Context: an optimization exercise on an open-source flow, tuned for a short achievable clock period and few clock cycles. The choices shown serve that exercise and are no tape-out recipe.
At most, simulation tests tie the RTL to the original design; equivalence was not proved.
The series may have gaps, and a smaller design here may also do less where the tests do not look.
The RTL of run 2 was laid out without a check of its function.
Power figures rest on the tool's default switching activity, not on a simulated workload.

run_1/zoom.png
Window x 233 to 273, y 335 to 375 um. Cells in grey, sequential cells in the stronger grey; small squares are vias.
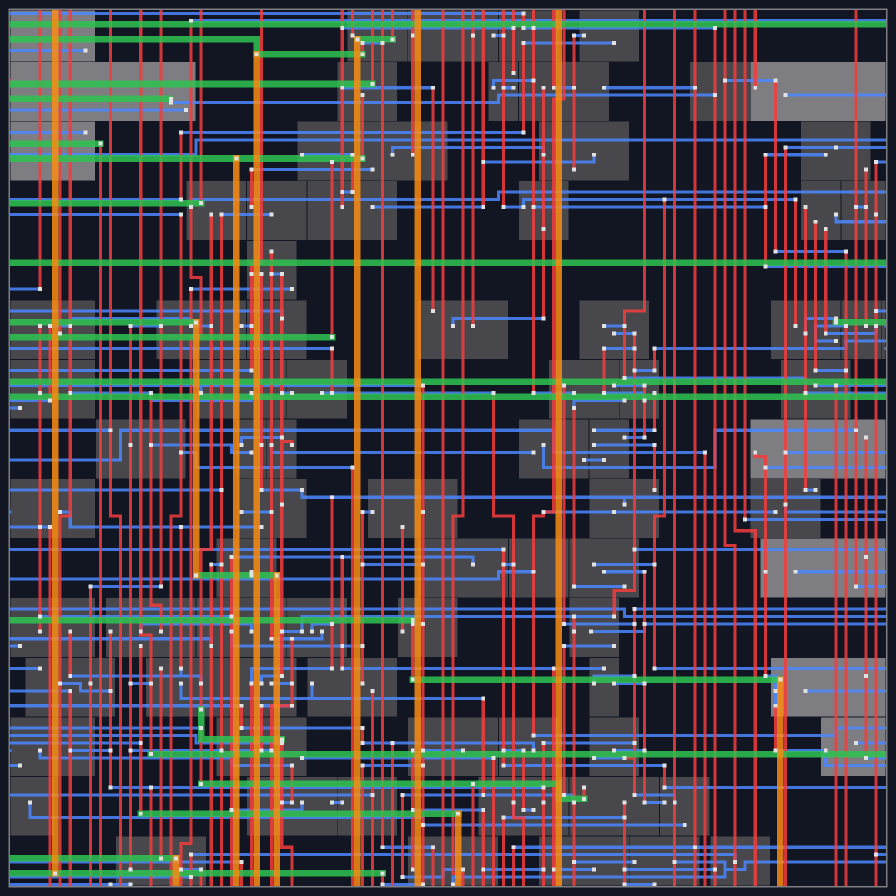
run_1/layout.png
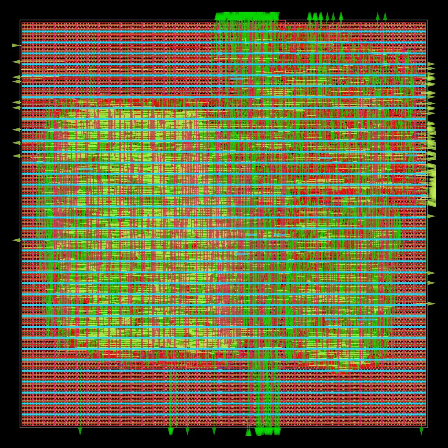
run_1/wire_density.png
25 x 25 tiles, from white (low) to dark blue (high), scaled to the fullest tile. Values are wire area over tile area, all layers added.
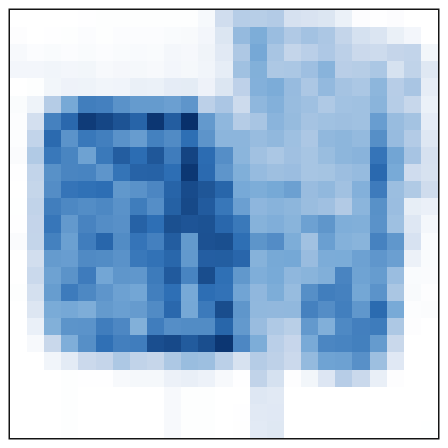
run_1/density.png
25 x 25 tiles, from white (low) to dark blue (high), 0 to 100% covered.
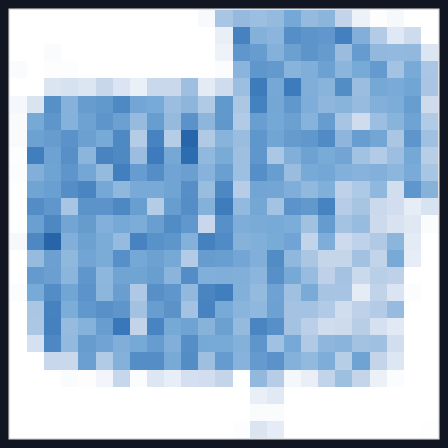
$ cat flow/design.v
`timescale 1ns / 1ps
module PC (
    input  wire         clk_i  ,
    input  wire         rst_i ,
    input  wire [31:0]  npc_i,
    input  wire         back_i,
    input  wire         keep_i,
    output reg  [31:0]   pc_o,
    output wire [31:0]   pc4_o
);
wire [31:0]   din;
assign  din = back_i ? npc_i : pc_o + 4;
assign  pc4_o = pc_o + 4;
    always @ (posedge clk_i or posedge rst_i) begin
        if (rst_i) begin
            pc_o <= -4;
        end else if (keep_i == 0) begin
            pc_o <= din;
        end
    end
endmodule
`timescale 1ns / 1ps
module IFETCH(
    input  wire         clk_i,
    input  wire         rst_i,
    input  wire [31:0]  npc_i,
    input  wire         back_i,
    input  wire         keep_i,
    output wire [31:0]  pc4_if_o,
    output wire [31:0]  pc_if_o
);
PC U_pc(
    .clk_i(clk_i),
    .rst_i(rst_i),
    .npc_i(npc_i),
    .back_i(back_i),
    .keep_i(keep_i),
    .pc_o(pc_if_o),
    .pc4_o(pc4_if_o)
);
endmodule
`timescale 1ns / 1ps
module IF_ID(
    input  wire         clk_i  ,
    input  wire         rst_i ,
    input  wire [1:0]   data_ctrl_i,
    input  wire [31:0]  pc4_i,
    input  wire [31:0]  inst_i,
    output reg  [31:0]  inst_o,
    output reg  [31:0]  pc4_o
);
always @(posedge clk_i or posedge rst_i) begin
    if (rst_i) begin
        inst_o <= 32'b0;
        pc4_o <= 32'b0;
    end else begin
        case(data_ctrl_i)
            2'b00: begin
                inst_o <= inst_i;
                pc4_o <= pc4_i;
            end
            2'b10: begin
                inst_o <= 32'b0;
                pc4_o <= 32'b0;
            end
            2'b01: begin
            end
            default: begin
                inst_o <= 32'b0;
                pc4_o <= 32'b0;
            end
        endcase
    end
end
endmodule
`timescale 1ns / 1ps
module CONTROLLER(
    input wire [31:0] irom_i,  
    output reg [2:0] npc_op_o, 
    output reg rf_we_o, 
    output reg [1:0] rf_sel_o, 
    output reg [3:0] ext_op_o,  
    output reg [3:0] alu_op_o,  
    output reg [1:0] alu_b_sel_o,  
    output reg ram_op_o  
);
wire [2:0] fun3;
wire [6:0] fun7;
wire [6:0] opcode;
assign fun3 = irom_i[14:12];
assign fun7 = irom_i[31:25];
assign opcode = irom_i[6:0];
always @(*) begin
    if (opcode == 7'b0110011) begin
        alu_op_o = {fun7[5], fun3};
    end else if (opcode == 7'b0010011) begin
        if (fun3 == 3'b101 | fun3 == 3'b001)   alu_op_o = {fun7[5], fun3};
        else alu_op_o = {1'b0, fun3};
    end else if (opcode == 7'b1100011) begin
        alu_op_o = 4'b1000;
    end else begin
        alu_op_o = 4'b0000;
    end 
    case (opcode)
        7'b0110011: begin
            npc_op_o = 3'b000;
            rf_we_o = 1'b1;
            rf_sel_o = 2'b00;
            ext_op_o = 4'b1111;
            alu_b_sel_o = 2'b00;
            ram_op_o = 1'b0;
        end
        7'b0010011: begin
            npc_op_o = 3'b000;
            rf_we_o = 1'b1;
            rf_sel_o = 2'b00;
            ext_op_o = 4'b0000;
            alu_b_sel_o = 2'b01;
            ram_op_o = 1'b0;
        end
        7'b0000011: begin
            npc_op_o = 3'b000;
            rf_we_o = 1'b1;
            rf_sel_o = 2'b01;
            ext_op_o = 4'b0000;
            alu_b_sel_o = 2'b01;
            ram_op_o = 1'b0;
        end
        7'b1100111: begin
            npc_op_o = 3'b011;
            rf_we_o = 1'b1;
            rf_sel_o = 2'b10;
            ext_op_o = 4'b0000;
            alu_b_sel_o = 2'b01;
            ram_op_o = 1'b0;
        end
        7'b0100011: begin
            npc_op_o = 3'b000;
            rf_we_o = 1'b0;
            rf_sel_o = 2'b11;
            ext_op_o = 4'b0001;
            alu_b_sel_o = 2'b01;
            ram_op_o = 1'b1;
        end
        7'b1100011: begin
            case(fun3)
                3'b000: begin
                    npc_op_o = 3'b100;
                end
                3'b001: begin
                    npc_op_o = 3'b101;
                end
                3'b100: begin
                    npc_op_o = 3'b110;
                end
                3'b101: begin
                    npc_op_o = 3'b111;
                end
                default: begin
                    npc_op_o = 3'b000;
                end
            endcase
            rf_we_o = 1'b0;
            rf_sel_o = 2'b11;
            ext_op_o = 4'b0010;
            alu_b_sel_o = 2'b00;
            ram_op_o = 1'b0;
        end
        7'b0110111: begin
            npc_op_o = 3'b000;
            rf_we_o = 1'b1;
            rf_sel_o = 2'b11;
            ext_op_o = 4'b0011;
            alu_b_sel_o = 2'b01;
            ram_op_o = 1'b0;
        end
        7'b1101111: begin
            npc_op_o = 3'b001;
            rf_we_o = 1'b1;
            rf_sel_o = 2'b10;
            ext_op_o = 4'b0100;
            alu_b_sel_o = 2'b01;
            ram_op_o = 1'b0;
        end
        default: begin
            npc_op_o = 3'b000;
            rf_we_o = 1'b0;
            rf_sel_o = 2'b11;
            ext_op_o = 4'b1111;
            alu_b_sel_o = 2'b00;
            ram_op_o = 1'b0;
        end
    endcase
end
endmodule
`timescale 1ns / 1ps
module RF(
    input  wire  [4:0]  rR1_i,
    input  wire  [4:0]  rR2_i, 
    input  wire  [4:0]  wR_i,
    input  wire  WE_i,
    input  wire [31:0]  Wd_i,
    input  wire  clk_i,
    output reg [31:0]  rD1_o,
    output reg [31:0]  rD2_o
);
reg [31:0] rf [31:0]; 
always @(*) begin
    case (rR1_i)
        5'b00000: rD1_o = 32'b0;
        5'b00001: rD1_o = rf[1];
        5'b00010: rD1_o = rf[2];
        5'b00011: rD1_o = rf[3];
        5'b00100: rD1_o = rf[4];
        5'b00101: rD1_o = rf[5];
        5'b00110: rD1_o = rf[6];
        5'b00111: rD1_o = rf[7];
        5'b01000: rD1_o = rf[8];
        5'b01001: rD1_o = rf[9];
        5'b01010: rD1_o = rf[10];
        5'b01011: rD1_o = rf[11];
        5'b01100: rD1_o = rf[12];
        5'b01101: rD1_o = rf[13];
        5'b01110: rD1_o = rf[14];
        5'b01111: rD1_o = rf[15];
        5'b10000: rD1_o = rf[16];
        5'b10001: rD1_o = rf[17];
        5'b10010: rD1_o = rf[18];
        5'b10011: rD1_o = rf[19];
        5'b10100: rD1_o = rf[20];
        5'b10101: rD1_o = rf[21];
        5'b10110: rD1_o = rf[22];
        5'b10111: rD1_o = rf[23];
        5'b11000: rD1_o = rf[24];
        5'b11001: rD1_o = rf[25];
        5'b11010: rD1_o = rf[26];
        5'b11011: rD1_o = rf[27];
        5'b11100: rD1_o = rf[28];
        5'b11101: rD1_o = rf[29];
        5'b11110: rD1_o = rf[30];
        5'b11111: rD1_o = rf[31];
        default: rD1_o = 32'b0;  
    endcase
    case (rR2_i)
        5'b00000: rD2_o = 32'b0;
        5'b00001: rD2_o = rf[1];
        5'b00010: rD2_o = rf[2];
        5'b00011: rD2_o = rf[3];
        5'b00100: rD2_o = rf[4];
        5'b00101: rD2_o = rf[5];
        5'b00110: rD2_o = rf[6];
        5'b00111: rD2_o = rf[7];
        5'b01000: rD2_o = rf[8];
        5'b01001: rD2_o = rf[9];
        5'b01010: rD2_o = rf[10];
        5'b01011: rD2_o = rf[11];
        5'b01100: rD2_o = rf[12];
        5'b01101: rD2_o = rf[13];
        5'b01110: rD2_o = rf[14];
        5'b01111: rD2_o = rf[15];
        5'b10000: rD2_o = rf[16];
        5'b10001: rD2_o = rf[17];
        5'b10010: rD2_o = rf[18];
        5'b10011: rD2_o = rf[19];
        5'b10100: rD2_o = rf[20];
        5'b10101: rD2_o = rf[21];
        5'b10110: rD2_o = rf[22];
        5'b10111: rD2_o = rf[23];
        5'b11000: rD2_o = rf[24];
        5'b11001: rD2_o = rf[25];
        5'b11010: rD2_o = rf[26];
        5'b11011: rD2_o = rf[27];
        5'b11100: rD2_o = rf[28];
        5'b11101: rD2_o = rf[29];
        5'b11110: rD2_o = rf[30];
        5'b11111: rD2_o = rf[31];
        default: rD2_o = 32'b0;  
    endcase
end
always @(posedge clk_i) begin
    if (WE_i && wR_i != 0) begin 
        case (wR_i)
            5'b00000: ;  
            5'b00001: rf[1] <= Wd_i;
            5'b00010: rf[2] <= Wd_i;
            5'b00011: rf[3] <= Wd_i;
            5'b00100: rf[4] <= Wd_i;
            5'b00101: rf[5] <= Wd_i;
            5'b00110: rf[6] <= Wd_i;
            5'b00111: rf[7] <= Wd_i;
            5'b01000: rf[8] <= Wd_i;
            5'b01001: rf[9] <= Wd_i;
            5'b01010: rf[10] <= Wd_i;
            5'b01011: rf[11] <= Wd_i;
            5'b01100: rf[12] <= Wd_i;
            5'b01101: rf[13] <= Wd_i;
            5'b01110: rf[14] <= Wd_i;
            5'b01111: rf[15] <= Wd_i;
            5'b10000: rf[16] <= Wd_i;
            5'b10001: rf[17] <= Wd_i;
            5'b10010: rf[18] <= Wd_i;
            5'b10011: rf[19] <= Wd_i;
            5'b10100: rf[20] <= Wd_i;
            5'b10101: rf[21] <= Wd_i;
            5'b10110: rf[22] <= Wd_i;
            5'b10111: rf[23] <= Wd_i;
            5'b11000: rf[24] <= Wd_i;
            5'b11001: rf[25] <= Wd_i;
            5'b11010: rf[26] <= Wd_i;
            5'b11011: rf[27] <= Wd_i;
            5'b11100: rf[28] <= Wd_i;
            5'b11101: rf[29] <= Wd_i;
            5'b11110: rf[30] <= Wd_i;
            5'b11111: rf[31] <= Wd_i;
            default:;
        endcase
    end
end
endmodule
`timescale 1ns / 1ps
module SEXT(
    input  wire [31:0]  din_i, 
    input  wire [3:0]   sext_op_i, 
    output reg  [31:0]  ext_o 
);
always @(*) begin
    case (sext_op_i)
        4'b0000: begin
            ext_o = {{20{din_i[31]}}, din_i[31:20]};  
        end
        4'b0001: begin
            ext_o = {{20{din_i[31]}}, din_i[31:25], din_i[11:7]}; 
        end
        4'b0010: begin
            ext_o = {{20{din_i[31]}},din_i[7],din_i[30:25], din_i[11:8], 1'b0}; 
        end
        4'b0011: begin
            ext_o = {din_i[31:12], 12'b0}; 
        end
        4'b0100: begin
            ext_o = {{12{din_i[31]}}, din_i[19:12], din_i[20], din_i[30:21], 1'b0}; 
        end
        default: begin
            ext_o = 32'b0;  
        end
    endcase
end
endmodule
`timescale 1ns / 1ps
module IDECODE(
    input wire WE_i,
    input wire clk_i,
    input wire [31:0] inst_i,
    input wire [31:0] Wd_i,
    input wire [4:0] wR_i,
    output wire [31:0] rA_o,
    output wire [31:0] rB_o,
    output wire [31:0] imm_o,
    output wire [1:0] rf_sel_o,
    output wire [2:0] npc_op_o,
    output wire rf_we_o,
    output wire dram_we_o,
    output wire [3:0] alu_op_i,
    output wire [4:0] wR_o,
    output wire [31:0] rD2_o
);
wire [1:0] alu_b_sel;
wire [3:0] sext_op;
assign wR_o = inst_i[11:7];
assign rB_o = (alu_b_sel == 2'b00) ? rD2_o : imm_o;
CONTROLLER U_CTRL(
    .irom_i(inst_i),
    .alu_b_sel_o(alu_b_sel),
    .rf_we_o(rf_we_o),
    .rf_sel_o(rf_sel_o),
    .ram_op_o(dram_we_o),
    .alu_op_o(alu_op_i),
    .ext_op_o(sext_op),
    .npc_op_o(npc_op_o)
);
RF U_rf(
    .rR1_i(inst_i[19:15]),
    .rR2_i(inst_i[24:20]),
    .wR_i(wR_i),
    .WE_i(WE_i),
    .Wd_i(Wd_i),
    .clk_i(clk_i),
    .rD1_o(rA_o),
    .rD2_o(rD2_o)
);
SEXT U_ext(
    .din_i(inst_i),
    .sext_op_i(sext_op),
    .ext_o(imm_o)
);
endmodule
`timescale 1ns / 1ps
module ID_EX(
    input  wire         clk_i  ,
    input  wire         rst_i ,
    input  wire [1:0]   data_ctrl_i,
    input  wire [31:0]  pc4_i,
    input  wire [1:0]   rf_sel_i,
    input  wire         rf_we_i,
    input  wire         dram_we_i,
    input  wire [3:0]   alu_op_i,
    input  wire [31:0]  rA_i,
    input  wire [31:0]  rB_i,
    input  wire [31:0]  rD2_i,
    input  wire [31:0]  imm_i,
    input  wire [2:0] npc_op_i,
    input  wire [4:0]  wR_i,
    output reg  [31:0]  pc4_o,
    output reg  [1:0]   rf_sel_o,
    output reg          rf_we_o,
    output reg          dram_we_o,
    output reg  [3:0]   alu_op_o,
    output reg  [31:0]  rA_o,
    output reg  [31:0]  rB_o,
    output reg  [31:0]  rD2_o,
    output reg  [31:0]  imm_o,
    output reg  [2:0]   npc_op_o,
    output reg  [4:0]   wR_o
);
always @(posedge clk_i or posedge rst_i) begin
    if (rst_i) begin
        pc4_o <= 32'b0;
        rf_sel_o <= 2'b11;
        rf_we_o <= 1'b0;
        dram_we_o <= 1'b0;
        alu_op_o <= 4'b0;
        rA_o <= 32'b0;
        rB_o <= 32'b0;
        rD2_o <= 32'b0;
        imm_o <= 32'b0;
        npc_op_o <= 3'b000;
        wR_o <= 5'b0;
    end else begin
        case(data_ctrl_i)
            2'b00: begin
                pc4_o <= pc4_i;
                rf_sel_o <= rf_sel_i;
                rf_we_o <= rf_we_i;
                dram_we_o <= dram_we_i;
                alu_op_o <= alu_op_i;
                rA_o <= rA_i;
                rB_o <= rB_i;
                rD2_o <= rD2_i;
                imm_o <= imm_i;
                npc_op_o <= npc_op_i;
                wR_o <= wR_i;
            end
            2'b10: begin
                pc4_o <= 32'b0;
                rf_sel_o <= 2'b11;
                rf_we_o <= 1'b0;
                dram_we_o <= 1'b0;
                alu_op_o <= 4'b0;
                rA_o <= 32'b0;
                rB_o <= 32'b0;
                rD2_o <= 32'b0;
                imm_o <= 32'b0;
                npc_op_o <= 3'b000;
                wR_o <= 5'b0;
            end
            2'b01: begin
            end
            default: begin
                pc4_o <= 32'b0;
                rf_sel_o <= 2'b11;
                rf_we_o <= 1'b0;
                dram_we_o <= 1'b0;
                alu_op_o <= 4'b0;
                rA_o <= 32'b0;
                rB_o <= 32'b0;
                rD2_o <= 32'b0;
                imm_o <= 32'b0; 
                npc_op_o <= 3'b000;
                wR_o <= 5'b0;
            end
        endcase
    end
end
endmodule
`timescale 1ns / 1ps
module ALU(
    input wire [31:0] alu_a_i,
    input wire [31:0] alu_b_i,
    input wire [3:0] alu_op_i,
    output reg [31:0] alu_c_o,
    output reg zero_o,  
    output reg neg_o    
);
always @(*) begin
    case (alu_op_i)
        4'b0000: begin
            alu_c_o = alu_a_i + alu_b_i; 
        end
        4'b1000: begin
            alu_c_o = alu_a_i - alu_b_i; 
        end
        4'b0111: begin
            alu_c_o = alu_a_i & alu_b_i;  
        end
        4'b0110: begin
            alu_c_o = alu_a_i | alu_b_i;  
        end
        4'b0100: begin
            alu_c_o = alu_a_i ^ alu_b_i; 
        end
        4'b0001: begin
            alu_c_o = alu_a_i << alu_b_i[4:0]; 
        end
        4'b0101: begin
            alu_c_o = alu_a_i >> alu_b_i[4:0]; 
        end
        4'b1101:begin
            alu_c_o = ($signed(alu_a_i)) >>> alu_b_i[4:0]; 
        end
        default: begin
            alu_c_o = 32'b0;  
        end
    endcase
    zero_o = (alu_c_o == 32'b0); 
    neg_o = alu_c_o[31]; 
end
endmodule
`timescale 1ns / 1ps
module NPC(
    input wire [3:0] npc_op_i,
    input wire [31:0] pc4_i,
    input wire [31:0] jalr_i,
    input wire [31:0] offset_i,
    input wire zero_i,
    input wire neg_i,
    output wire [31:0] npc_o,
    output wire back_o
);
wire [31:0] pc;
assign pc = pc4_i - 4;
assign back_o = (npc_op_i == 3'b011) ? 1'b1 :
                 (npc_op_i == 3'b001) ? 1'b1 : 
                 (npc_op_i == 3'b100 && zero_i) ? 1'b1 :
                 (npc_op_i == 3'b101 && !zero_i) ? 1'b1 :
                 (npc_op_i == 3'b110 && neg_i) ? 1'b1 :
                 (npc_op_i == 3'b111 && !neg_i) ? 1'b1 : 1'b0;
assign npc_o = (npc_op_i == 3'b011) ? jalr_i :
                (npc_op_i == 3'b001) ? offset_i+pc :
                (npc_op_i == 3'b100 && zero_i) ? offset_i+pc :
                (npc_op_i == 3'b101 && !zero_i) ? offset_i+pc :
                (npc_op_i == 3'b110 && neg_i) ? offset_i+pc :
                (npc_op_i == 3'b111 && !neg_i) ? offset_i+pc :
                32'b0;
endmodule
`timescale 1ns / 1ps
module EX(
    input wire [31:0] rA_i,
    input wire [31:0] rB_i,
    input wire [2:0] npc_op_i,
    input wire [3:0] alu_op_i,
    input wire [31:0] pc4_i,
    input wire [31:0] imm_i,
    output wire [31:0] npc_o,
    output wire back_o,
    output wire [31:0] alu_c_o
);
wire zero;
wire neg;
NPC U_npc(
    .npc_op_i(npc_op_i),
    .pc4_i(pc4_i),
    .jalr_i(alu_c_o),
    .offset_i(imm_i),
    .zero_i(zero),
    .neg_i(neg),
    .npc_o(npc_o),
    .back_o(back_o)
);
ALU U_alu(
    .alu_a_i(rA_i),
    .alu_b_i(rB_i),
    .alu_op_i(alu_op_i),
    .alu_c_o(alu_c_o),
    .zero_o(zero),
    .neg_o(neg)
);
endmodule
`timescale 1ns / 1ps
module EX_MEM(
    input  wire         clk_i  ,
    input  wire         rst_i ,
    input  wire [1:0]   data_ctrl_i,
    input  wire [31:0]  pc4_i,
    input  wire [1:0]   rf_sel_i,
    input  wire rf_we_i,
    input  wire         dram_we_i,
    input  wire [31:0]  alu_c_i,
    input  wire [31:0]  rD2_i,
    input  wire [31:0]  imm_i,
    input  wire [4:0]   wR_i,
    output reg  [31:0]  pc4_o,
    output reg  [1:0]   rf_sel_o,
    output reg          rf_we_o,
    output reg          dram_we_o,
    output reg [31:0]  alu_c_o,
    output reg [31:0]  rD2_o,
    output reg [31:0]  imm_o,
    output reg [4:0]   wR_o
);
always @(posedge clk_i or posedge rst_i) begin
    if (rst_i) begin
        pc4_o <= 32'b0;
        rf_sel_o <= 2'b0;
        rf_we_o <= 1'b0;
        dram_we_o <= 1'b0;
        alu_c_o <= 32'b0;
        rD2_o <= 32'b0;
        imm_o <= 32'b0;
        wR_o <= 5'b0;
    end else begin
        case(data_ctrl_i)
            2'b00: begin
                pc4_o <= pc4_i;
                rf_sel_o <= rf_sel_i;
                rf_we_o <= rf_we_i;
                dram_we_o <= dram_we_i;
                alu_c_o <= alu_c_i;
                rD2_o <= rD2_i;
                imm_o <= imm_i;
                wR_o <= wR_i;
            end
            2'b10: begin
                pc4_o <= 32'b0;
                rf_sel_o <= 2'b0;
                rf_we_o <= 1'b0;
                dram_we_o <= 1'b0;
                alu_c_o <= 32'b0;
                rD2_o <= 32'b0;
                imm_o <= 32'b0;
                wR_o <= 5'b0;
            end
            2'b01: begin
            end
            default: begin
                pc4_o <= 32'b0;
                rf_sel_o <= 2'b0;
                rf_we_o <= 1'b0;
                dram_we_o <= 1'b0;
                alu_c_o <= 32'b0;
                rD2_o <= 32'b0;
                imm_o <= 32'b0;
                wR_o <= 5'b0;
            end
        endcase
    end
end
endmodule
`timescale 1ns / 1ps
module MEM_WB(
    input  wire         clk_i  ,
    input  wire         rst_i ,
    input  wire [1:0]   data_ctrl_i,
    input  wire [31:0]  pc4_i,
    input  wire [1:0]   rf_sel_i,
    input  wire         rf_we_i,
    input  wire [31:0]  dram_rdata_i,
    input  wire [31:0]  alu_c_i,
    input  wire [31:0]  imm_i,
    input  wire [4:0]   wR_i,
    output reg  [31:0]  pc4_o,
    output reg  [1:0]   rf_sel_o,
    output reg          rf_we_o,
    output reg [31:0]  dram_rdata_o,
    output reg [31:0]  alu_c_o,
    output reg [31:0]  imm_o,
    output reg [4:0]   wR_o
);
always @(posedge clk_i or posedge rst_i) begin
    if (rst_i) begin
        pc4_o <= 32'b0;
        rf_sel_o <= 2'b0;
        rf_we_o <= 1'b0;
        dram_rdata_o <= 32'b0;
        alu_c_o <= 32'b0;
        imm_o <= 32'b0;
        wR_o <= 5'b0;
    end else begin
        case(data_ctrl_i)
            2'b00: begin
                pc4_o <= pc4_i;
                rf_sel_o <= rf_sel_i;
                rf_we_o <= rf_we_i;
                dram_rdata_o <= dram_rdata_i;
                alu_c_o <= alu_c_i;
                imm_o <= imm_i;
                wR_o <= wR_i;
            end
            2'b10: begin
                pc4_o <= 32'b0;
                rf_sel_o <= 2'b0;
                rf_we_o <= 1'b0;
                dram_rdata_o <= 32'b0;
                alu_c_o <= 32'b0;
                imm_o <= 32'b0;
                wR_o <= 5'b0;
            end
            2'b01: begin
            end
            default: begin
                pc4_o <= 32'b0;
                rf_sel_o <= 2'b0;
                rf_we_o <= 1'b0;
                dram_rdata_o <= 32'b0;
                alu_c_o <= 32'b0;
                imm_o <= 32'b0;
                wR_o <= 5'b0; 
            end
        endcase
    end
end
endmodule
`timescale 1ns / 1ps
module WB(
    input wire [1:0] rf_sel_i,
    input wire       rf_we_i,
    input wire [31:0] pc4_i,
    input wire [31:0] dram_rdata_i,
    input wire [31:0] alu_c_i,
    input wire [31:0] imm_i,
    output wire [31:0] we_data_o
);
assign we_data_o = (rf_sel_i == 2'b00) ? alu_c_i :
                   (rf_sel_i == 2'b01) ? dram_rdata_i :
                   (rf_sel_i == 2'b10) ? pc4_i :
                   (rf_sel_i == 2'b11) ? imm_i : 32'b0;
endmodule
`timescale 1ns / 1ps
module PIPE_CTRL(
    input  wire [4:0]   WB_wR_i,
    input  wire [4:0]   EX_wR_i,
    input  wire [4:0]   MEM_wR_i,
    input  wire [31:0]  ID_irom_i,
    input  wire         back_i,
    input  wire         WB_rf_we_i,
    input  wire         EX_rf_we_i,
    input  wire         MEM_rf_we_i,
    output reg  [1:0]  IF_ID_data_ctrl_o,
    output reg  [1:0]  ID_EX_data_ctrl_o,
    output reg  [1:0]  EX_MEM_data_ctrl_o,
    output reg  [1:0]  MEM_WB_data_ctrl_o,
    output reg         keep_o
);
wire [4:0] rR1 , rR2;
assign rR1 = ID_irom_i[19:15];
assign rR2 = ID_irom_i[24:20];
always @(*) begin
    if (back_i) begin
        keep_o = 1'b0;
        IF_ID_data_ctrl_o = 2'b10;
        ID_EX_data_ctrl_o = 2'b10;
        EX_MEM_data_ctrl_o = 2'b00;
        MEM_WB_data_ctrl_o = 2'b00;
    end else if ((rR1 == WB_wR_i || rR2 == WB_wR_i) && WB_wR_i != 5'b0 && WB_rf_we_i) begin
        keep_o = 1'b1;
        IF_ID_data_ctrl_o = 2'b01;
        ID_EX_data_ctrl_o = 2'b01;
        EX_MEM_data_ctrl_o = 2'b01;
        MEM_WB_data_ctrl_o = 2'b10;
    end else if ((rR1 == MEM_wR_i || rR2 == MEM_wR_i) && MEM_wR_i != 5'b0 && MEM_rf_we_i) begin
        keep_o = 1'b1;
        IF_ID_data_ctrl_o = 2'b01;
        ID_EX_data_ctrl_o = 2'b01;
        EX_MEM_data_ctrl_o = 2'b10;
        MEM_WB_data_ctrl_o = 2'b00;
    end else if ((rR1 == EX_wR_i || rR2 == EX_wR_i) && EX_wR_i != 5'b0 && EX_rf_we_i) begin
        keep_o = 1'b1;
        IF_ID_data_ctrl_o = 2'b01;
        ID_EX_data_ctrl_o = 2'b10;
        EX_MEM_data_ctrl_o = 2'b00;
        MEM_WB_data_ctrl_o = 2'b00;
    end else begin
        keep_o = 1'b0;
        IF_ID_data_ctrl_o = 2'b00;
        ID_EX_data_ctrl_o = 2'b00;
        EX_MEM_data_ctrl_o = 2'b00;
        MEM_WB_data_ctrl_o = 2'b00;
    end
end
endmodule
`timescale 1ns / 1ps
module myCPU (
    input  wire         cpu_rst,
    input  wire         cpu_clk,
    output wire [15:0]  inst_addr,
    input  wire [31:0]  inst,
    output wire [31:0]  Bus_addr,
    input  wire [31:0]  Bus_rdata,
    output wire         Bus_we,
    output wire [31:0]  Bus_wdata
    , 
    output wire         debug_wb_have_inst,
    output wire [31:0]  debug_wb_pc,
    output              debug_wb_ena,
    output wire [ 4:0]  debug_wb_reg,
    output wire [31:0]  debug_wb_value
);
wire [31:0] IF_pc;
wire [31:0] IF_inst;
wire back;
wire [31:0] npc;
wire [31:0] IF_pc4;
wire keep;
wire [31:0] ID_pc4;
wire [31:0] ID_inst;
wire [1:0] ID_rf_sel;
wire ID_rf_we;
wire ID_dram_we;
wire [3:0] ID_alu_op;
wire [4:0] ID_wR;
wire [31:0] ID_rA;
wire [31:0] ID_rB;
wire [31:0] ID_rD2;
wire [31:0] ID_imm;
wire [2:0] ID_npc_op;
wire [31:0] EX_pc4;
wire [1:0] EX_rf_sel;
wire EX_rf_we;
wire EX_dram_we;
wire [3:0] EX_alu_op;
wire [4:0] EX_wR;
wire [31:0] EX_rA;
wire [31:0] EX_rB;
wire [31:0] EX_rD2;
wire [31:0] EX_imm;
wire [2:0] EX_npc_op;
wire [31:0] Ex_alu_c;
wire [31:0] MEM_pc4;
wire [1:0] MEM_rf_sel;
wire MEM_rf_we;
wire MEM_dram_we;
wire [31:0] MEM_alu_c;
wire [31:0] MEM_rD2;
wire [31:0] MEM_imm;
wire [4:0] MEM_wR;
wire [31:0] MEM_rdata;
wire [31:0]  WB_pc4;
wire [1:0] WB_rf_sel;
wire WB_rf_we;
wire [31:0] WB_dram_rdata;
wire [31:0] WB_alu_c;
wire [31:0] WB_imm;
wire [4:0] WB_wR;
wire [31:0] WB_data;
wire [1:0]    IF_ID_data_ctrl;
wire [1:0]    ID_EX_data_ctrl;
wire [1:0]    EX_MEM_data_ctrl;
wire [1:0]    MEM_WB_data_ctrl;
assign IF_inst = inst;
assign inst_addr = IF_pc[15:2]; 
assign Bus_addr = MEM_alu_c;
assign Bus_wdata = MEM_rD2;
assign Bus_we = MEM_dram_we;
assign MEM_rdata = Bus_rdata;
IFETCH U_ifetch(
    .clk_i(cpu_clk),
    .rst_i(cpu_rst),
    .npc_i(npc),
    .back_i(back),
    .keep_i(keep),
    .pc4_if_o(IF_pc4),
    .pc_if_o(IF_pc)
);
IF_ID U_if_id(
    .clk_i(cpu_clk),
    .rst_i(cpu_rst),
    .data_ctrl_i(IF_ID_data_ctrl),
    .pc4_i(IF_pc4),
    .inst_i(IF_inst),
    .inst_o(ID_inst),
    .pc4_o(ID_pc4)
);
IDECODE U_idecode(
    .WE_i(WB_rf_we),
    .clk_i(cpu_clk),
    .inst_i(ID_inst),
    .Wd_i(WB_data),
    .wR_i(WB_wR),
    .rA_o(ID_rA),
    .rB_o(ID_rB),
    .imm_o(ID_imm),
    .rf_sel_o(ID_rf_sel),
    .rf_we_o(ID_rf_we),
    .dram_we_o(ID_dram_we),
    .alu_op_i(ID_alu_op),
    .wR_o(ID_wR),
    .rD2_o(ID_rD2),
    .npc_op_o(ID_npc_op)
);
ID_EX U_id_ex(
    .clk_i(cpu_clk),
    .rst_i(cpu_rst),
    .data_ctrl_i(ID_EX_data_ctrl),
    .pc4_i(ID_pc4),
    .rf_sel_i(ID_rf_sel),
    .rf_we_i(ID_rf_we),
    .dram_we_i(ID_dram_we),
    .alu_op_i(ID_alu_op),
    .rA_i(ID_rA),
    .rB_i(ID_rB),
    .rD2_i(ID_rD2),
    .imm_i(ID_imm),
    .wR_i(ID_wR),
    .npc_op_i(ID_npc_op),
    .pc4_o(EX_pc4),
    .rf_sel_o(EX_rf_sel),
    .rf_we_o(EX_rf_we),
    .dram_we_o(EX_dram_we),
    .alu_op_o(EX_alu_op),
    .rA_o(EX_rA),
    .rB_o(EX_rB),
    .rD2_o(EX_rD2),
    .imm_o(EX_imm),
    .wR_o(EX_wR),
    .npc_op_o(EX_npc_op)
);
EX U_ex(
    .rA_i(EX_rA),
    .rB_i(EX_rB),
    .npc_op_i(EX_npc_op),
    .alu_op_i(EX_alu_op),
    .pc4_i(EX_pc4),
    .imm_i(EX_imm),
    .npc_o(npc),
    .back_o(back),
    .alu_c_o(Ex_alu_c)
);
EX_MEM U_ex_mem(
    .clk_i(cpu_clk),
    .rst_i(cpu_rst),
    .data_ctrl_i(EX_MEM_data_ctrl),
    .pc4_i(EX_pc4),
    .rf_sel_i(EX_rf_sel),
    .rf_we_i(EX_rf_we),
    .dram_we_i(EX_dram_we),
    .alu_c_i(Ex_alu_c),
    .rD2_i(EX_rD2),
    .imm_i(EX_imm),
    .wR_i(EX_wR),
    .pc4_o(MEM_pc4),
    .rf_sel_o(MEM_rf_sel),
    .rf_we_o(MEM_rf_we),
    .dram_we_o(MEM_dram_we),
    .alu_c_o(MEM_alu_c),
    .rD2_o(MEM_rD2),
    .imm_o(MEM_imm),
    .wR_o(MEM_wR)
);
MEM_WB U_mem_wb(
    .clk_i(cpu_clk),
    .rst_i(cpu_rst),
    .data_ctrl_i(MEM_WB_data_ctrl),
    .pc4_i(MEM_pc4),
    .rf_sel_i(MEM_rf_sel),
    .rf_we_i(MEM_rf_we),
    .dram_rdata_i(MEM_rdata),
    .alu_c_i(MEM_alu_c),
    .imm_i(MEM_imm),
    .wR_i(MEM_wR),
    .pc4_o(WB_pc4),
    .rf_sel_o(WB_rf_sel),
    .rf_we_o(WB_rf_we),
    .dram_rdata_o(WB_dram_rdata),
    .alu_c_o(WB_alu_c),
    .imm_o(WB_imm),
    .wR_o(WB_wR)
);
WB U_wb(
    .rf_sel_i(WB_rf_sel),
    .pc4_i(WB_pc4),
    .dram_rdata_i(WB_dram_rdata),
    .alu_c_i(WB_alu_c),
    .imm_i(WB_imm),
    .rf_we_i(WB_rf_we),
    .we_data_o(WB_data)
);
PIPE_CTRL U_pipe_ctrl(
    .WB_wR_i(WB_wR),
    .WB_rf_we_i(WB_rf_we),
    .EX_wR_i(EX_wR),
    .EX_rf_we_i(EX_rf_we),
    .MEM_wR_i(MEM_wR),
    .MEM_rf_we_i(MEM_rf_we),
    .back_i(back),
    .ID_irom_i(ID_inst),
    .IF_ID_data_ctrl_o(IF_ID_data_ctrl),
    .ID_EX_data_ctrl_o(ID_EX_data_ctrl),
    .EX_MEM_data_ctrl_o(EX_MEM_data_ctrl),
    .MEM_WB_data_ctrl_o(MEM_WB_data_ctrl),
    .keep_o(keep)
);
    assign debug_wb_have_inst = (WB_pc4 == 32'b0) ? ((WB_wR == 5'b0) ? 1'b0 : 1'b1) : 1'b1;
    assign debug_wb_pc        = WB_pc4-4;
    assign debug_wb_ena       = WB_rf_we;
    assign debug_wb_reg       = WB_wR;
    assign debug_wb_value     = WB_data;
endmodule
$ cat flow/run.sh
#!/bin/bash
# synth_recipe.tcl (not shown) runs the flow's synth.tcl, then flattens the netlist and writes it again
# the make line also repeats each setting of config.mk as NAME=value (left out here)
make -C /OpenROAD-flow-scripts/flow DESIGN_CONFIG=/design/flow/config.mk WORK_HOME=/design/flow/orfs CLKGATE_MAP_FILE= SYNTH_SCRIPT=/design/flow/synth_recipe.tcl finish
$ cat flow/config.mk
export PLATFORM = sky130hd
export DESIGN_NAME = myCPU
export DESIGN_NICKNAME = myCPU
export VERILOG_FILES = /design/flow/design.v
export SDC_FILE = /design/flow/constraint.sdc
export NUM_CORES = 4
export LEC_CHECK = 0
export CAP_MARGIN = 20
export CORE_MARGIN = 2
export CORE_UTILIZATION = 30
export PLACE_DENSITY = 0.5
export SLEW_MARGIN = 20
$ cat flow/constraint.sdc
create_clock -name core_clock -period 9.0 [get_ports {cpu_clk}]
set_input_delay 1.8000 -clock core_clock [delete_from_list [all_inputs] [get_ports {cpu_clk}]]
set_output_delay 1.8000 -clock core_clock [all_outputs]
set_load 0.01 [all_outputs]
==> run_results.csv, run 1 <==
group,metric,value,unit
outcome,outcome,"complete, no violations",
setup_path,critPathRequiredTime,9.64,ns
grt,grt_use_total,0.303,
finish,top_register,"U_idecode.U_rf.rf",
route,dr.pass1.iters,10,
power,seq_power_share,0.393,
floorplan,die-area,257000,um^2
floorplan,die_w,507,um
cts,cts_setup_buffers,0,
cts,insertion_delay,0.87,ns
power,total_power,0.0237,W
placed_design,dp_hpwl,245000,um
setup_path,crit_slowest_cell,"o21ai_1",
timing,hold_violations,0,
route,vias,64204,
setup_path,r2r_end,"U_id_ex.rA_o[23]$_DFFE_PP0P_",
synthesis,synth_mux_area_frac,0.0490,
cts,cts_buffer_depth,3,
finish,drive_above_1_share,0.124,
finish,layout_common_cells,"edfxtp_1, dfrtp_1, a22oi_1, a22o_1, nor2_1",
cts,path_clk_slew,0.06,ns
timing,rsz0062_at_grt,"no",
power,p_per_area,268,nW/um^2
cts,clock-sinks,1537,
synthesis,avgSynthCellArea,12.2,um^2
synthesis,syn_area,75800,um^2
synthesis,synthSimpleGateAreaFrac,0.0957,
placed_design,place_area,82700,um^2
finish,finalNetCount,6523,
route,drc,0,
finish,largest_reg_flops,992,
finish,area.sequential,43500,um^2
synthesis,yosys-top-cells-area,"edfxtp_1, dfrtp_1, a22oi_1, a22o_1, mux4_2",
Testbench counts for the RTL of run 1, summed over its fixed seeds: cycles 367,666.
About zoom.png:
layer	colour
met3	green
met4	orange
met2	red
met1	blue
sequential cells in the window	5
netlist names of flops here include	`U_mem_wb.wR_o` (3)
most frequent	nor2_4 (29), buf_4 (16), xor2_1 (6)
cells with their middle in the window	77

About layout.png:
fin util: 0.352
IO Count: 218

About wire_density.png:
densest ninth of the die	middle
fullest tile	0.79
mean over tiles	0.28
nearly empty tiles	21%

About density.png:
emptiest ninth of the die	bottom right
densest ninth of the die	middle
fullest tile	79%
mean over tiles	33%
nearly empty tiles	24%

-- run 1: final cells by class --
cell class | count | share of cell area
Sequential cell | 1537 | 0.492
Multi-Input combinational cell | 3936 | 0.341
Tap cell | 3348 | 0.0474
Inverter | 214 | 0.00913
Antenna cell | 13 | 0.000368
Timing Repair Buffer | 441 | 0.0461
Clock inverter | 93 | 0.0131
Clock buffer | 208 | 0.0505
-- run 1: routing by layer --
metal | global-route usage | vias to the layer above | part of all wire
li1 | - | 24774 | -
met1 | 0.398 | 32644 | 0.38
met2 | 0.443 | 5410 | 0.42
met3 | 0.0984 | 1358 | 0.13
met4 | 0.159 | 18 | 0.067
met5 | 0 | - | 0.00031
-- run 1: kinds of logic after synthesis --
kind of cell               Yosys count
adders and majority gates          163
AOI/OAI and AO/OA                 1938
other                                1
muxes                              238
buffers and inverters              726
and+or+nand+nor                   1416
xor gates and xnor gates           179
DFF                               1537
-- run 1: per-stage QoR --
stage          hold slack [ns]  instances
2_1_floorplan            0.449       6199
5_1_grt                  0.490       9778
4_1_cts                  0.456       9775
3_3_place_gp             0.469       9473
3_5_place_dp             0.470       9474
6_report                 0.455       9790
==> run 2: a larger rewrite; changed files in full <==
==> flow/design.v <==
`timescale 1ns / 1ps
module myCPU (
    input  wire         cpu_rst,
    input  wire         cpu_clk,
    output wire [15:0]  inst_addr,
    input  wire [31:0]  inst,
    output wire [31:0]  Bus_addr,
    input  wire [31:0]  Bus_rdata,
    output wire         Bus_we,
    output wire [31:0]  Bus_wdata
    , 
    output wire         debug_wb_have_inst,
    output wire [31:0]  debug_wb_pc,
    output              debug_wb_ena,
    output wire [ 4:0]  debug_wb_reg,
    output wire [31:0]  debug_wb_value
);
reg  [31:0] pc;
reg         e_valid;
reg  [31:0] e_pc;
reg  [31:0] e_pc4;
reg  [31:0] e_a;         
reg  [31:0] e_b;         
reg  [31:0] e_sd;        
reg  [31:0] e_imm;       
reg  [31:0] e_tgt;       
reg  [4:0]  e_rd;
reg         e_we;        
reg         e_ld, e_st;
reg         e_s_add, e_s_sub, e_s_and, e_s_or, e_s_xor, e_s_sll, e_s_srl, e_s_sra;
reg         e_s_link, e_s_imm;
reg         e_jalr, e_beq, e_bne, e_blt, e_bge;
reg         e_pred;      
reg         m_valid;
reg  [31:0] m_pc;
reg  [31:0] m_res;       
reg  [31:0] m_addr;
reg  [31:0] m_sd;
reg  [4:0]  m_rd;
reg         m_we, m_ld, m_st;
reg  [31:0] rf [1:31];
reg         w_ena;
reg         w_have;
reg  [31:0] w_pc;
reg  [4:0]  w_reg;
reg  [31:0] w_val;
wire [31:0] m_val = m_ld ? Bus_rdata : m_res;
wire        m_wen = m_valid & m_we & (m_rd != 5'd0);
assign Bus_addr  = m_addr;
assign Bus_wdata = m_sd;
assign Bus_we    = m_valid & m_st;
always @(posedge cpu_clk) begin
    if (m_wen) rf[m_rd] <= m_val;
end
wire [31:0] sum  = e_a + e_b;
wire [31:0] diff = e_a - e_b;
wire        eq   = (e_a == e_b);
wire [4:0]  sh   = e_b[4:0];
wire [31:0] sra  = $signed(e_a) >>> sh;
wire [31:0] e_res =
      ({32{e_s_add}} & sum)
    | ({32{e_s_sub}} & diff)
    | ({32{e_s_and}} & (e_a & e_b))
    | ({32{e_s_or }} & (e_a | e_b))
    | ({32{e_s_xor}} & (e_a ^ e_b))
    | ({32{e_s_sll}} & (e_a << sh))
    | ({32{e_s_srl}} & (e_a >> sh))
    | ({32{e_s_sra}} & sra)
    | ({32{e_s_link}} & e_pc4)
    | ({32{e_s_imm }} & e_imm);
wire        e_fwd   = e_valid & e_we & (e_rd != 5'd0);
wire        br_take = (e_beq & eq) | (e_bne & ~eq) | (e_blt & diff[31]) | (e_bge & ~diff[31]);
wire        e_isbr  = e_beq | e_bne | e_blt | e_bge;
wire        e_redir = e_valid & (e_jalr | (e_isbr & (br_take ^ e_pred)));
wire [31:0] e_npc   = e_jalr ? sum : (br_take ? e_tgt : e_pc4);
wire [6:0] opc = inst[6:0];
wire [2:0] f3  = inst[14:12];
wire [4:0] rs1 = inst[19:15];
wire [4:0] rs2 = inst[24:20];
wire [4:0] rd  = inst[11:7];
wire d_r    = (opc == 7'b0110011);
wire d_i    = (opc == 7'b0010011);
wire d_ld   = (opc == 7'b0000011);
wire d_jalr = (opc == 7'b1100111);
wire d_st   = (opc == 7'b0100011);
wire d_br   = (opc == 7'b1100011);
wire d_lui  = (opc == 7'b0110111);
wire d_jal  = (opc == 7'b1101111);
wire [3:0] aop = d_r ? {inst[30], f3} :
                 d_i ? {((f3 == 3'b101) | (f3 == 3'b001)) & inst[30], f3} : 4'b0000;
wire d_alu = d_r | d_i;
wire [31:0] imm_i = {{20{inst[31]}}, inst[31:20]};
wire [31:0] imm_s = {{20{inst[31]}}, inst[31:25], inst[11:7]};
wire [31:0] imm_b = {{20{inst[31]}}, inst[7], inst[30:25], inst[11:8], 1'b0};
wire [31:0] imm_u = {inst[31:12], 12'b0};
wire [31:0] imm_j = {{12{inst[31]}}, inst[19:12], inst[20], inst[30:21], 1'b0};
wire [31:0] imm = (d_i | d_ld | d_jalr) ? imm_i :
                  d_st  ? imm_s :
                  d_br  ? imm_b :
                  d_lui ? imm_u :
                  d_jal ? imm_j : 32'b0;
wire [31:0] d_pc4 = pc + 32'd4;
wire [31:0] d_tgt = pc + imm;
wire        d_brk = d_br & ((f3 == 3'b000) | (f3 == 3'b001) |
                            (f3 == 3'b100) | (f3 == 3'b101));
wire use1 = d_r | d_i | d_ld | d_st | d_br | d_jalr;
wire use2 = d_r | d_st | d_br;
wire stall = e_valid & e_ld & (e_rd != 5'd0) &
             ((use1 & (e_rd == rs1)) | (use2 & (e_rd == rs2)));
wire d_pred  = d_jal | (d_brk & inst[31]);
wire [31:0] rf1 = (rs1 == 5'd0) ? 32'b0 : rf[rs1];
wire [31:0] rf2 = (rs2 == 5'd0) ? 32'b0 : rf[rs2];
wire [31:0] v1  = (e_fwd && e_rd == rs1) ? e_res :
                  (m_wen && m_rd == rs1) ? m_val : rf1;
wire [31:0] v2  = (e_fwd && e_rd == rs2) ? e_res :
                  (m_wen && m_rd == rs2) ? m_val : rf2;
assign inst_addr = {2'b00, pc[15:2]};
always @(posedge cpu_clk or posedge cpu_rst) begin
    if (cpu_rst) begin
        pc      <= 32'b0;
        e_valid <= 1'b0;
        m_valid <= 1'b0;
    end else begin
        pc      <= e_redir ? e_npc : stall ? pc : d_pred ? d_tgt : d_pc4;
        e_valid <= ~e_redir & ~stall;
        m_valid <= e_valid;
    end
end
always @(posedge cpu_clk) begin
    e_pc     <= pc;
    e_pc4    <= d_pc4;
    e_a      <= v1;
    e_b      <= (d_r | d_br) ? v2 : imm;
    e_sd     <= v2;
    e_imm    <= imm;
    e_tgt    <= d_tgt;
    e_rd     <= rd;
    e_we     <= d_alu | d_ld | d_jalr | d_lui | d_jal;
    e_ld     <= d_ld;
    e_st     <= d_st;
    e_s_add  <= d_alu & (aop == 4'b0000);
    e_s_sub  <= d_alu & (aop == 4'b1000);
    e_s_and  <= d_alu & (aop == 4'b0111);
    e_s_or   <= d_alu & (aop == 4'b0110);
    e_s_xor  <= d_alu & (aop == 4'b0100);
    e_s_sll  <= d_alu & (aop == 4'b0001);
    e_s_srl  <= d_alu & (aop == 4'b0101);
    e_s_sra  <= d_alu & (aop == 4'b1101);
    e_s_link <= d_jal | d_jalr;
    e_s_imm  <= d_lui;
    e_jalr   <= d_jalr;
    e_beq    <= d_br & (f3 == 3'b000);
    e_bne    <= d_br & (f3 == 3'b001);
    e_blt    <= d_br & (f3 == 3'b100);
    e_bge    <= d_br & (f3 == 3'b101);
    e_pred   <= d_pred;
end
always @(posedge cpu_clk) begin
    m_pc   <= e_pc;
    m_res  <= e_res;
    m_addr <= sum;
    m_sd   <= e_sd;
    m_rd   <= e_rd;
    m_we   <= e_we;
    m_ld   <= e_ld;
    m_st   <= e_st;
end
always @(posedge cpu_clk or posedge cpu_rst) begin
    if (cpu_rst) begin
        w_ena  <= 1'b0;
        w_have <= 1'b0;
    end else begin
        w_ena  <= m_valid & m_we;
        w_have <= m_valid;
    end
end
always @(posedge cpu_clk) begin
    w_pc  <= m_pc;
    w_reg <= m_rd;
    w_val <= m_val;
end
    assign debug_wb_have_inst = w_have;
    assign debug_wb_pc        = w_pc;
    assign debug_wb_ena       = w_ena;
    assign debug_wb_reg       = w_reg;
    assign debug_wb_value     = w_val;
endmodule
==> flow/config.mk <==
export PLATFORM = sky130hd
export DESIGN_NAME = myCPU
export DESIGN_NICKNAME = myCPU
export VERILOG_FILES = /design/flow/design.v
export SDC_FILE = /design/flow/constraint.sdc
export NUM_CORES = 4
export LEC_CHECK = 0
export CAP_MARGIN = 20
export CORE_MARGIN = 2
export CORE_UTILIZATION = 30
export PLACE_DENSITY = 0.5
export SETUP_SLACK_MARGIN = 5
export SLEW_MARGIN = 20
==> run_results.csv, run 2 <==
group,metric,value,unit
placed_design,dp_hpwl,199000,um
setup_path,r2r-start,"e_b[23]$_DFF_P_",
placed_design,place_inst,8459,
synthesis,synth_seq_cells,1479,
finish,clk_share,0.0603,
cts,cts_buffer_depth,3,
finish,multi_input_area,32600,um^2
cts,path_clk_slew,0.06,ns
finish,finalNetCount,5935,
finish,largest_reg_flops,992,
finish,top_register,"rf",
synthesis,avgSynthCellArea,13.5,um^2
timing,setup_viol,0,
finish,n_all_buffers,638,
cts,clock-sinks,1479,
route,drc,0,
power,seq_power_share,0.444,
grt,grt_use_total,0.248,
synthesis,synth_mux_area_frac,0.210,
floorplan,die_w,494,um
finish,finish.utilization,0.375,
timing,hold_ws,0.314,ns
floorplan,n_tap_cell,3167,
setup_path,r2r_end,"pc[14]$_DFFE_PP0P_",
finish,nClkBuffers,216,
synthesis,synthSimpleGateAreaFrac,0.0579,
power,internal-power,0.0127,W
synthesis,yosys-top-cells-area,"edfxtp_1, mux4_2, dfxtp_1, mux2i_1, a21oi_1",
finish,area.sequential,39800,um^2
setup_path,critPathRequiredTime,9.71,ns
floorplan,die-area,244000,um^2
cts,cts_setup_buffers,157,
finish,drive_above_1_share,0.291,
floorplan,pin_count,218,
synthesis,syn_area,72000,um^2
finish,seq_cells,1479,
route,dr.pass1.iters,6,
timing,rsz0062_at_grt,"yes",
finish,final-nonclk-buf-share,0.0763,
power,p_per_area,199,nW/um^2
finish,diodes,9,
finish,inverters,180,
power,total_power,0.0178,W
outcome,outcome,"complete, no violations",
## run 2: critical path, stage by stage
cell	delay, ns
buf_12	0.10
nand4b_1	0.17
buf_6	0.15
nor3_4	0.20
o21bai_4	0.18
nor2b_4	0.21
buf_8	0.16
buf_6	0.11
a21oi_4	0.04
ha_4	0.27
nand2_2	0.07
o211ai_1	0.13
a221oi_2	0.28
o211ai_1	0.11
buf_4	0.16
a41oi_4	0.27
a21oi_2	0.08
o21a_1	0.18
nor2_2	0.09
xnor2_1	0.09
mux2_4	0.28
a221o_1	0.30
## run 2: metrics by stage
step	worst slack [ns]	area, um^2
3_5_place_dp	1.90	78100
3_3_place_gp	1.93	78100
6_report	4.28	89300
5_1_grt	4.15	89300
4_1_cts	4.35	87400
2_1_floorplan	3.70	72500
## run 2: cells by family after synthesis
family / after synthesis
mux: 915
compound gates: 1183
simple gates: 911
other cells: 1
flops: 1479
xor+xnor: 123
buf+inv: 570
fa+ha+maj: 132
## run 2: layer usage
layer / GRT usage / routed length, um / up-vias
met5: 0 / 99 / -
met4: 0.127 / 18600 / 14
met3: 0.0494 / 25800 / 608
met1: 0.325 / 125000 / 27264
li1: - / - / 21636
met2: 0.388 / 142000 / 2660
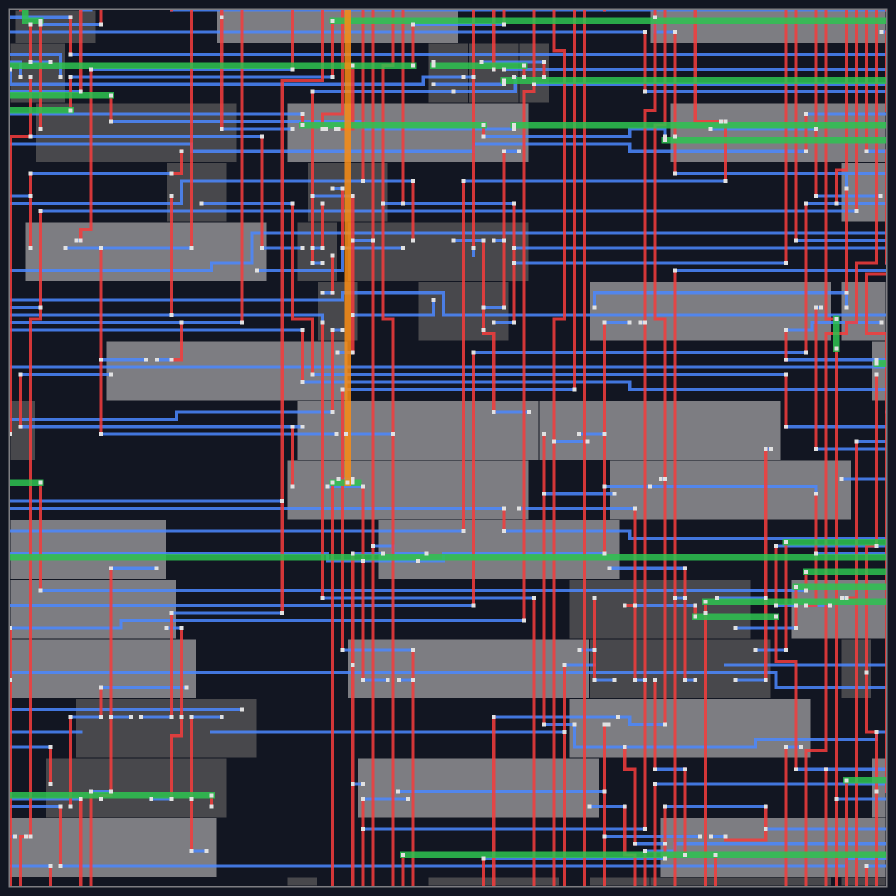
run_2/zoom.png
Window x 227 to 267, y 326 to 366 um. Cells in grey, sequential cells in the stronger grey; small squares are vias.
layer	colour
met3	green
met2	red
met4	orange
met1	blue
cells with their middle in the window	37
most frequent	edfxtp_1 (20), mux4_2 (5)
sequential cells in the window	20
netlist names of flops here include	`rf` (20)

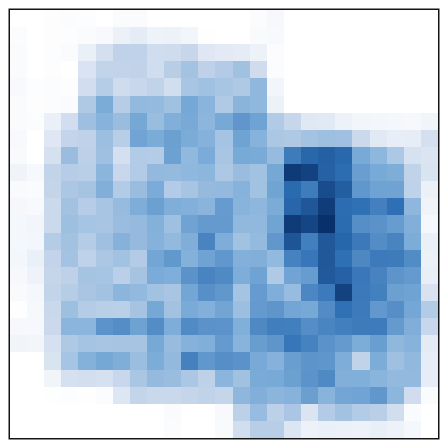
run_2/wire_density.png
25 x 25 tiles, from white (low) to dark blue (high), scaled to the fullest tile. Values are wire area over tile area, all layers added.
nearly empty tiles	19%
tiles over half the peak	23%
mean over tiles	0.21
fullest tile	0.68

--- run 3 (changed files replaced; the others as in run 2) ---
==> flow/design.v <==
`timescale 1ns / 1ps
module ADD #(parameter W = 32, parameter L = 5) (    
    input  wire [W-1:0] a,
    input  wire [W-1:0] b,
    input  wire         ci,
    output wire [W-1:0] y,
    output wire         co
);
wire [W-1:0] p0 = a ^ b;
wire [W-1:0] g [0:L];
wire [W-1:0] p [0:L];
assign g[0] = {a[W-1:1] & b[W-1:1], (a[0] & b[0]) | (p0[0] & ci)};
assign p[0] = p0;
genvar k, i;
generate
    for (k = 0; k < L; k = k + 1) begin : g_lvl
        for (i = 0; i < W; i = i + 1) begin : g_bit
            if (i >= (1 << k)) begin : g_op
                assign g[k+1][i] = g[k][i] | (p[k][i] & g[k][i-(1<<k)]);
                assign p[k+1][i] = p[k][i] & p[k][i-(1<<k)];
            end else begin : g_pass
                assign g[k+1][i] = g[k][i];
                assign p[k+1][i] = p[k][i];
            end
        end
    end
endgenerate
assign y  = p0 ^ {g[L][W-2:0], ci};
assign co = g[L][W-1];
endmodule
`timescale 1ns / 1ps
module myCPU (
    input  wire         cpu_rst,
    input  wire         cpu_clk,
    output wire [15:0]  inst_addr,
    input  wire [31:0]  inst,
    output wire [31:0]  Bus_addr,
    input  wire [31:0]  Bus_rdata,
    output wire         Bus_we,
    output wire [31:0]  Bus_wdata
    , 
    output wire         debug_wb_have_inst,
    output wire [31:0]  debug_wb_pc,
    output              debug_wb_ena,
    output wire [ 4:0]  debug_wb_reg,
    output wire [31:0]  debug_wb_value
);
reg  [31:0] pc;
reg  [15:2] pc_ia;       
reg         e_valid;
reg  [31:0] e_pc;
reg  [31:0] e_pc4;
reg  [31:0] e_a;         
reg  [31:0] e_b;         
reg  [31:0] e_sa;        
reg  [4:0]  e_sh;        
reg  [31:0] e_ca, e_cb;  
reg  [31:0] e_sd;        
reg  [31:0] e_imm;       
reg  [31:0] e_k;         
reg  [4:0]  e_rd;
reg         e_we;        
reg         e_ld, e_st;
reg         e_s_add, e_s_sub, e_s_and, e_s_or, e_s_xor, e_s_sll, e_s_sr, e_s_sra;
reg         e_s_k;
reg         e_jalr, e_beq, e_bne, e_blt, e_bge;
reg         e_pred;      
reg         m_valid;
reg  [31:0] m_pc;
reg  [31:0] m_res;       
reg  [31:0] m_addr;
reg  [31:0] m_sd;
reg  [4:0]  m_rd;
reg         m_we, m_ld, m_st;
reg  [31:1] m_wsel;      
reg  [31:0] rf [1:31];
reg         w_ena;
reg         w_have;
reg  [31:0] w_pc;
reg  [4:0]  w_reg;
reg  [31:0] w_val;
wire [31:0] m_val = m_ld ? Bus_rdata : m_res;
wire        m_wen = m_valid & m_we & (m_rd != 5'd0);
assign Bus_addr  = m_addr;
assign Bus_wdata = m_sd;
assign Bus_we    = m_valid & m_st;
genvar gi;
generate
    for (gi = 1; gi < 32; gi = gi + 1) begin : g_rf
        always @(posedge cpu_clk) begin
            if (m_wsel[gi]) rf[gi] <= m_val;
        end
    end
endgenerate
wire [31:0] a    = e_a;
wire [31:0] b    = e_b;
wire [31:0] sum, diff, e_tgt, cdiff;
ADD #(32, 5) u_sum  (.a(a), .b(b),  .ci(1'b0), .y(sum),  .co());
ADD #(32, 5) u_diff (.a(a), .b(~b), .ci(1'b1), .y(diff), .co());
ADD #(32, 5) u_tgt  (.a(e_pc), .b(e_imm), .ci(1'b0), .y(e_tgt), .co());
ADD #(32, 5) u_cmp  (.a(e_ca), .b(~e_cb), .ci(1'b1), .y(cdiff), .co());
wire        eq   = (e_ca == e_cb);
wire [32:0] srx  = {e_s_sra & e_sa[31], e_sa};
wire [32:0] sr   = $signed(srx) >>> e_sh;
wire [31:0] e_res =
      ({32{e_s_add}} & sum)
    | ({32{e_s_sub}} & diff)
    | ({32{e_s_and}} & (a & b))
    | ({32{e_s_or }} & (a | b))
    | ({32{e_s_xor}} & (a ^ b))
    | ({32{e_s_sll}} & (e_sa << e_sh))
    | ({32{e_s_sr }} & sr[31:0])
    | ({32{e_s_k  }} & e_k);
wire        e_fwd   = e_valid & e_we & (e_rd != 5'd0);
wire        br_take = (e_beq & eq) | (e_bne & ~eq) | (e_blt & cdiff[31]) | (e_bge & ~cdiff[31]);
wire        e_isbr  = e_beq | e_bne | e_blt | e_bge;
wire        e_redir = e_valid & (e_jalr | (e_isbr & (br_take ^ e_pred)));
wire [31:0] e_npc   = e_jalr ? sum : (e_pred ? e_pc4 : e_tgt);
wire [6:0] opc = inst[6:0];
wire [2:0] f3  = inst[14:12];
wire [4:0] rs1 = inst[19:15];
wire [4:0] rs2 = inst[24:20];
wire [4:0] rd  = inst[11:7];
wire d_r    = (opc == 7'b0110011);
wire d_i    = (opc == 7'b0010011);
wire d_ld   = (opc == 7'b0000011);
wire d_jalr = (opc == 7'b1100111);
wire d_st   = (opc == 7'b0100011);
wire d_br   = (opc == 7'b1100011);
wire d_lui  = (opc == 7'b0110111);
wire d_jal  = (opc == 7'b1101111);
wire [3:0] aop = d_r ? {inst[30], f3} :
                 d_i ? {((f3 == 3'b101) | (f3 == 3'b001)) & inst[30], f3} : 4'b0000;
wire d_alu = d_r | d_i;
wire d_shift = d_alu & ((aop == 4'b0001) | (aop == 4'b0101) | (aop == 4'b1101));
wire [31:0] imm_i = {{20{inst[31]}}, inst[31:20]};
wire [31:0] imm_s = {{20{inst[31]}}, inst[31:25], inst[11:7]};
wire [31:0] imm_b = {{20{inst[31]}}, inst[7], inst[30:25], inst[11:8], 1'b0};
wire [31:0] imm_u = {inst[31:12], 12'b0};
wire [31:0] imm_j = {{12{inst[31]}}, inst[19:12], inst[20], inst[30:21], 1'b0};
wire [31:0] imm = (d_i | d_ld | d_jalr) ? imm_i :
                  d_st  ? imm_s :
                  d_br  ? imm_b :
                  d_lui ? imm_u :
                  d_jal ? imm_j : 32'b0;
wire [31:2] pc4_hi;
ADD #(30, 5) u_pc4 (.a(pc[31:2]), .b(30'd0), .ci(1'b1), .y(pc4_hi), .co());
wire [31:0] d_pc4 = {pc4_hi, pc[1:0]};
wire [7:0]   imm8 = inst[3] ? imm_j[7:0] : imm_b[7:0];
wire         near = inst[3] ? (imm_j[20:7] == {14{inst[31]}}) : (imm_b[12:7] == {6{inst[31]}});
wire [8:0]   lo8;
wire [31:8]  h8_i, h8_d;
ADD #(8, 3)  u_lo8 (.a(pc[7:0]),  .b(imm8),        .ci(1'b0), .y(lo8[7:0]), .co(lo8[8]));
ADD #(24, 5) u_h8i (.a(pc[31:8]), .b(24'd0),       .ci(1'b1), .y(h8_i), .co());
ADD #(24, 5) u_h8d (.a(pc[31:8]), .b({24{1'b1}}),  .ci(1'b0), .y(h8_d), .co());
wire [31:0]  d_tgt = {(lo8[8] == inst[31]) ? pc[31:8] : lo8[8] ? h8_i : h8_d, lo8[7:0]};
wire        d_brk = d_br & ((f3 == 3'b000) | (f3 == 3'b001) |
                            (f3 == 3'b100) | (f3 == 3'b101));
wire use1 = d_r | d_i | d_ld | d_st | d_br | d_jalr;
wire use2 = d_r | d_st | d_br;
wire stall = e_valid & e_ld & (e_rd != 5'd0) &
             ((use1 & (e_rd == rs1)) | (use2 & (e_rd == rs2)));
wire d_pred  = near & (d_jal | (d_brk & inst[31]));
wire [31:0] rf1 = (rs1 == 5'd0) ? 32'b0 : rf[rs1];
wire [31:0] rf2 = (rs2 == 5'd0) ? 32'b0 : rf[rs2];
wire        f1  = e_fwd & (e_rd == rs1);
wire        f2  = e_fwd & (e_rd == rs2);
wire [31:0] v1  = f1 ? e_res : (m_wen && m_rd == rs1) ? m_val : rf1;
wire [31:0] v2  = f2 ? e_res : (m_wen && m_rd == rs2) ? m_val : rf2;
wire        bim = ~(d_r | d_br);    
assign inst_addr = {2'b00, pc_ia};
wire [31:0] pc_nx = e_redir ? e_npc : stall ? pc : d_pred ? d_tgt : d_pc4;
always @(posedge cpu_clk or posedge cpu_rst) begin
    if (cpu_rst) begin
        pc      <= 32'b0;
        pc_ia   <= 14'b0;
        e_valid <= 1'b0;
        m_valid <= 1'b0;
        m_wsel  <= 31'b0;
    end else begin
        pc      <= pc_nx;
        pc_ia   <= pc_nx[15:2];
        e_valid <= ~e_redir & ~stall;
        m_valid <= e_valid;
        m_wsel  <= e_fwd ? (32'd1 << e_rd) >> 1 : 31'b0;
    end
end
always @(posedge cpu_clk) begin
    e_pc     <= pc;
    e_pc4    <= d_pc4;
    e_a      <= v1;
    e_b      <= bim ? imm : v2;
    e_sa     <= d_shift ? v1 : 32'b0;
    e_sh     <= d_shift ? (bim ? imm[4:0] : v2[4:0]) : 5'b0;
    e_ca     <= d_br ? v1 : 32'b0;
    e_cb     <= d_br ? v2 : 32'b0;
    e_k      <= d_lui ? imm : d_pc4;
    e_sd     <= v2;
    e_imm    <= imm;
    e_rd     <= rd;
    e_we     <= d_alu | d_ld | d_jalr | d_lui | d_jal;
    e_ld     <= d_ld;
    e_st     <= d_st;
    e_s_add  <= d_alu & (aop == 4'b0000);
    e_s_sub  <= d_alu & (aop == 4'b1000);
    e_s_and  <= d_alu & (aop == 4'b0111);
    e_s_or   <= d_alu & (aop == 4'b0110);
    e_s_xor  <= d_alu & (aop == 4'b0100);
    e_s_sll  <= d_alu & (aop == 4'b0001);
    e_s_sr   <= d_alu & ((aop == 4'b0101) | (aop == 4'b1101));
    e_s_sra  <= d_alu & (aop == 4'b1101);
    e_s_k    <= d_jal | d_jalr | d_lui;
    e_jalr   <= d_jalr;
    e_beq    <= d_br & (f3 == 3'b000);
    e_bne    <= d_br & (f3 == 3'b001);
    e_blt    <= d_br & (f3 == 3'b100);
    e_bge    <= d_br & (f3 == 3'b101);
    e_pred   <= d_pred;
end
always @(posedge cpu_clk) begin
    m_pc   <= e_pc;
    m_res  <= e_res;
    m_addr <= sum;
    m_sd   <= e_sd;
    m_rd   <= e_rd;
    m_we   <= e_we;
    m_ld   <= e_ld;
    m_st   <= e_st;
end
always @(posedge cpu_clk or posedge cpu_rst) begin
    if (cpu_rst) begin
        w_ena  <= 1'b0;
        w_have <= 1'b0;
    end else begin
        w_ena  <= m_valid & m_we;
        w_have <= m_valid;
    end
end
always @(posedge cpu_clk) begin
    w_pc  <= m_pc;
    w_reg <= m_rd;
    w_val <= m_val;
end
    assign debug_wb_have_inst = w_have;
    assign debug_wb_pc        = w_pc;
    assign debug_wb_ena       = w_ena;
    assign debug_wb_reg       = w_reg;
    assign debug_wb_value     = w_val;
endmodule
==> run_results.csv, run 3 <==
group,metric,value,unit
placed_design,place_area,79700,um^2
route,dr.pass1.iters,11,
power,internal-power,0.0136,W
placed_design,dp_hpwl,244000,um
route,top_layer,"met5",
power,p_per_area,208,nW/um^2
finish,multi_input_area,30500,um^2
placed_design,place_ws,2.13,ns
synthesis,avgSynthCellArea,11.7,um^2
synthesis,synth_mux_area_frac,0.0448,
timing,finalWorstSetupSlack,4.90,ns
timing,rsz0062_at_grt,"yes",
cts,cts_buffer_depth,3,
timing,hold_ws,0.325,ns
cts,clock-sinks,1610,
finish,clk_share,0.0702,
route,drc,0,
outcome,outcome,"complete, no violations",
power,seq_power_share,0.446,
placed_design,place_inst,9437,
floorplan,n_tap_cell,3202,
synthesis,synthSimpleGateAreaFrac,0.103,
finish,final-nonclk-buf-share,0.0657,
synthesis,yosys-top-cells-area,"edfxtp_1, dfxtp_1, a22oi_1, ha_1, dfrtp_1",
setup_path,critPathRequiredTime,9.75,ns
finish,n_all_buffers,582,
grt,grt_use_total,0.303,
finish,top_register,"rf",
cts,cts_setup_buffers,164,
route,wl_met1,143000,um
finish,area.sequential,42500,um^2
floorplan,pin_count,218,
power,total_power,0.0187,W
finish,inverters,209,
Testbench counts for the RTL of run 3, summed over its fixed seeds: cycles 193,069.
## run 3: critical path, cell delays in order
cell and delay [ns]:
clkdlybuf4s15_2 0.25, buf_12 0.17, nor2b_2 0.45, and3_4 0.49
a22oi_1 0.15, and4_1 0.21, nand4_1 0.16, nor3_4 0.11
o31a_1 0.28, mux2_2 0.40, a21oi_2 0.32
## run 3: logic make-up (layout without fill, tap and decap cells)
kind of cell / Yosys count / after routing
compound gates: 1977 / 1977
flops: 1610 / 1610
other cells: 1 / 20
mux: 224 / 224
fa+ha+maj: 171 / 171
buf+inv: 667 / 1128
simple gates: 1517 / 1523
xor+xnor: 123 / 123
## run 3: final timing paths
check | end | cells after the start
hold reg to reg | w_pc[21]$_DFF_P_ | 0
hold / removal | w_pc[21]$_DFF_P_ | 0
max in group asynchronous | m_wsel[22]$_DFF_PP0_ | 3
setup / recovery | e_b[14]$_DFF_P_ | 11
setup reg to reg | e_b[23]$_DFF_P_ | 10
min in group asynchronous | w_have$_DFF_PP0_ | 3
## run 3: metal layers
layer | GRT usage | vias to the layer above
met4 | 0.186 | 18
li1 | - | 25145
met3 | 0.0979 | 1583
met5 | 0 | -
met2 | 0.456 | 5818
met1 | 0.378 | 32182
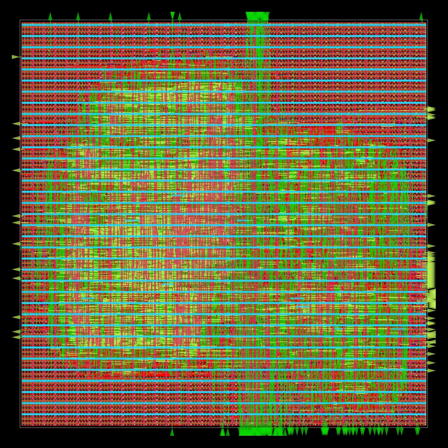
run_3/layout.png
die area: 248000 um^2
non-filler cells, final: 9978
Die Wd: 498 um
fin util: 0.370
Die Span Y: 498 um

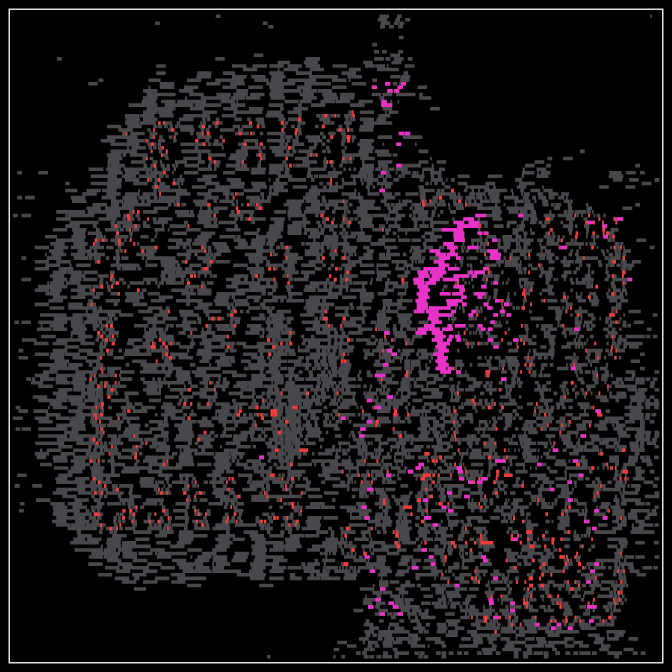
run_3/gate_families.png
family	colour	cells
NAND gates	red	667
multiplexers	magenta	224

## Run 4: what changed since run 3
--- a/flow/design.v
+++ b/flow/design.v
@@ -50,2 +50,3 @@
 reg         e_valid;
+reg         rp;          
 reg  [31:0] e_pc;
@@ -148,10 +149,12 @@
 wire [31:0] d_pc4 = {pc4_hi, pc[1:0]};
-wire [7:0]   imm8 = inst[3] ? imm_j[7:0] : imm_b[7:0];
 wire         near = inst[3] ? (imm_j[20:7] == {14{inst[31]}}) : (imm_b[12:7] == {6{inst[31]}});
-wire [8:0]   lo8;
+wire [8:0]   lob, loj;
 wire [31:8]  h8_i, h8_d;
-ADD #(8, 3)  u_lo8 (.a(pc[7:0]),  .b(imm8),        .ci(1'b0), .y(lo8[7:0]), .co(lo8[8]));
+ADD #(8, 3)  u_lob (.a(pc[7:0]),  .b(imm_b[7:0]),  .ci(1'b0), .y(lob[7:0]), .co(lob[8]));
+ADD #(8, 3)  u_loj (.a(pc[7:0]),  .b(imm_j[7:0]),  .ci(1'b0), .y(loj[7:0]), .co(loj[8]));
 ADD #(24, 5) u_h8i (.a(pc[31:8]), .b(24'd0),       .ci(1'b1), .y(h8_i), .co());
 ADD #(24, 5) u_h8d (.a(pc[31:8]), .b({24{1'b1}}),  .ci(1'b0), .y(h8_d), .co());
-wire [31:0]  d_tgt = {(lo8[8] == inst[31]) ? pc[31:8] : lo8[8] ? h8_i : h8_d, lo8[7:0]};
+wire [31:0]  tgb = {(lob[8] == inst[31]) ? pc[31:8] : lob[8] ? h8_i : h8_d, lob[7:0]};
+wire [31:0]  tgj = {(loj[8] == inst[31]) ? pc[31:8] : loj[8] ? h8_i : h8_d, loj[7:0]};
+wire [31:0]  d_tgt = inst[3] ? tgj : tgb;
 wire        d_brk = d_br & ((f3 == 3'b000) | (f3 == 3'b001) |
@@ -171,3 +174,3 @@
 assign inst_addr = {2'b00, pc_ia};
-wire [31:0] pc_nx = e_redir ? e_npc : stall ? pc : d_pred ? d_tgt : d_pc4;
+wire [31:0] pc_nx = e_redir ? e_npc : rp ? e_pc : d_pred ? d_tgt : d_pc4;
 always @(posedge cpu_clk or posedge cpu_rst) begin
@@ -177,2 +180,3 @@
         e_valid <= 1'b0;
+        rp      <= 1'b0;
         m_valid <= 1'b0;
@@ -182,3 +186,4 @@
         pc_ia   <= pc_nx[15:2];
-        e_valid <= ~e_redir & ~stall;
+        e_valid <= ~e_redir & ~stall & ~rp;
+        rp      <= stall & ~rp;
         m_valid <= e_valid;
==> flow/flow/run.sh (new file) <==
#!/bin/bash
set -euo pipefail
cd "$(dirname "$0")/.."
bash standard.sh SETUP_SLACK_MARGIN=6.5 finish > standard.log 2>&1
==> flow/standard.sh (new file) <==
#!/bin/bash
# synth_recipe.tcl (not shown) runs the flow's synth.tcl, then flattens the netlist and writes it again
# the make line also repeats each setting of config.mk as NAME=value (left out here)
make -C /OpenROAD-flow-scripts/flow DESIGN_CONFIG=/design/flow/config.mk WORK_HOME=/design/flow/orfs CLKGATE_MAP_FILE= SYNTH_SCRIPT=/design/flow/synth_recipe.tcl "${@:-finish}"
--- a/flow/config.mk
+++ b/flow/config.mk
@@ -10,4 +10,3 @@
 export CORE_UTILIZATION = 30
-export PLACE_DENSITY = 0.5
-export SETUP_SLACK_MARGIN = 5
+export PLACE_DENSITY = 0.4
 export SLEW_MARGIN = 20
removed: flow/run.sh
==> run_results.csv, run 4 <==
group,metric,value,unit
outcome,outcome,"complete, no violations",
setup_path,path_cells,"buf_16 > buf_8 > buf_8 > or3b_4 > buf_6 > nor2_4 > buf_12 > buf_4 > a22oi_1 > nand4_1 > or4_4 > o211ai_1 > a22o_1 > mux2i_1",
power,seq_power_share,0.417,
setup_path,crit_path_frequent_cell,"buf_8",
cts,cts_buffer_depth,3,
power,internal-power,0.0145,W
setup_path,crit_slowest_cell,"or3b_4",
finish,area_delta_synth_final,46.6,%
synthesis,synthSimpleGateAreaFrac,0.100,
setup_path,endpoint,"e_b[23]$_DFF_P_",
setup_path,r2r_end,"e_sa[20]$_SDFF_PN0_",
grt,grt_use_total,0.357,
setup_path,r2r_cells,13,
finish,n_all_buffers,1402,
setup_path,crit_cells,14,
grt,met3_usage,0.0997,
placed_design,dp_hpwl,274000,um
finish,clk_share,0.0596,
synthesis,yosys-top-cells-area,"edfxtp_1, dfxtp_1, a22oi_1, ha_1, dfrtp_1",
grt,busiest_layer,"met2",
finish,inverters,219,
synthesis,avgSynthCellArea,11.7,um^2
timing,skew,0.0535,ns
setup_path,critPathRequiredTime,9.80,ns
finish,area.sequential,42800,um^2
power,p_per_area,192,nW/um^2
finish,final_common_cell,"edfxtp_1",
route,wl_met1,164000,um
floorplan,pin_count,218,
finish,final-nonclk-buf-share,0.158,
placed_design,place_ws,2.37,ns
finish,largest_reg_flops,992,
setup_path,crit_path_max_incr_delay,0.42,ns
grt,grt_use_met1,0.427,
route,top_layer,"met5",
worst_hold_path,hold_end,"w_pc[12]$_DFF_P_",
cts,clock-sinks,1611,
synthesis,synth_mux_area_frac,0.0421,
floorplan,n_tap_cell,3185,
setup_path,critPathTopFamily,"simple AND/OR/NAND/NOR gates",
finish,layout_common_cells,"edfxtp_1, a22oi_1, buf_4, dfxtp_1, buf_6",
timing,drv_slew,0,
finish,multi_input_area,35700,um^2
setup_path,end_kind,"flop",
timing,rsz0062_at_grt,"yes",
timing,finalWorstSetupSlack,5.21,ns
grt,grt_start_max_net_pins,57,
finish,top_register,"rf",
route,dr.pass1.iters,11,
Testbench counts for the RTL of run 4, summed over its fixed seeds: cycles 194,943.
-- run 4: changes by cell type in the layout (fill, tap and decap cells not counted), sizes merged, moves of 18 or more --
cell	delta
buf	+978
clkdlybuf4s50	-154
nor2	+52
nand2	+45
a211oi	-42
nand3	-27
xnor2	+26
and3	-25
a221oi	-24
a31oi	-19
and2	-18
-- run 4: power groups by stage --
stage          Sequential (W)  Clock, W  Combinational (W)
2_1_floorplan         0.00851         0            0.00150
3_3_place_gp          0.00871         0            0.00257
3_5_place_dp          0.00871         0            0.00257
4_1_cts               0.00853   0.00806            0.00359
5_1_grt               0.00855   0.00836            0.00407
6_report              0.00854   0.00799            0.00395
-- run 4: timing repair --
action / in CTS / in global routing
pin swaps: 533 / 362
endpoints found under the setup margin: 652 / 597
gates cloned: 59 / 13
gates resized for setup: 2475 / 505
setup buffers: 713 / 175
-- run 4: metrics by stage --
step	std cells	hold slack (ns)	area, um^2	power [W]	util
global route	10741	0.328	106000	0.0210	0.442
detailed placement	9430	0.312	80900	0.0113	0.336
CTS	10547	0.318	103000	0.0202	0.426
floorplan	6230	0.310	75900	0.0100	-
global placement	9428	0.312	80800	0.0113	0.336
finish	10763	0.312	107000	0.0205	0.443
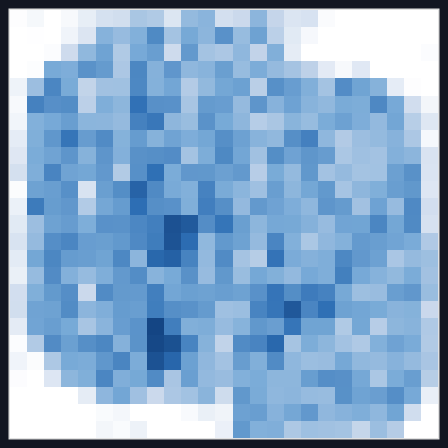
run_4/density.png
25 x 25 tiles, from white (low) to dark blue (high), 0 to 100% covered.
nearly empty tiles	10%
fullest tile	92%
tiles over 75% full	2.4%
mean over tiles	42%
emptiest ninth of the die	top right
densest ninth of the die	middle
Starting Density: 0.302
fin util: 0.443
core area: 241000 um^2

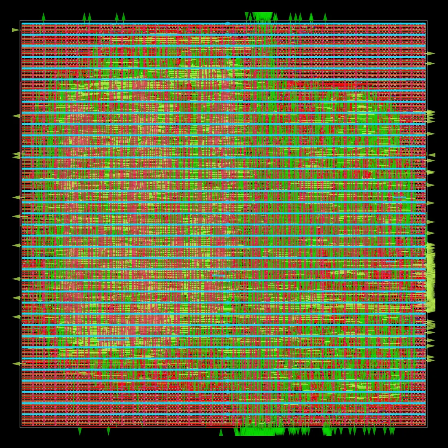
run_4/layout.png
Die Wd: 496 um
Die Span Y: 496 um
site row count: 180
die area: 246000 um^2
post-route cell area: 107000 um^2

## Run 5: what changed since run 4
--- a/flow/design.v
+++ b/flow/design.v
@@ -74,3 +74,4 @@
 reg  [4:0]  m_rd;
-reg         m_we, m_ld, m_st;
+reg         m_we, m_ld;
+reg         m_bwe;       
 reg  [31:1] m_wsel;      
@@ -86,3 +87,3 @@
 assign Bus_wdata = m_sd;
-assign Bus_we    = m_valid & m_st;
+assign Bus_we    = m_bwe;
 genvar gi;
@@ -182,2 +183,3 @@
         m_valid <= 1'b0;
+        m_bwe   <= 1'b0;
         m_wsel  <= 31'b0;
@@ -189,2 +191,3 @@
         m_valid <= e_valid;
+        m_bwe   <= e_valid & e_st;
         m_wsel  <= e_fwd ? (32'd1 << e_rd) >> 1 : 31'b0;
@@ -232,3 +235,2 @@
     m_ld   <= e_ld;
-    m_st   <= e_st;
 end
--- a/flow/config.mk
+++ b/flow/config.mk
@@ -9,3 +9,3 @@
 export CORE_MARGIN = 2
-export CORE_UTILIZATION = 30
+export CORE_UTILIZATION = 25
 export PLACE_DENSITY = 0.4
==> run_results.csv, run 5 <==
group,metric,value,unit
grt,grt_use_met1,0.353,
grt,grt_start_max_net_pins,56,
cts,cts_setup_buffers,645,
setup_path,path_cells,"buf_16 > or3b_4 > buf_6 > nor2_4 > buf_12 > buf_8 > a222oi_1 > nand3_1 > nor4_4 > nor2_2 > a211oi_2 > a21oi_2 > and2_4",
floorplan,pin_count,218,
finish,finalNonFillerCells,11424,
grt,busiest_layer,"met2",
cts,hold_buffers,0,
finish,final_common_cell,"edfxtp_1",
finish,top_register,"rf",
setup_path,end_kind,"flop",
finish,area_delta_synth_final,47.1,%
setup_path,critPathRequiredTime,9.80,ns
timing,hold_ws,0.324,ns
timing,worstMarginPinSlew,1.22,ns
synthesis,synth_area_leader_cell,"edfxtp_1",
setup_path,critPathTopFamily,"simple AND/OR/NAND/NOR gates",
floorplan,die_w,543,um
power,internal-power,0.0148,W
route,wl_met3,51900,um
finish,layout_common_cells,"edfxtp_1, a22oi_1, buf_4, dfxtp_1, nand2_1",
grt,grt_pass1_wl,584000,um
synthesis,yosys-top-cells-area,"edfxtp_1, dfxtp_1, a22oi_1, ha_1, dfrtp_1",
synthesis,avgSynthCellArea,11.7,um^2
outcome,outcome,"complete, no violations",
finish,finalNetCount,7588,
power,total_power,0.0208,W
timing,rsz0062_at_grt,"yes",
cts,cts_buffer_depth,4,
power,seq_power_share,0.411,
cts,cts.repair.resized,2447,
timing,finalWorstSetupSlack,5.31,ns
finish,largest_reg_flops,992,
setup_path,crit_type,"input pin to flop",
grt,grt_use_total,0.290,
setup_path,crit_cells,13,
setup_path,crit_path_max_incr_delay,0.61,ns
floorplan,die_h,543,um
setup_path,r2r_end,"pc[28]$_DFFE_PP0P_",
setup_path,crit_slowest_cell,"a222oi_1",
timing,skew,0.0841,ns
placed_design,place_inst,10090,
floorplan,die-area,295000,um^2
setup_path,endpoint,"e_sa[9]$_SDFF_PN0_",
timing,drv_slew,0,
setup_path,r2r_cells,13,
placed_design,dp_hpwl,273000,um
route,wl_met1,165000,um
power,p_per_area,194,nW/um^2
cts,clock-sinks,1611,
grt,met3_usage,0.0783,
worst_hold_path,hold_end,"w_pc[19]$_DFF_P_",
synthesis,synth.distinct_cells,95,
placed_design,place_area,81200,um^2
placed_design,place_ws,2.17,ns
route,top_layer,"met5",
route,dr.pass1.iters,13,
Testbench counts for the RTL of run 5, summed over its fixed seeds: cycles 194,943.
-- run 5: power groups by stage --
stage	clock network, W	logic [W]	registers, W
after CTS	0.00839	0.00357	0.00852
after global routing	0.00866	0.00406	0.00855
after detailed placement	0	0.00259	0.00870
final	0.00830	0.00393	0.00853
after global placement	0	0.00259	0.00870
after floorplan	0	0.00150	0.00851
-- run 5: cell families after synthesis --
family,Yosys count,synth area share
AO/OA/AOI/OAI,1912,0.186
flip-flops,1611,0.585
AND/OR/NAND/NOR,1520,0.100
buffers and inverters,657,0.0381
multiplexers,204,0.0421
adder cells (fa/ha/maj),176,0.0308
XOR/XNOR,148,0.0178
other,1,0.0000516
-- run 5: layout make-up --
| cell class | count | area (um^2) |
|---|---|---|
| clock inverter | 99 | 1280 |
| fill | 27773 | 182000 |
| antenna | 47 | 118 |
| sequential | 1611 | 42800 |
| tap | 3880 | 4850 |
| multi-input combinational | 3966 | 35600 |
| timing repair buffer | 1354 | 16100 |
| timing repair inverter | 1 | 5.00 |
| inverter | 217 | 877 |
| clock buffer | 249 | 5260 |
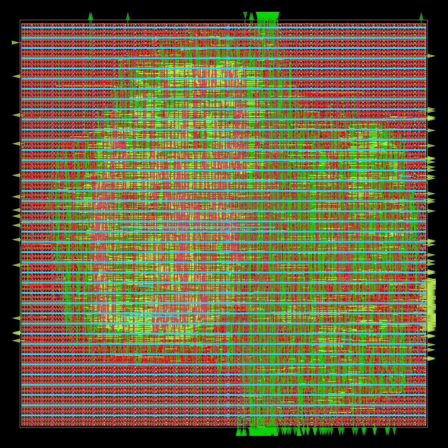
run_5/layout.png
site row count: 197
fin util: 0.370
post-route cell area: 107000 um^2
final wirelength: 453000 um

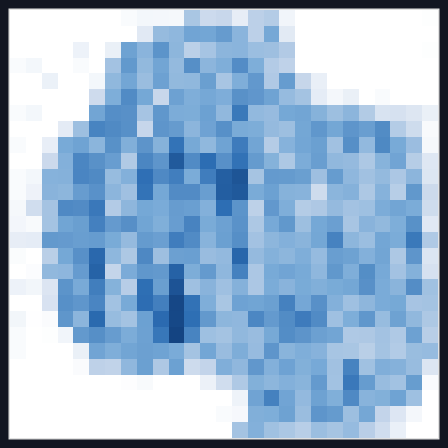
run_5/density.png
27 x 27 tiles, from white (low) to dark blue (high), 0 to 100% covered.
nearly empty tiles	22%
mean over tiles	35%
densest ninth of the die	middle
tiles over 75% full	2.5%
Starting Density: 0.252
core area: 289000 um^2

## Run 6: what changed since run 5
--- a/flow/config.mk
+++ b/flow/config.mk
@@ -10,3 +10,3 @@
 export CORE_UTILIZATION = 25
-export PLACE_DENSITY = 0.4
+export PLACE_DENSITY = 0.35
 export SLEW_MARGIN = 20
==> run_results.csv, run 6 <==
group,metric,value,unit
setup_path,r2r_cells,15,
timing,worstMarginPinSlew,1.22,ns
finish,layout_common_cells,"edfxtp_1, a22oi_1, buf_4, dfxtp_1, buf_6",
power,maxPowerGroup,"registers",
timing,finalWorstSetupSlack,5.23,ns
floorplan,initial_core_util,0.252,
grt,met3_usage,0.0761,
grt,busiest_layer,"met2",
route,dr.pass1.iters,9,
setup_path,end_kind,"flop",
floorplan,pin_count,218,
placed_design,dp_hpwl,291000,um
setup_path,path_cells,"buf_6 > buf_12 > nand2b_4 > buf_8 > buf_12 > nor2_4 > clkbuf_16 > a22oi_2 > nand4_1 > nor4_4 > a2bb2oi_2 > o21ai_4 > a21o_1 > and2_1",
placed_design,place_ws,1.95,ns
setup_path,critPathTopFamily,"simple AND/OR/NAND/NOR gates",
power,seq_power_share,0.411,
worst_hold_path,hold_end,"m_sd[12]$_DFF_P_",
setup_path,r2r_end,"e_b[20]$_DFF_P_",
synthesis,synthSimpleGateAreaFrac,0.100,
power,total_power,0.0208,W
floorplan,core_area,289000,um^2
synthesis,synth_mux_area_frac,0.0421,
setup_path,critPathRequiredTime,9.77,ns
synthesis,synth_compound_area_frac,0.186,
grt,grt_pass1_wl,626000,um
power,internal-power,0.0147,W
cts,cts_buffer_depth,4,
route,wl_met3,47000,um
timing,drv_slew,0,
setup_path,crit_path_max_incr_delay,0.67,ns
setup_path,crit_slowest_cell,"nor4_4",
placed_design,place_area,81300,um^2
outcome,outcome,"complete, no violations",
finish,area_delta_synth_final,49.2,%
synthesis,synth.distinct_cells,95,
synthesis,synth_area_leader_cell,"edfxtp_1",
setup_path,crit_type,"input pin to flop",
route,top_layer,"met5",
grt,grt_use_total,0.316,
synthesis,synth_fa_ha_area_frac,0.0308,
timing,hold_ws,0.313,ns
timing,skew,0.0950,ns
==> run 6: cell counts after synthesis <==
Identical to the previous run, type by type.
==> run 6: how the worst max path moves through the flow <==
stage	to	slack, ns	cells after the start
finish	e_sh[0]$_SDFF_PN0_	5.23	14
global placement	e_b[29]$_DFF_P_	1.78	9
global route	pc[26]$_DFFE_PP0P_	5.28	17
detailed placement	e_b[29]$_DFF_P_	1.95	12
floorplan	pc[28]$_DFFE_PP0P_	5.16	12
CTS	e_sh[0]$_SDFF_PN0_	5.30	13
==> run 6: repair_timing <==
item / CTS / global route
gates resized for setup: 2516 / 627
setup buffers: 770 / 199
cloned: 58 / 8
setup endpoints to repair: 739 / 544
pin swaps: 462 / 403
hold buffers: 0 / 0
==> run 6: layout make-up <==
| cell class | instances | area [um^2] | share of cell area |
|---|---|---|---|
| Sequential cell | 1611 | 42800 | 0.395 |
| Multi-Input combinational cell | 3968 | 35700 | 0.329 |
| Inverter | 217 | 875 | 0.00807 |
| Clock inverter | 91 | 976 | 0.00900 |
| Tap cell | 3880 | 4850 | 0.0448 |
| Clock buffer | 256 | 5490 | 0.0506 |
| Timing Repair Buffer | 1463 | 17700 | 0.163 |
| Antenna cell | 18 | 45.0 | 0.000415 |
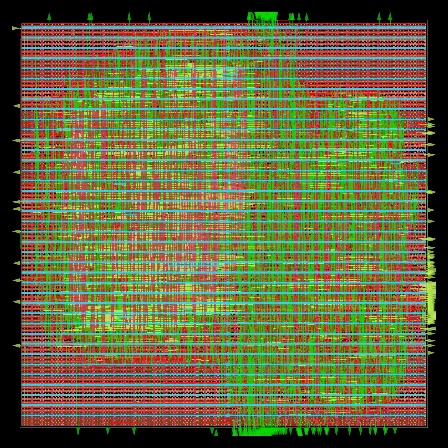
run_6/layout.png
Die Span Y: 543 um
final wirelength: 485000 um
post-route cell area: 108000 um^2

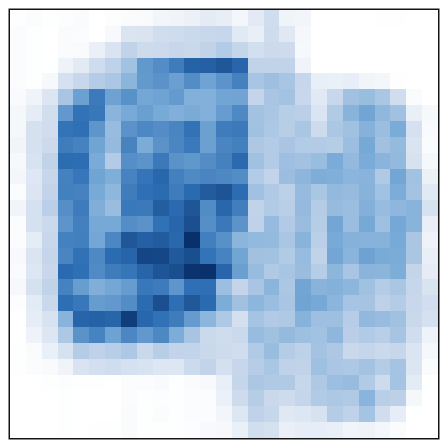
run_6/wire_density.png
27 x 27 tiles, from white (low) to dark blue (high), scaled to the fullest tile. Values are wire area over tile area, all layers added.
mean over tiles	0.28
nearly empty tiles	16%
tiles over half the peak	25%

## Run 7: what changed since run 6
==> flow/flow/run.sh (replaced) <==
#!/bin/bash
set -euo pipefail
cd "$(dirname "$0")/.."
bash standard.sh SETUP_SLACK_MARGIN=7.0 finish > standard.log 2>&1
--- a/flow/config.mk
+++ b/flow/config.mk
@@ -10,3 +10,3 @@
 export CORE_UTILIZATION = 25
-export PLACE_DENSITY = 0.35
+export PLACE_DENSITY = 0.4
 export SLEW_MARGIN = 20
==> run_results.csv, run 7 <==
group,metric,value,unit
outcome,outcome,"complete, no violations",
setup_path,r2r_end,"pc[28]$_DFFE_PP0P_",
power,total_power,0.0212,W
setup_path,crit_slowest_cell,"a211oi_4",
finish,seq_cells,1611,
finish,diodes,48,
route,dr.pass1.iters,11,
timing,drv_slew,0,
power,maxPowerGroup,"registers",
finish,multi_input_gates,4001,
finish,inverters,220,
placed_design,place_ws,2.22,ns
placed_design,place_area,81900,um^2
finish,n_all_buffers,1519,
floorplan,pin_count,218,
synthesis,synth_area_leader_cell,"edfxtp_1",
finish,nClkBuffers,246,
setup_path,critPathRequiredTime,9.85,ns
worst_hold_path,hold_end,"w_pc[22]$_DFF_P_",
timing,skew,0.104,ns
setup_path,crit_path_max_incr_delay,0.53,ns
finish,multi_input_area_share,0.332,
placed_design,dp_hpwl,266000,um
timing,worstMarginPinSlew,1.27,ns
floorplan,initial_core_util,0.252,
power,seq_power_share,0.405,
finish,area_delta_synth_final,51.5,%
synthesis,synth_mux_area_frac,0.0421,
grt,grt_pass1_wl,613000,um
floorplan,n_tap_cell,3880,
finish,multi_input_area,36600,um^2
synthesis,synth_fa_ha_area_frac,0.0308,
setup_path,critPathTopFamily,"compound AO/OA/AOI/OAI gates",
finish,area.sequential,42900,um^2
route,finalWirelength,477000,um
power,internal-power,0.0150,W
finish,clk_share,0.0588,
setup_path,r2r_cells,15,
finish,fin_area,110000,um^2
finish,biggestCellCategory,"registers",
timing,hold_ws,0.309,ns
-- run 7: cell count changes in the layout (fill, tap and decap cells not counted), moves of 29 or more --
| cell | change |
|---|---|
| buf_2 | -36 |
| diode_2 | +30 |
| buf_4 | +29 |
| dfxtp_2 | +51 |
| clkdlybuf4s50_1 | -31 |
| buf_6 | +90 |
| dfxtp_1 | -45 |
-- run 7: timing repair --
item | CTS | global route
gates cloned | 88 | 15
resized for setup | 2574 | 718
pin swaps | 460 | 446
buffers inserted | 740 | 296
setup endpoints to repair | 1643 | 693
-- run 7: how the worst max path moves through the flow --
stage                  start            endpoint
CTS                 inst[20]     e_b[14]$_DFF_P_
detailed placement  inst[21]  e_sh[3]$_SDFF_PN0_
global route        inst[21]      e_b[5]$_DFF_P_
finish              inst[21]  e_sh[3]$_SDFF_PN0_
global placement    inst[21]  e_sh[3]$_SDFF_PN0_
floorplan            inst[9]  pc[28]$_DFFE_PP0P_
-- run 7: routing by layer --
metal,track usage,wire [um]
met5,0,258
met1,0.369,171000
met2,0.462,202000
met3,0.102,59400
met4,0.216,44900
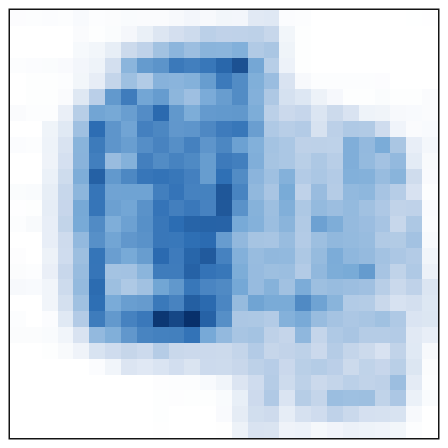
run_7/wire_density.png
27 x 27 tiles, from white (low) to dark blue (high), scaled to the fullest tile. Values are wire area over tile area, all layers added.
emptiest ninth of the die	top right
nearly empty tiles	23%
densest ninth of the die	middle
DR WL/cell: 41.0 um
Tot GR Track Use: 0.307

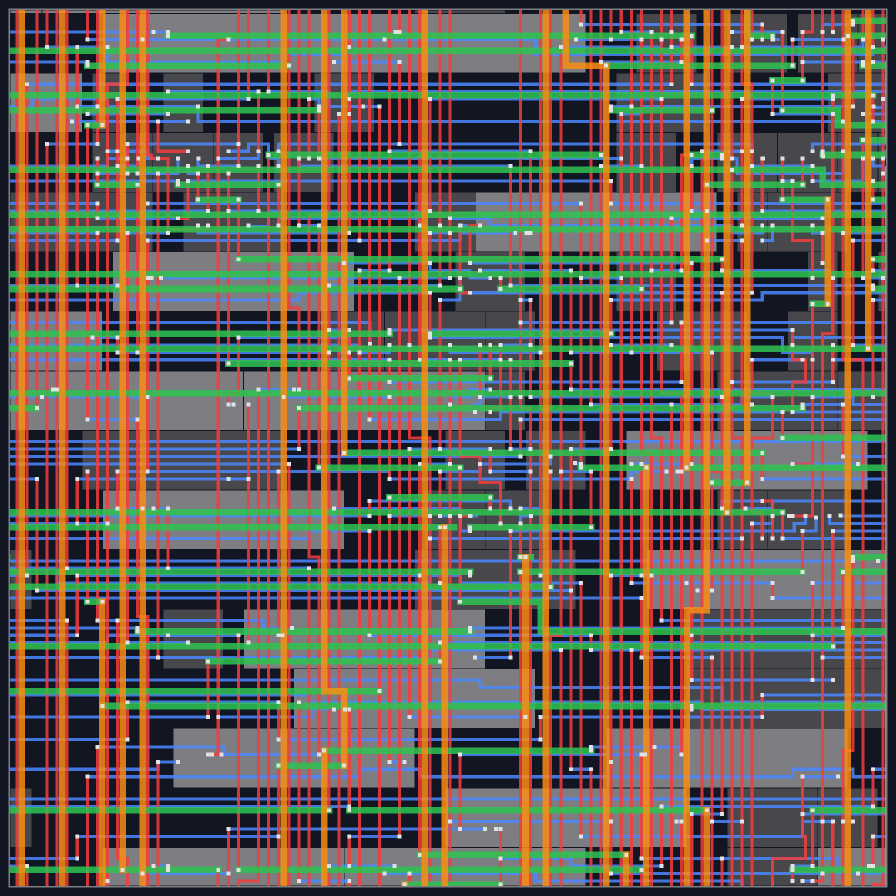
run_7/zoom.png
Window x 252 to 292, y 360 to 400 um. Cells in grey, sequential cells in the stronger grey; small squares are vias.
layer	colour
met2	red
met4	orange
met1	blue
met3	green
cells with their middle in the window	62
netlist names of flops here include	`rf` (16)
most frequent	edfxtp_1 (16), a22oi_1 (15), buf_4 (5)
sequential cells in the window	16


==> notes/layouts.md <==
Pictures saved along the way, in no particular order.

Zoomed window.
panel A
Window x 229 to 269, y 329 to 369 um. Cells in grey, sequential cells in the stronger grey; small squares are vias.
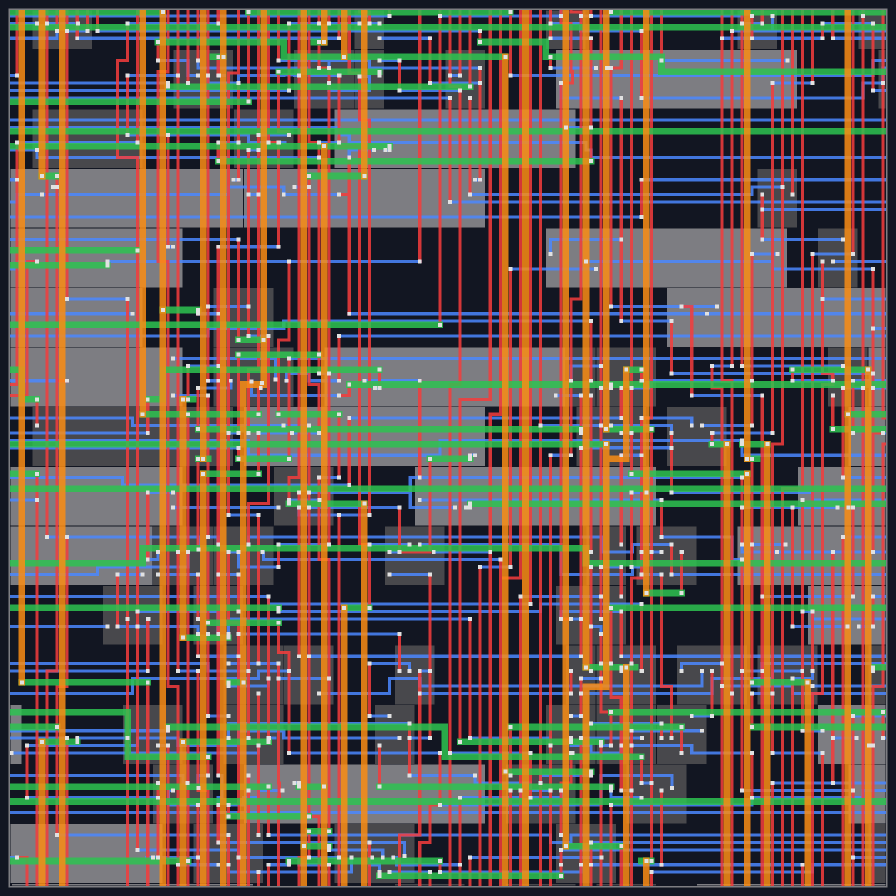
panel B
Window x 252 to 292, y 360 to 400 um. Cells in grey, sequential cells in the stronger grey; small squares are vias.
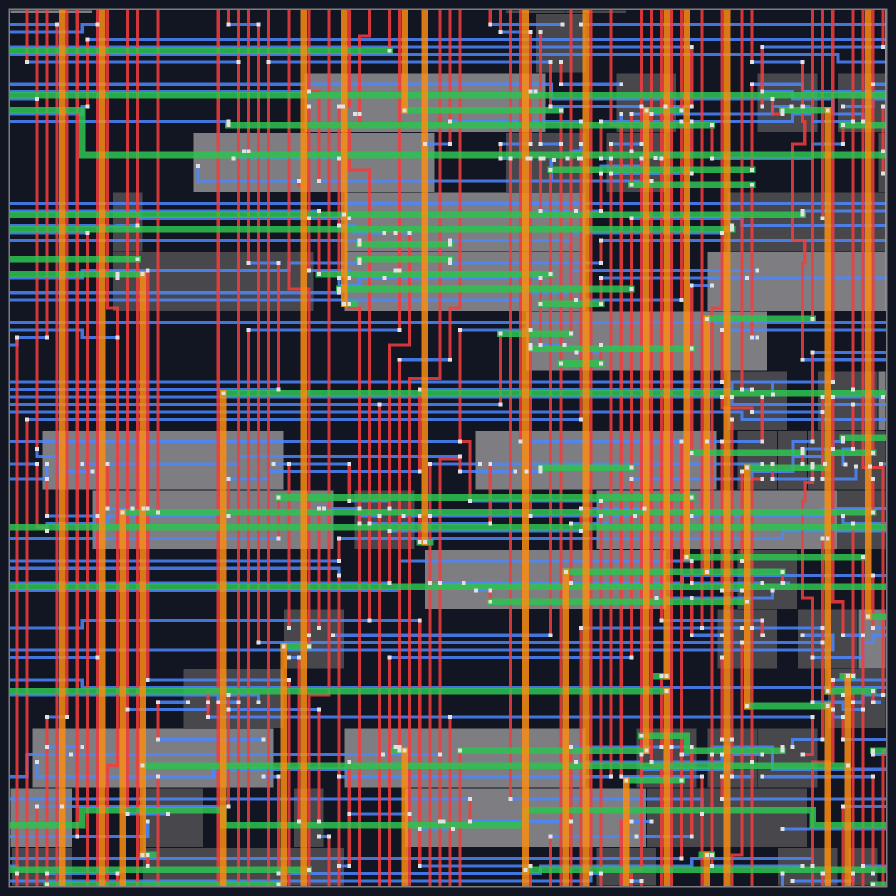
panel C
Window x 252 to 292, y 360 to 400 um. Cells in grey, sequential cells in the stronger grey; small squares are vias.
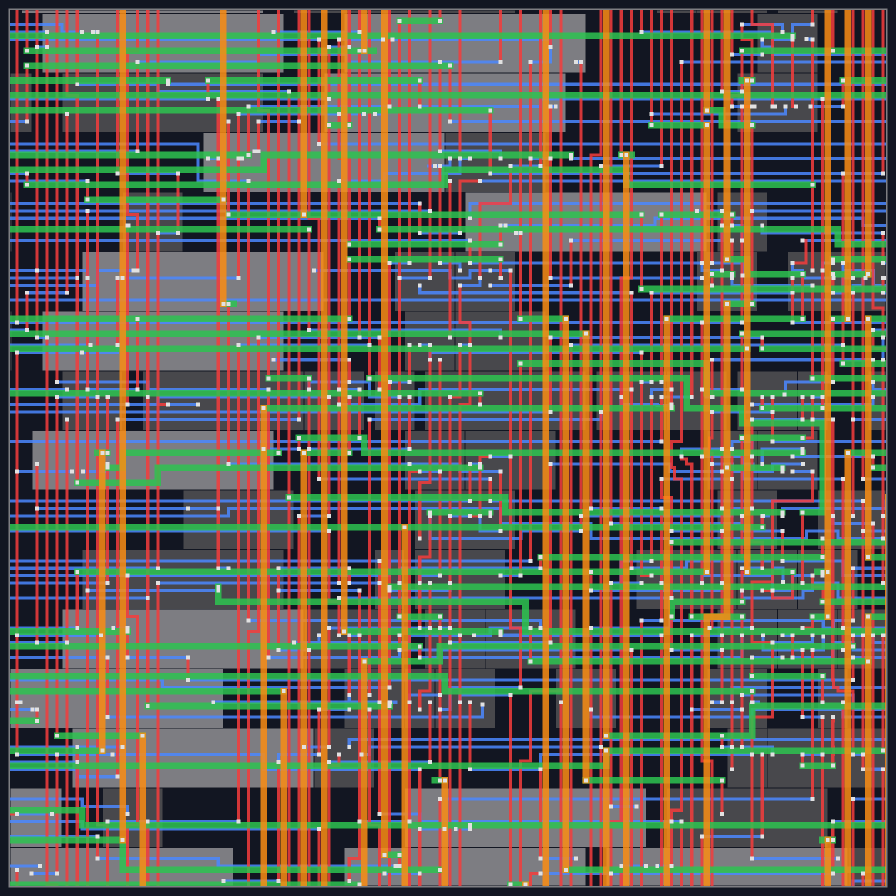
panel D
Window x 228 to 268, y 327 to 367 um. Cells in grey, sequential cells in the stronger grey; small squares are vias.
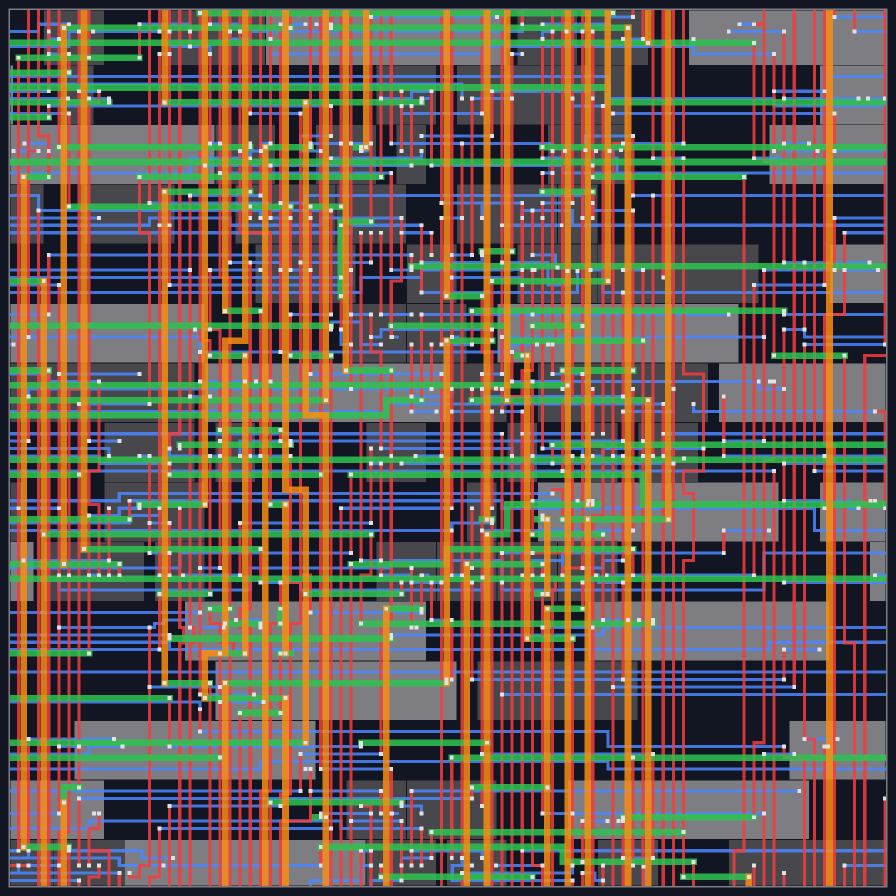
Panel C is run 5.
Panel A is run 3.
Panel B is run 6.
Panel D is run 4.

Key to panel A:
layer	colour
met1	blue
met2	red
met4	orange
met3	green
sequential cells in the window	17
netlist names of flops here include	`rf` (17)
most frequent	a22oi_1 (18), edfxtp_1 (17)
cells with their middle in the window	67

-- what the ideal ports hide --
The results above use ideal ports. As a check the final layouts listed here were re-extracted and re-timed, cells and wires unchanged.
Step 1 sets driving cells, clkbuf_16 on the clock port and buf_2 on the other inputs (assumed; they add their load-dependent delay and slew).
Step 2 also shifts input and output timing later by t, the mid clock arrival at the registers, as if the neighbouring blocks saw the same clock.
Three values: ideal, step 1, step 2; two values: the first two.
| run | shift t [ns] | slack for setup (ns) | worst hold slack (ns) | worst setup path after step 2 | worst register clock-pin slew, ns |
|---|---|---|---|---|---|
| run 1 | 0.903 | 0.760 / 0.760 / 0.760 | 0.455 / 0.455 / 0.455 | register to register | 0.07 / 0.07 |
| run 2 | 0.923 | 4.276 / 4.299 / 3.376 | 0.314 / 0.314 / 0.314 | input to register | 0.07 / 0.07 |
| run 3 | 0.932 | 4.903 / 4.978 / 4.046 | 0.325 / 0.325 / 0.325 | input to register | 0.07 / 0.07 |
| run 4 | 0.964 | 5.214 / 5.249 / 4.285 | 0.312 / 0.312 / 0.312 | input to register | 0.07 / 0.07 |
| run 5 | 0.974 | 5.312 / 5.226 / 4.252 | 0.324 / 0.324 / 0.324 | input to register | 0.07 / 0.07 |
| run 6 | 0.982 | 5.226 / 5.271 / 4.289 | 0.313 / 0.313 / 0.313 | input to register | 0.08 / 0.08 |
| run 7 | 0.993 | 5.259 / 5.226 / 4.233 | 0.309 / 0.309 / 0.309 | input to register | 0.07 / 0.07 |
After both steps setup and hold are still met in every run listed. The setup slack of run 5, which loses most, moves by -0.086 ns with the drivers and by -1.060 ns with both steps.
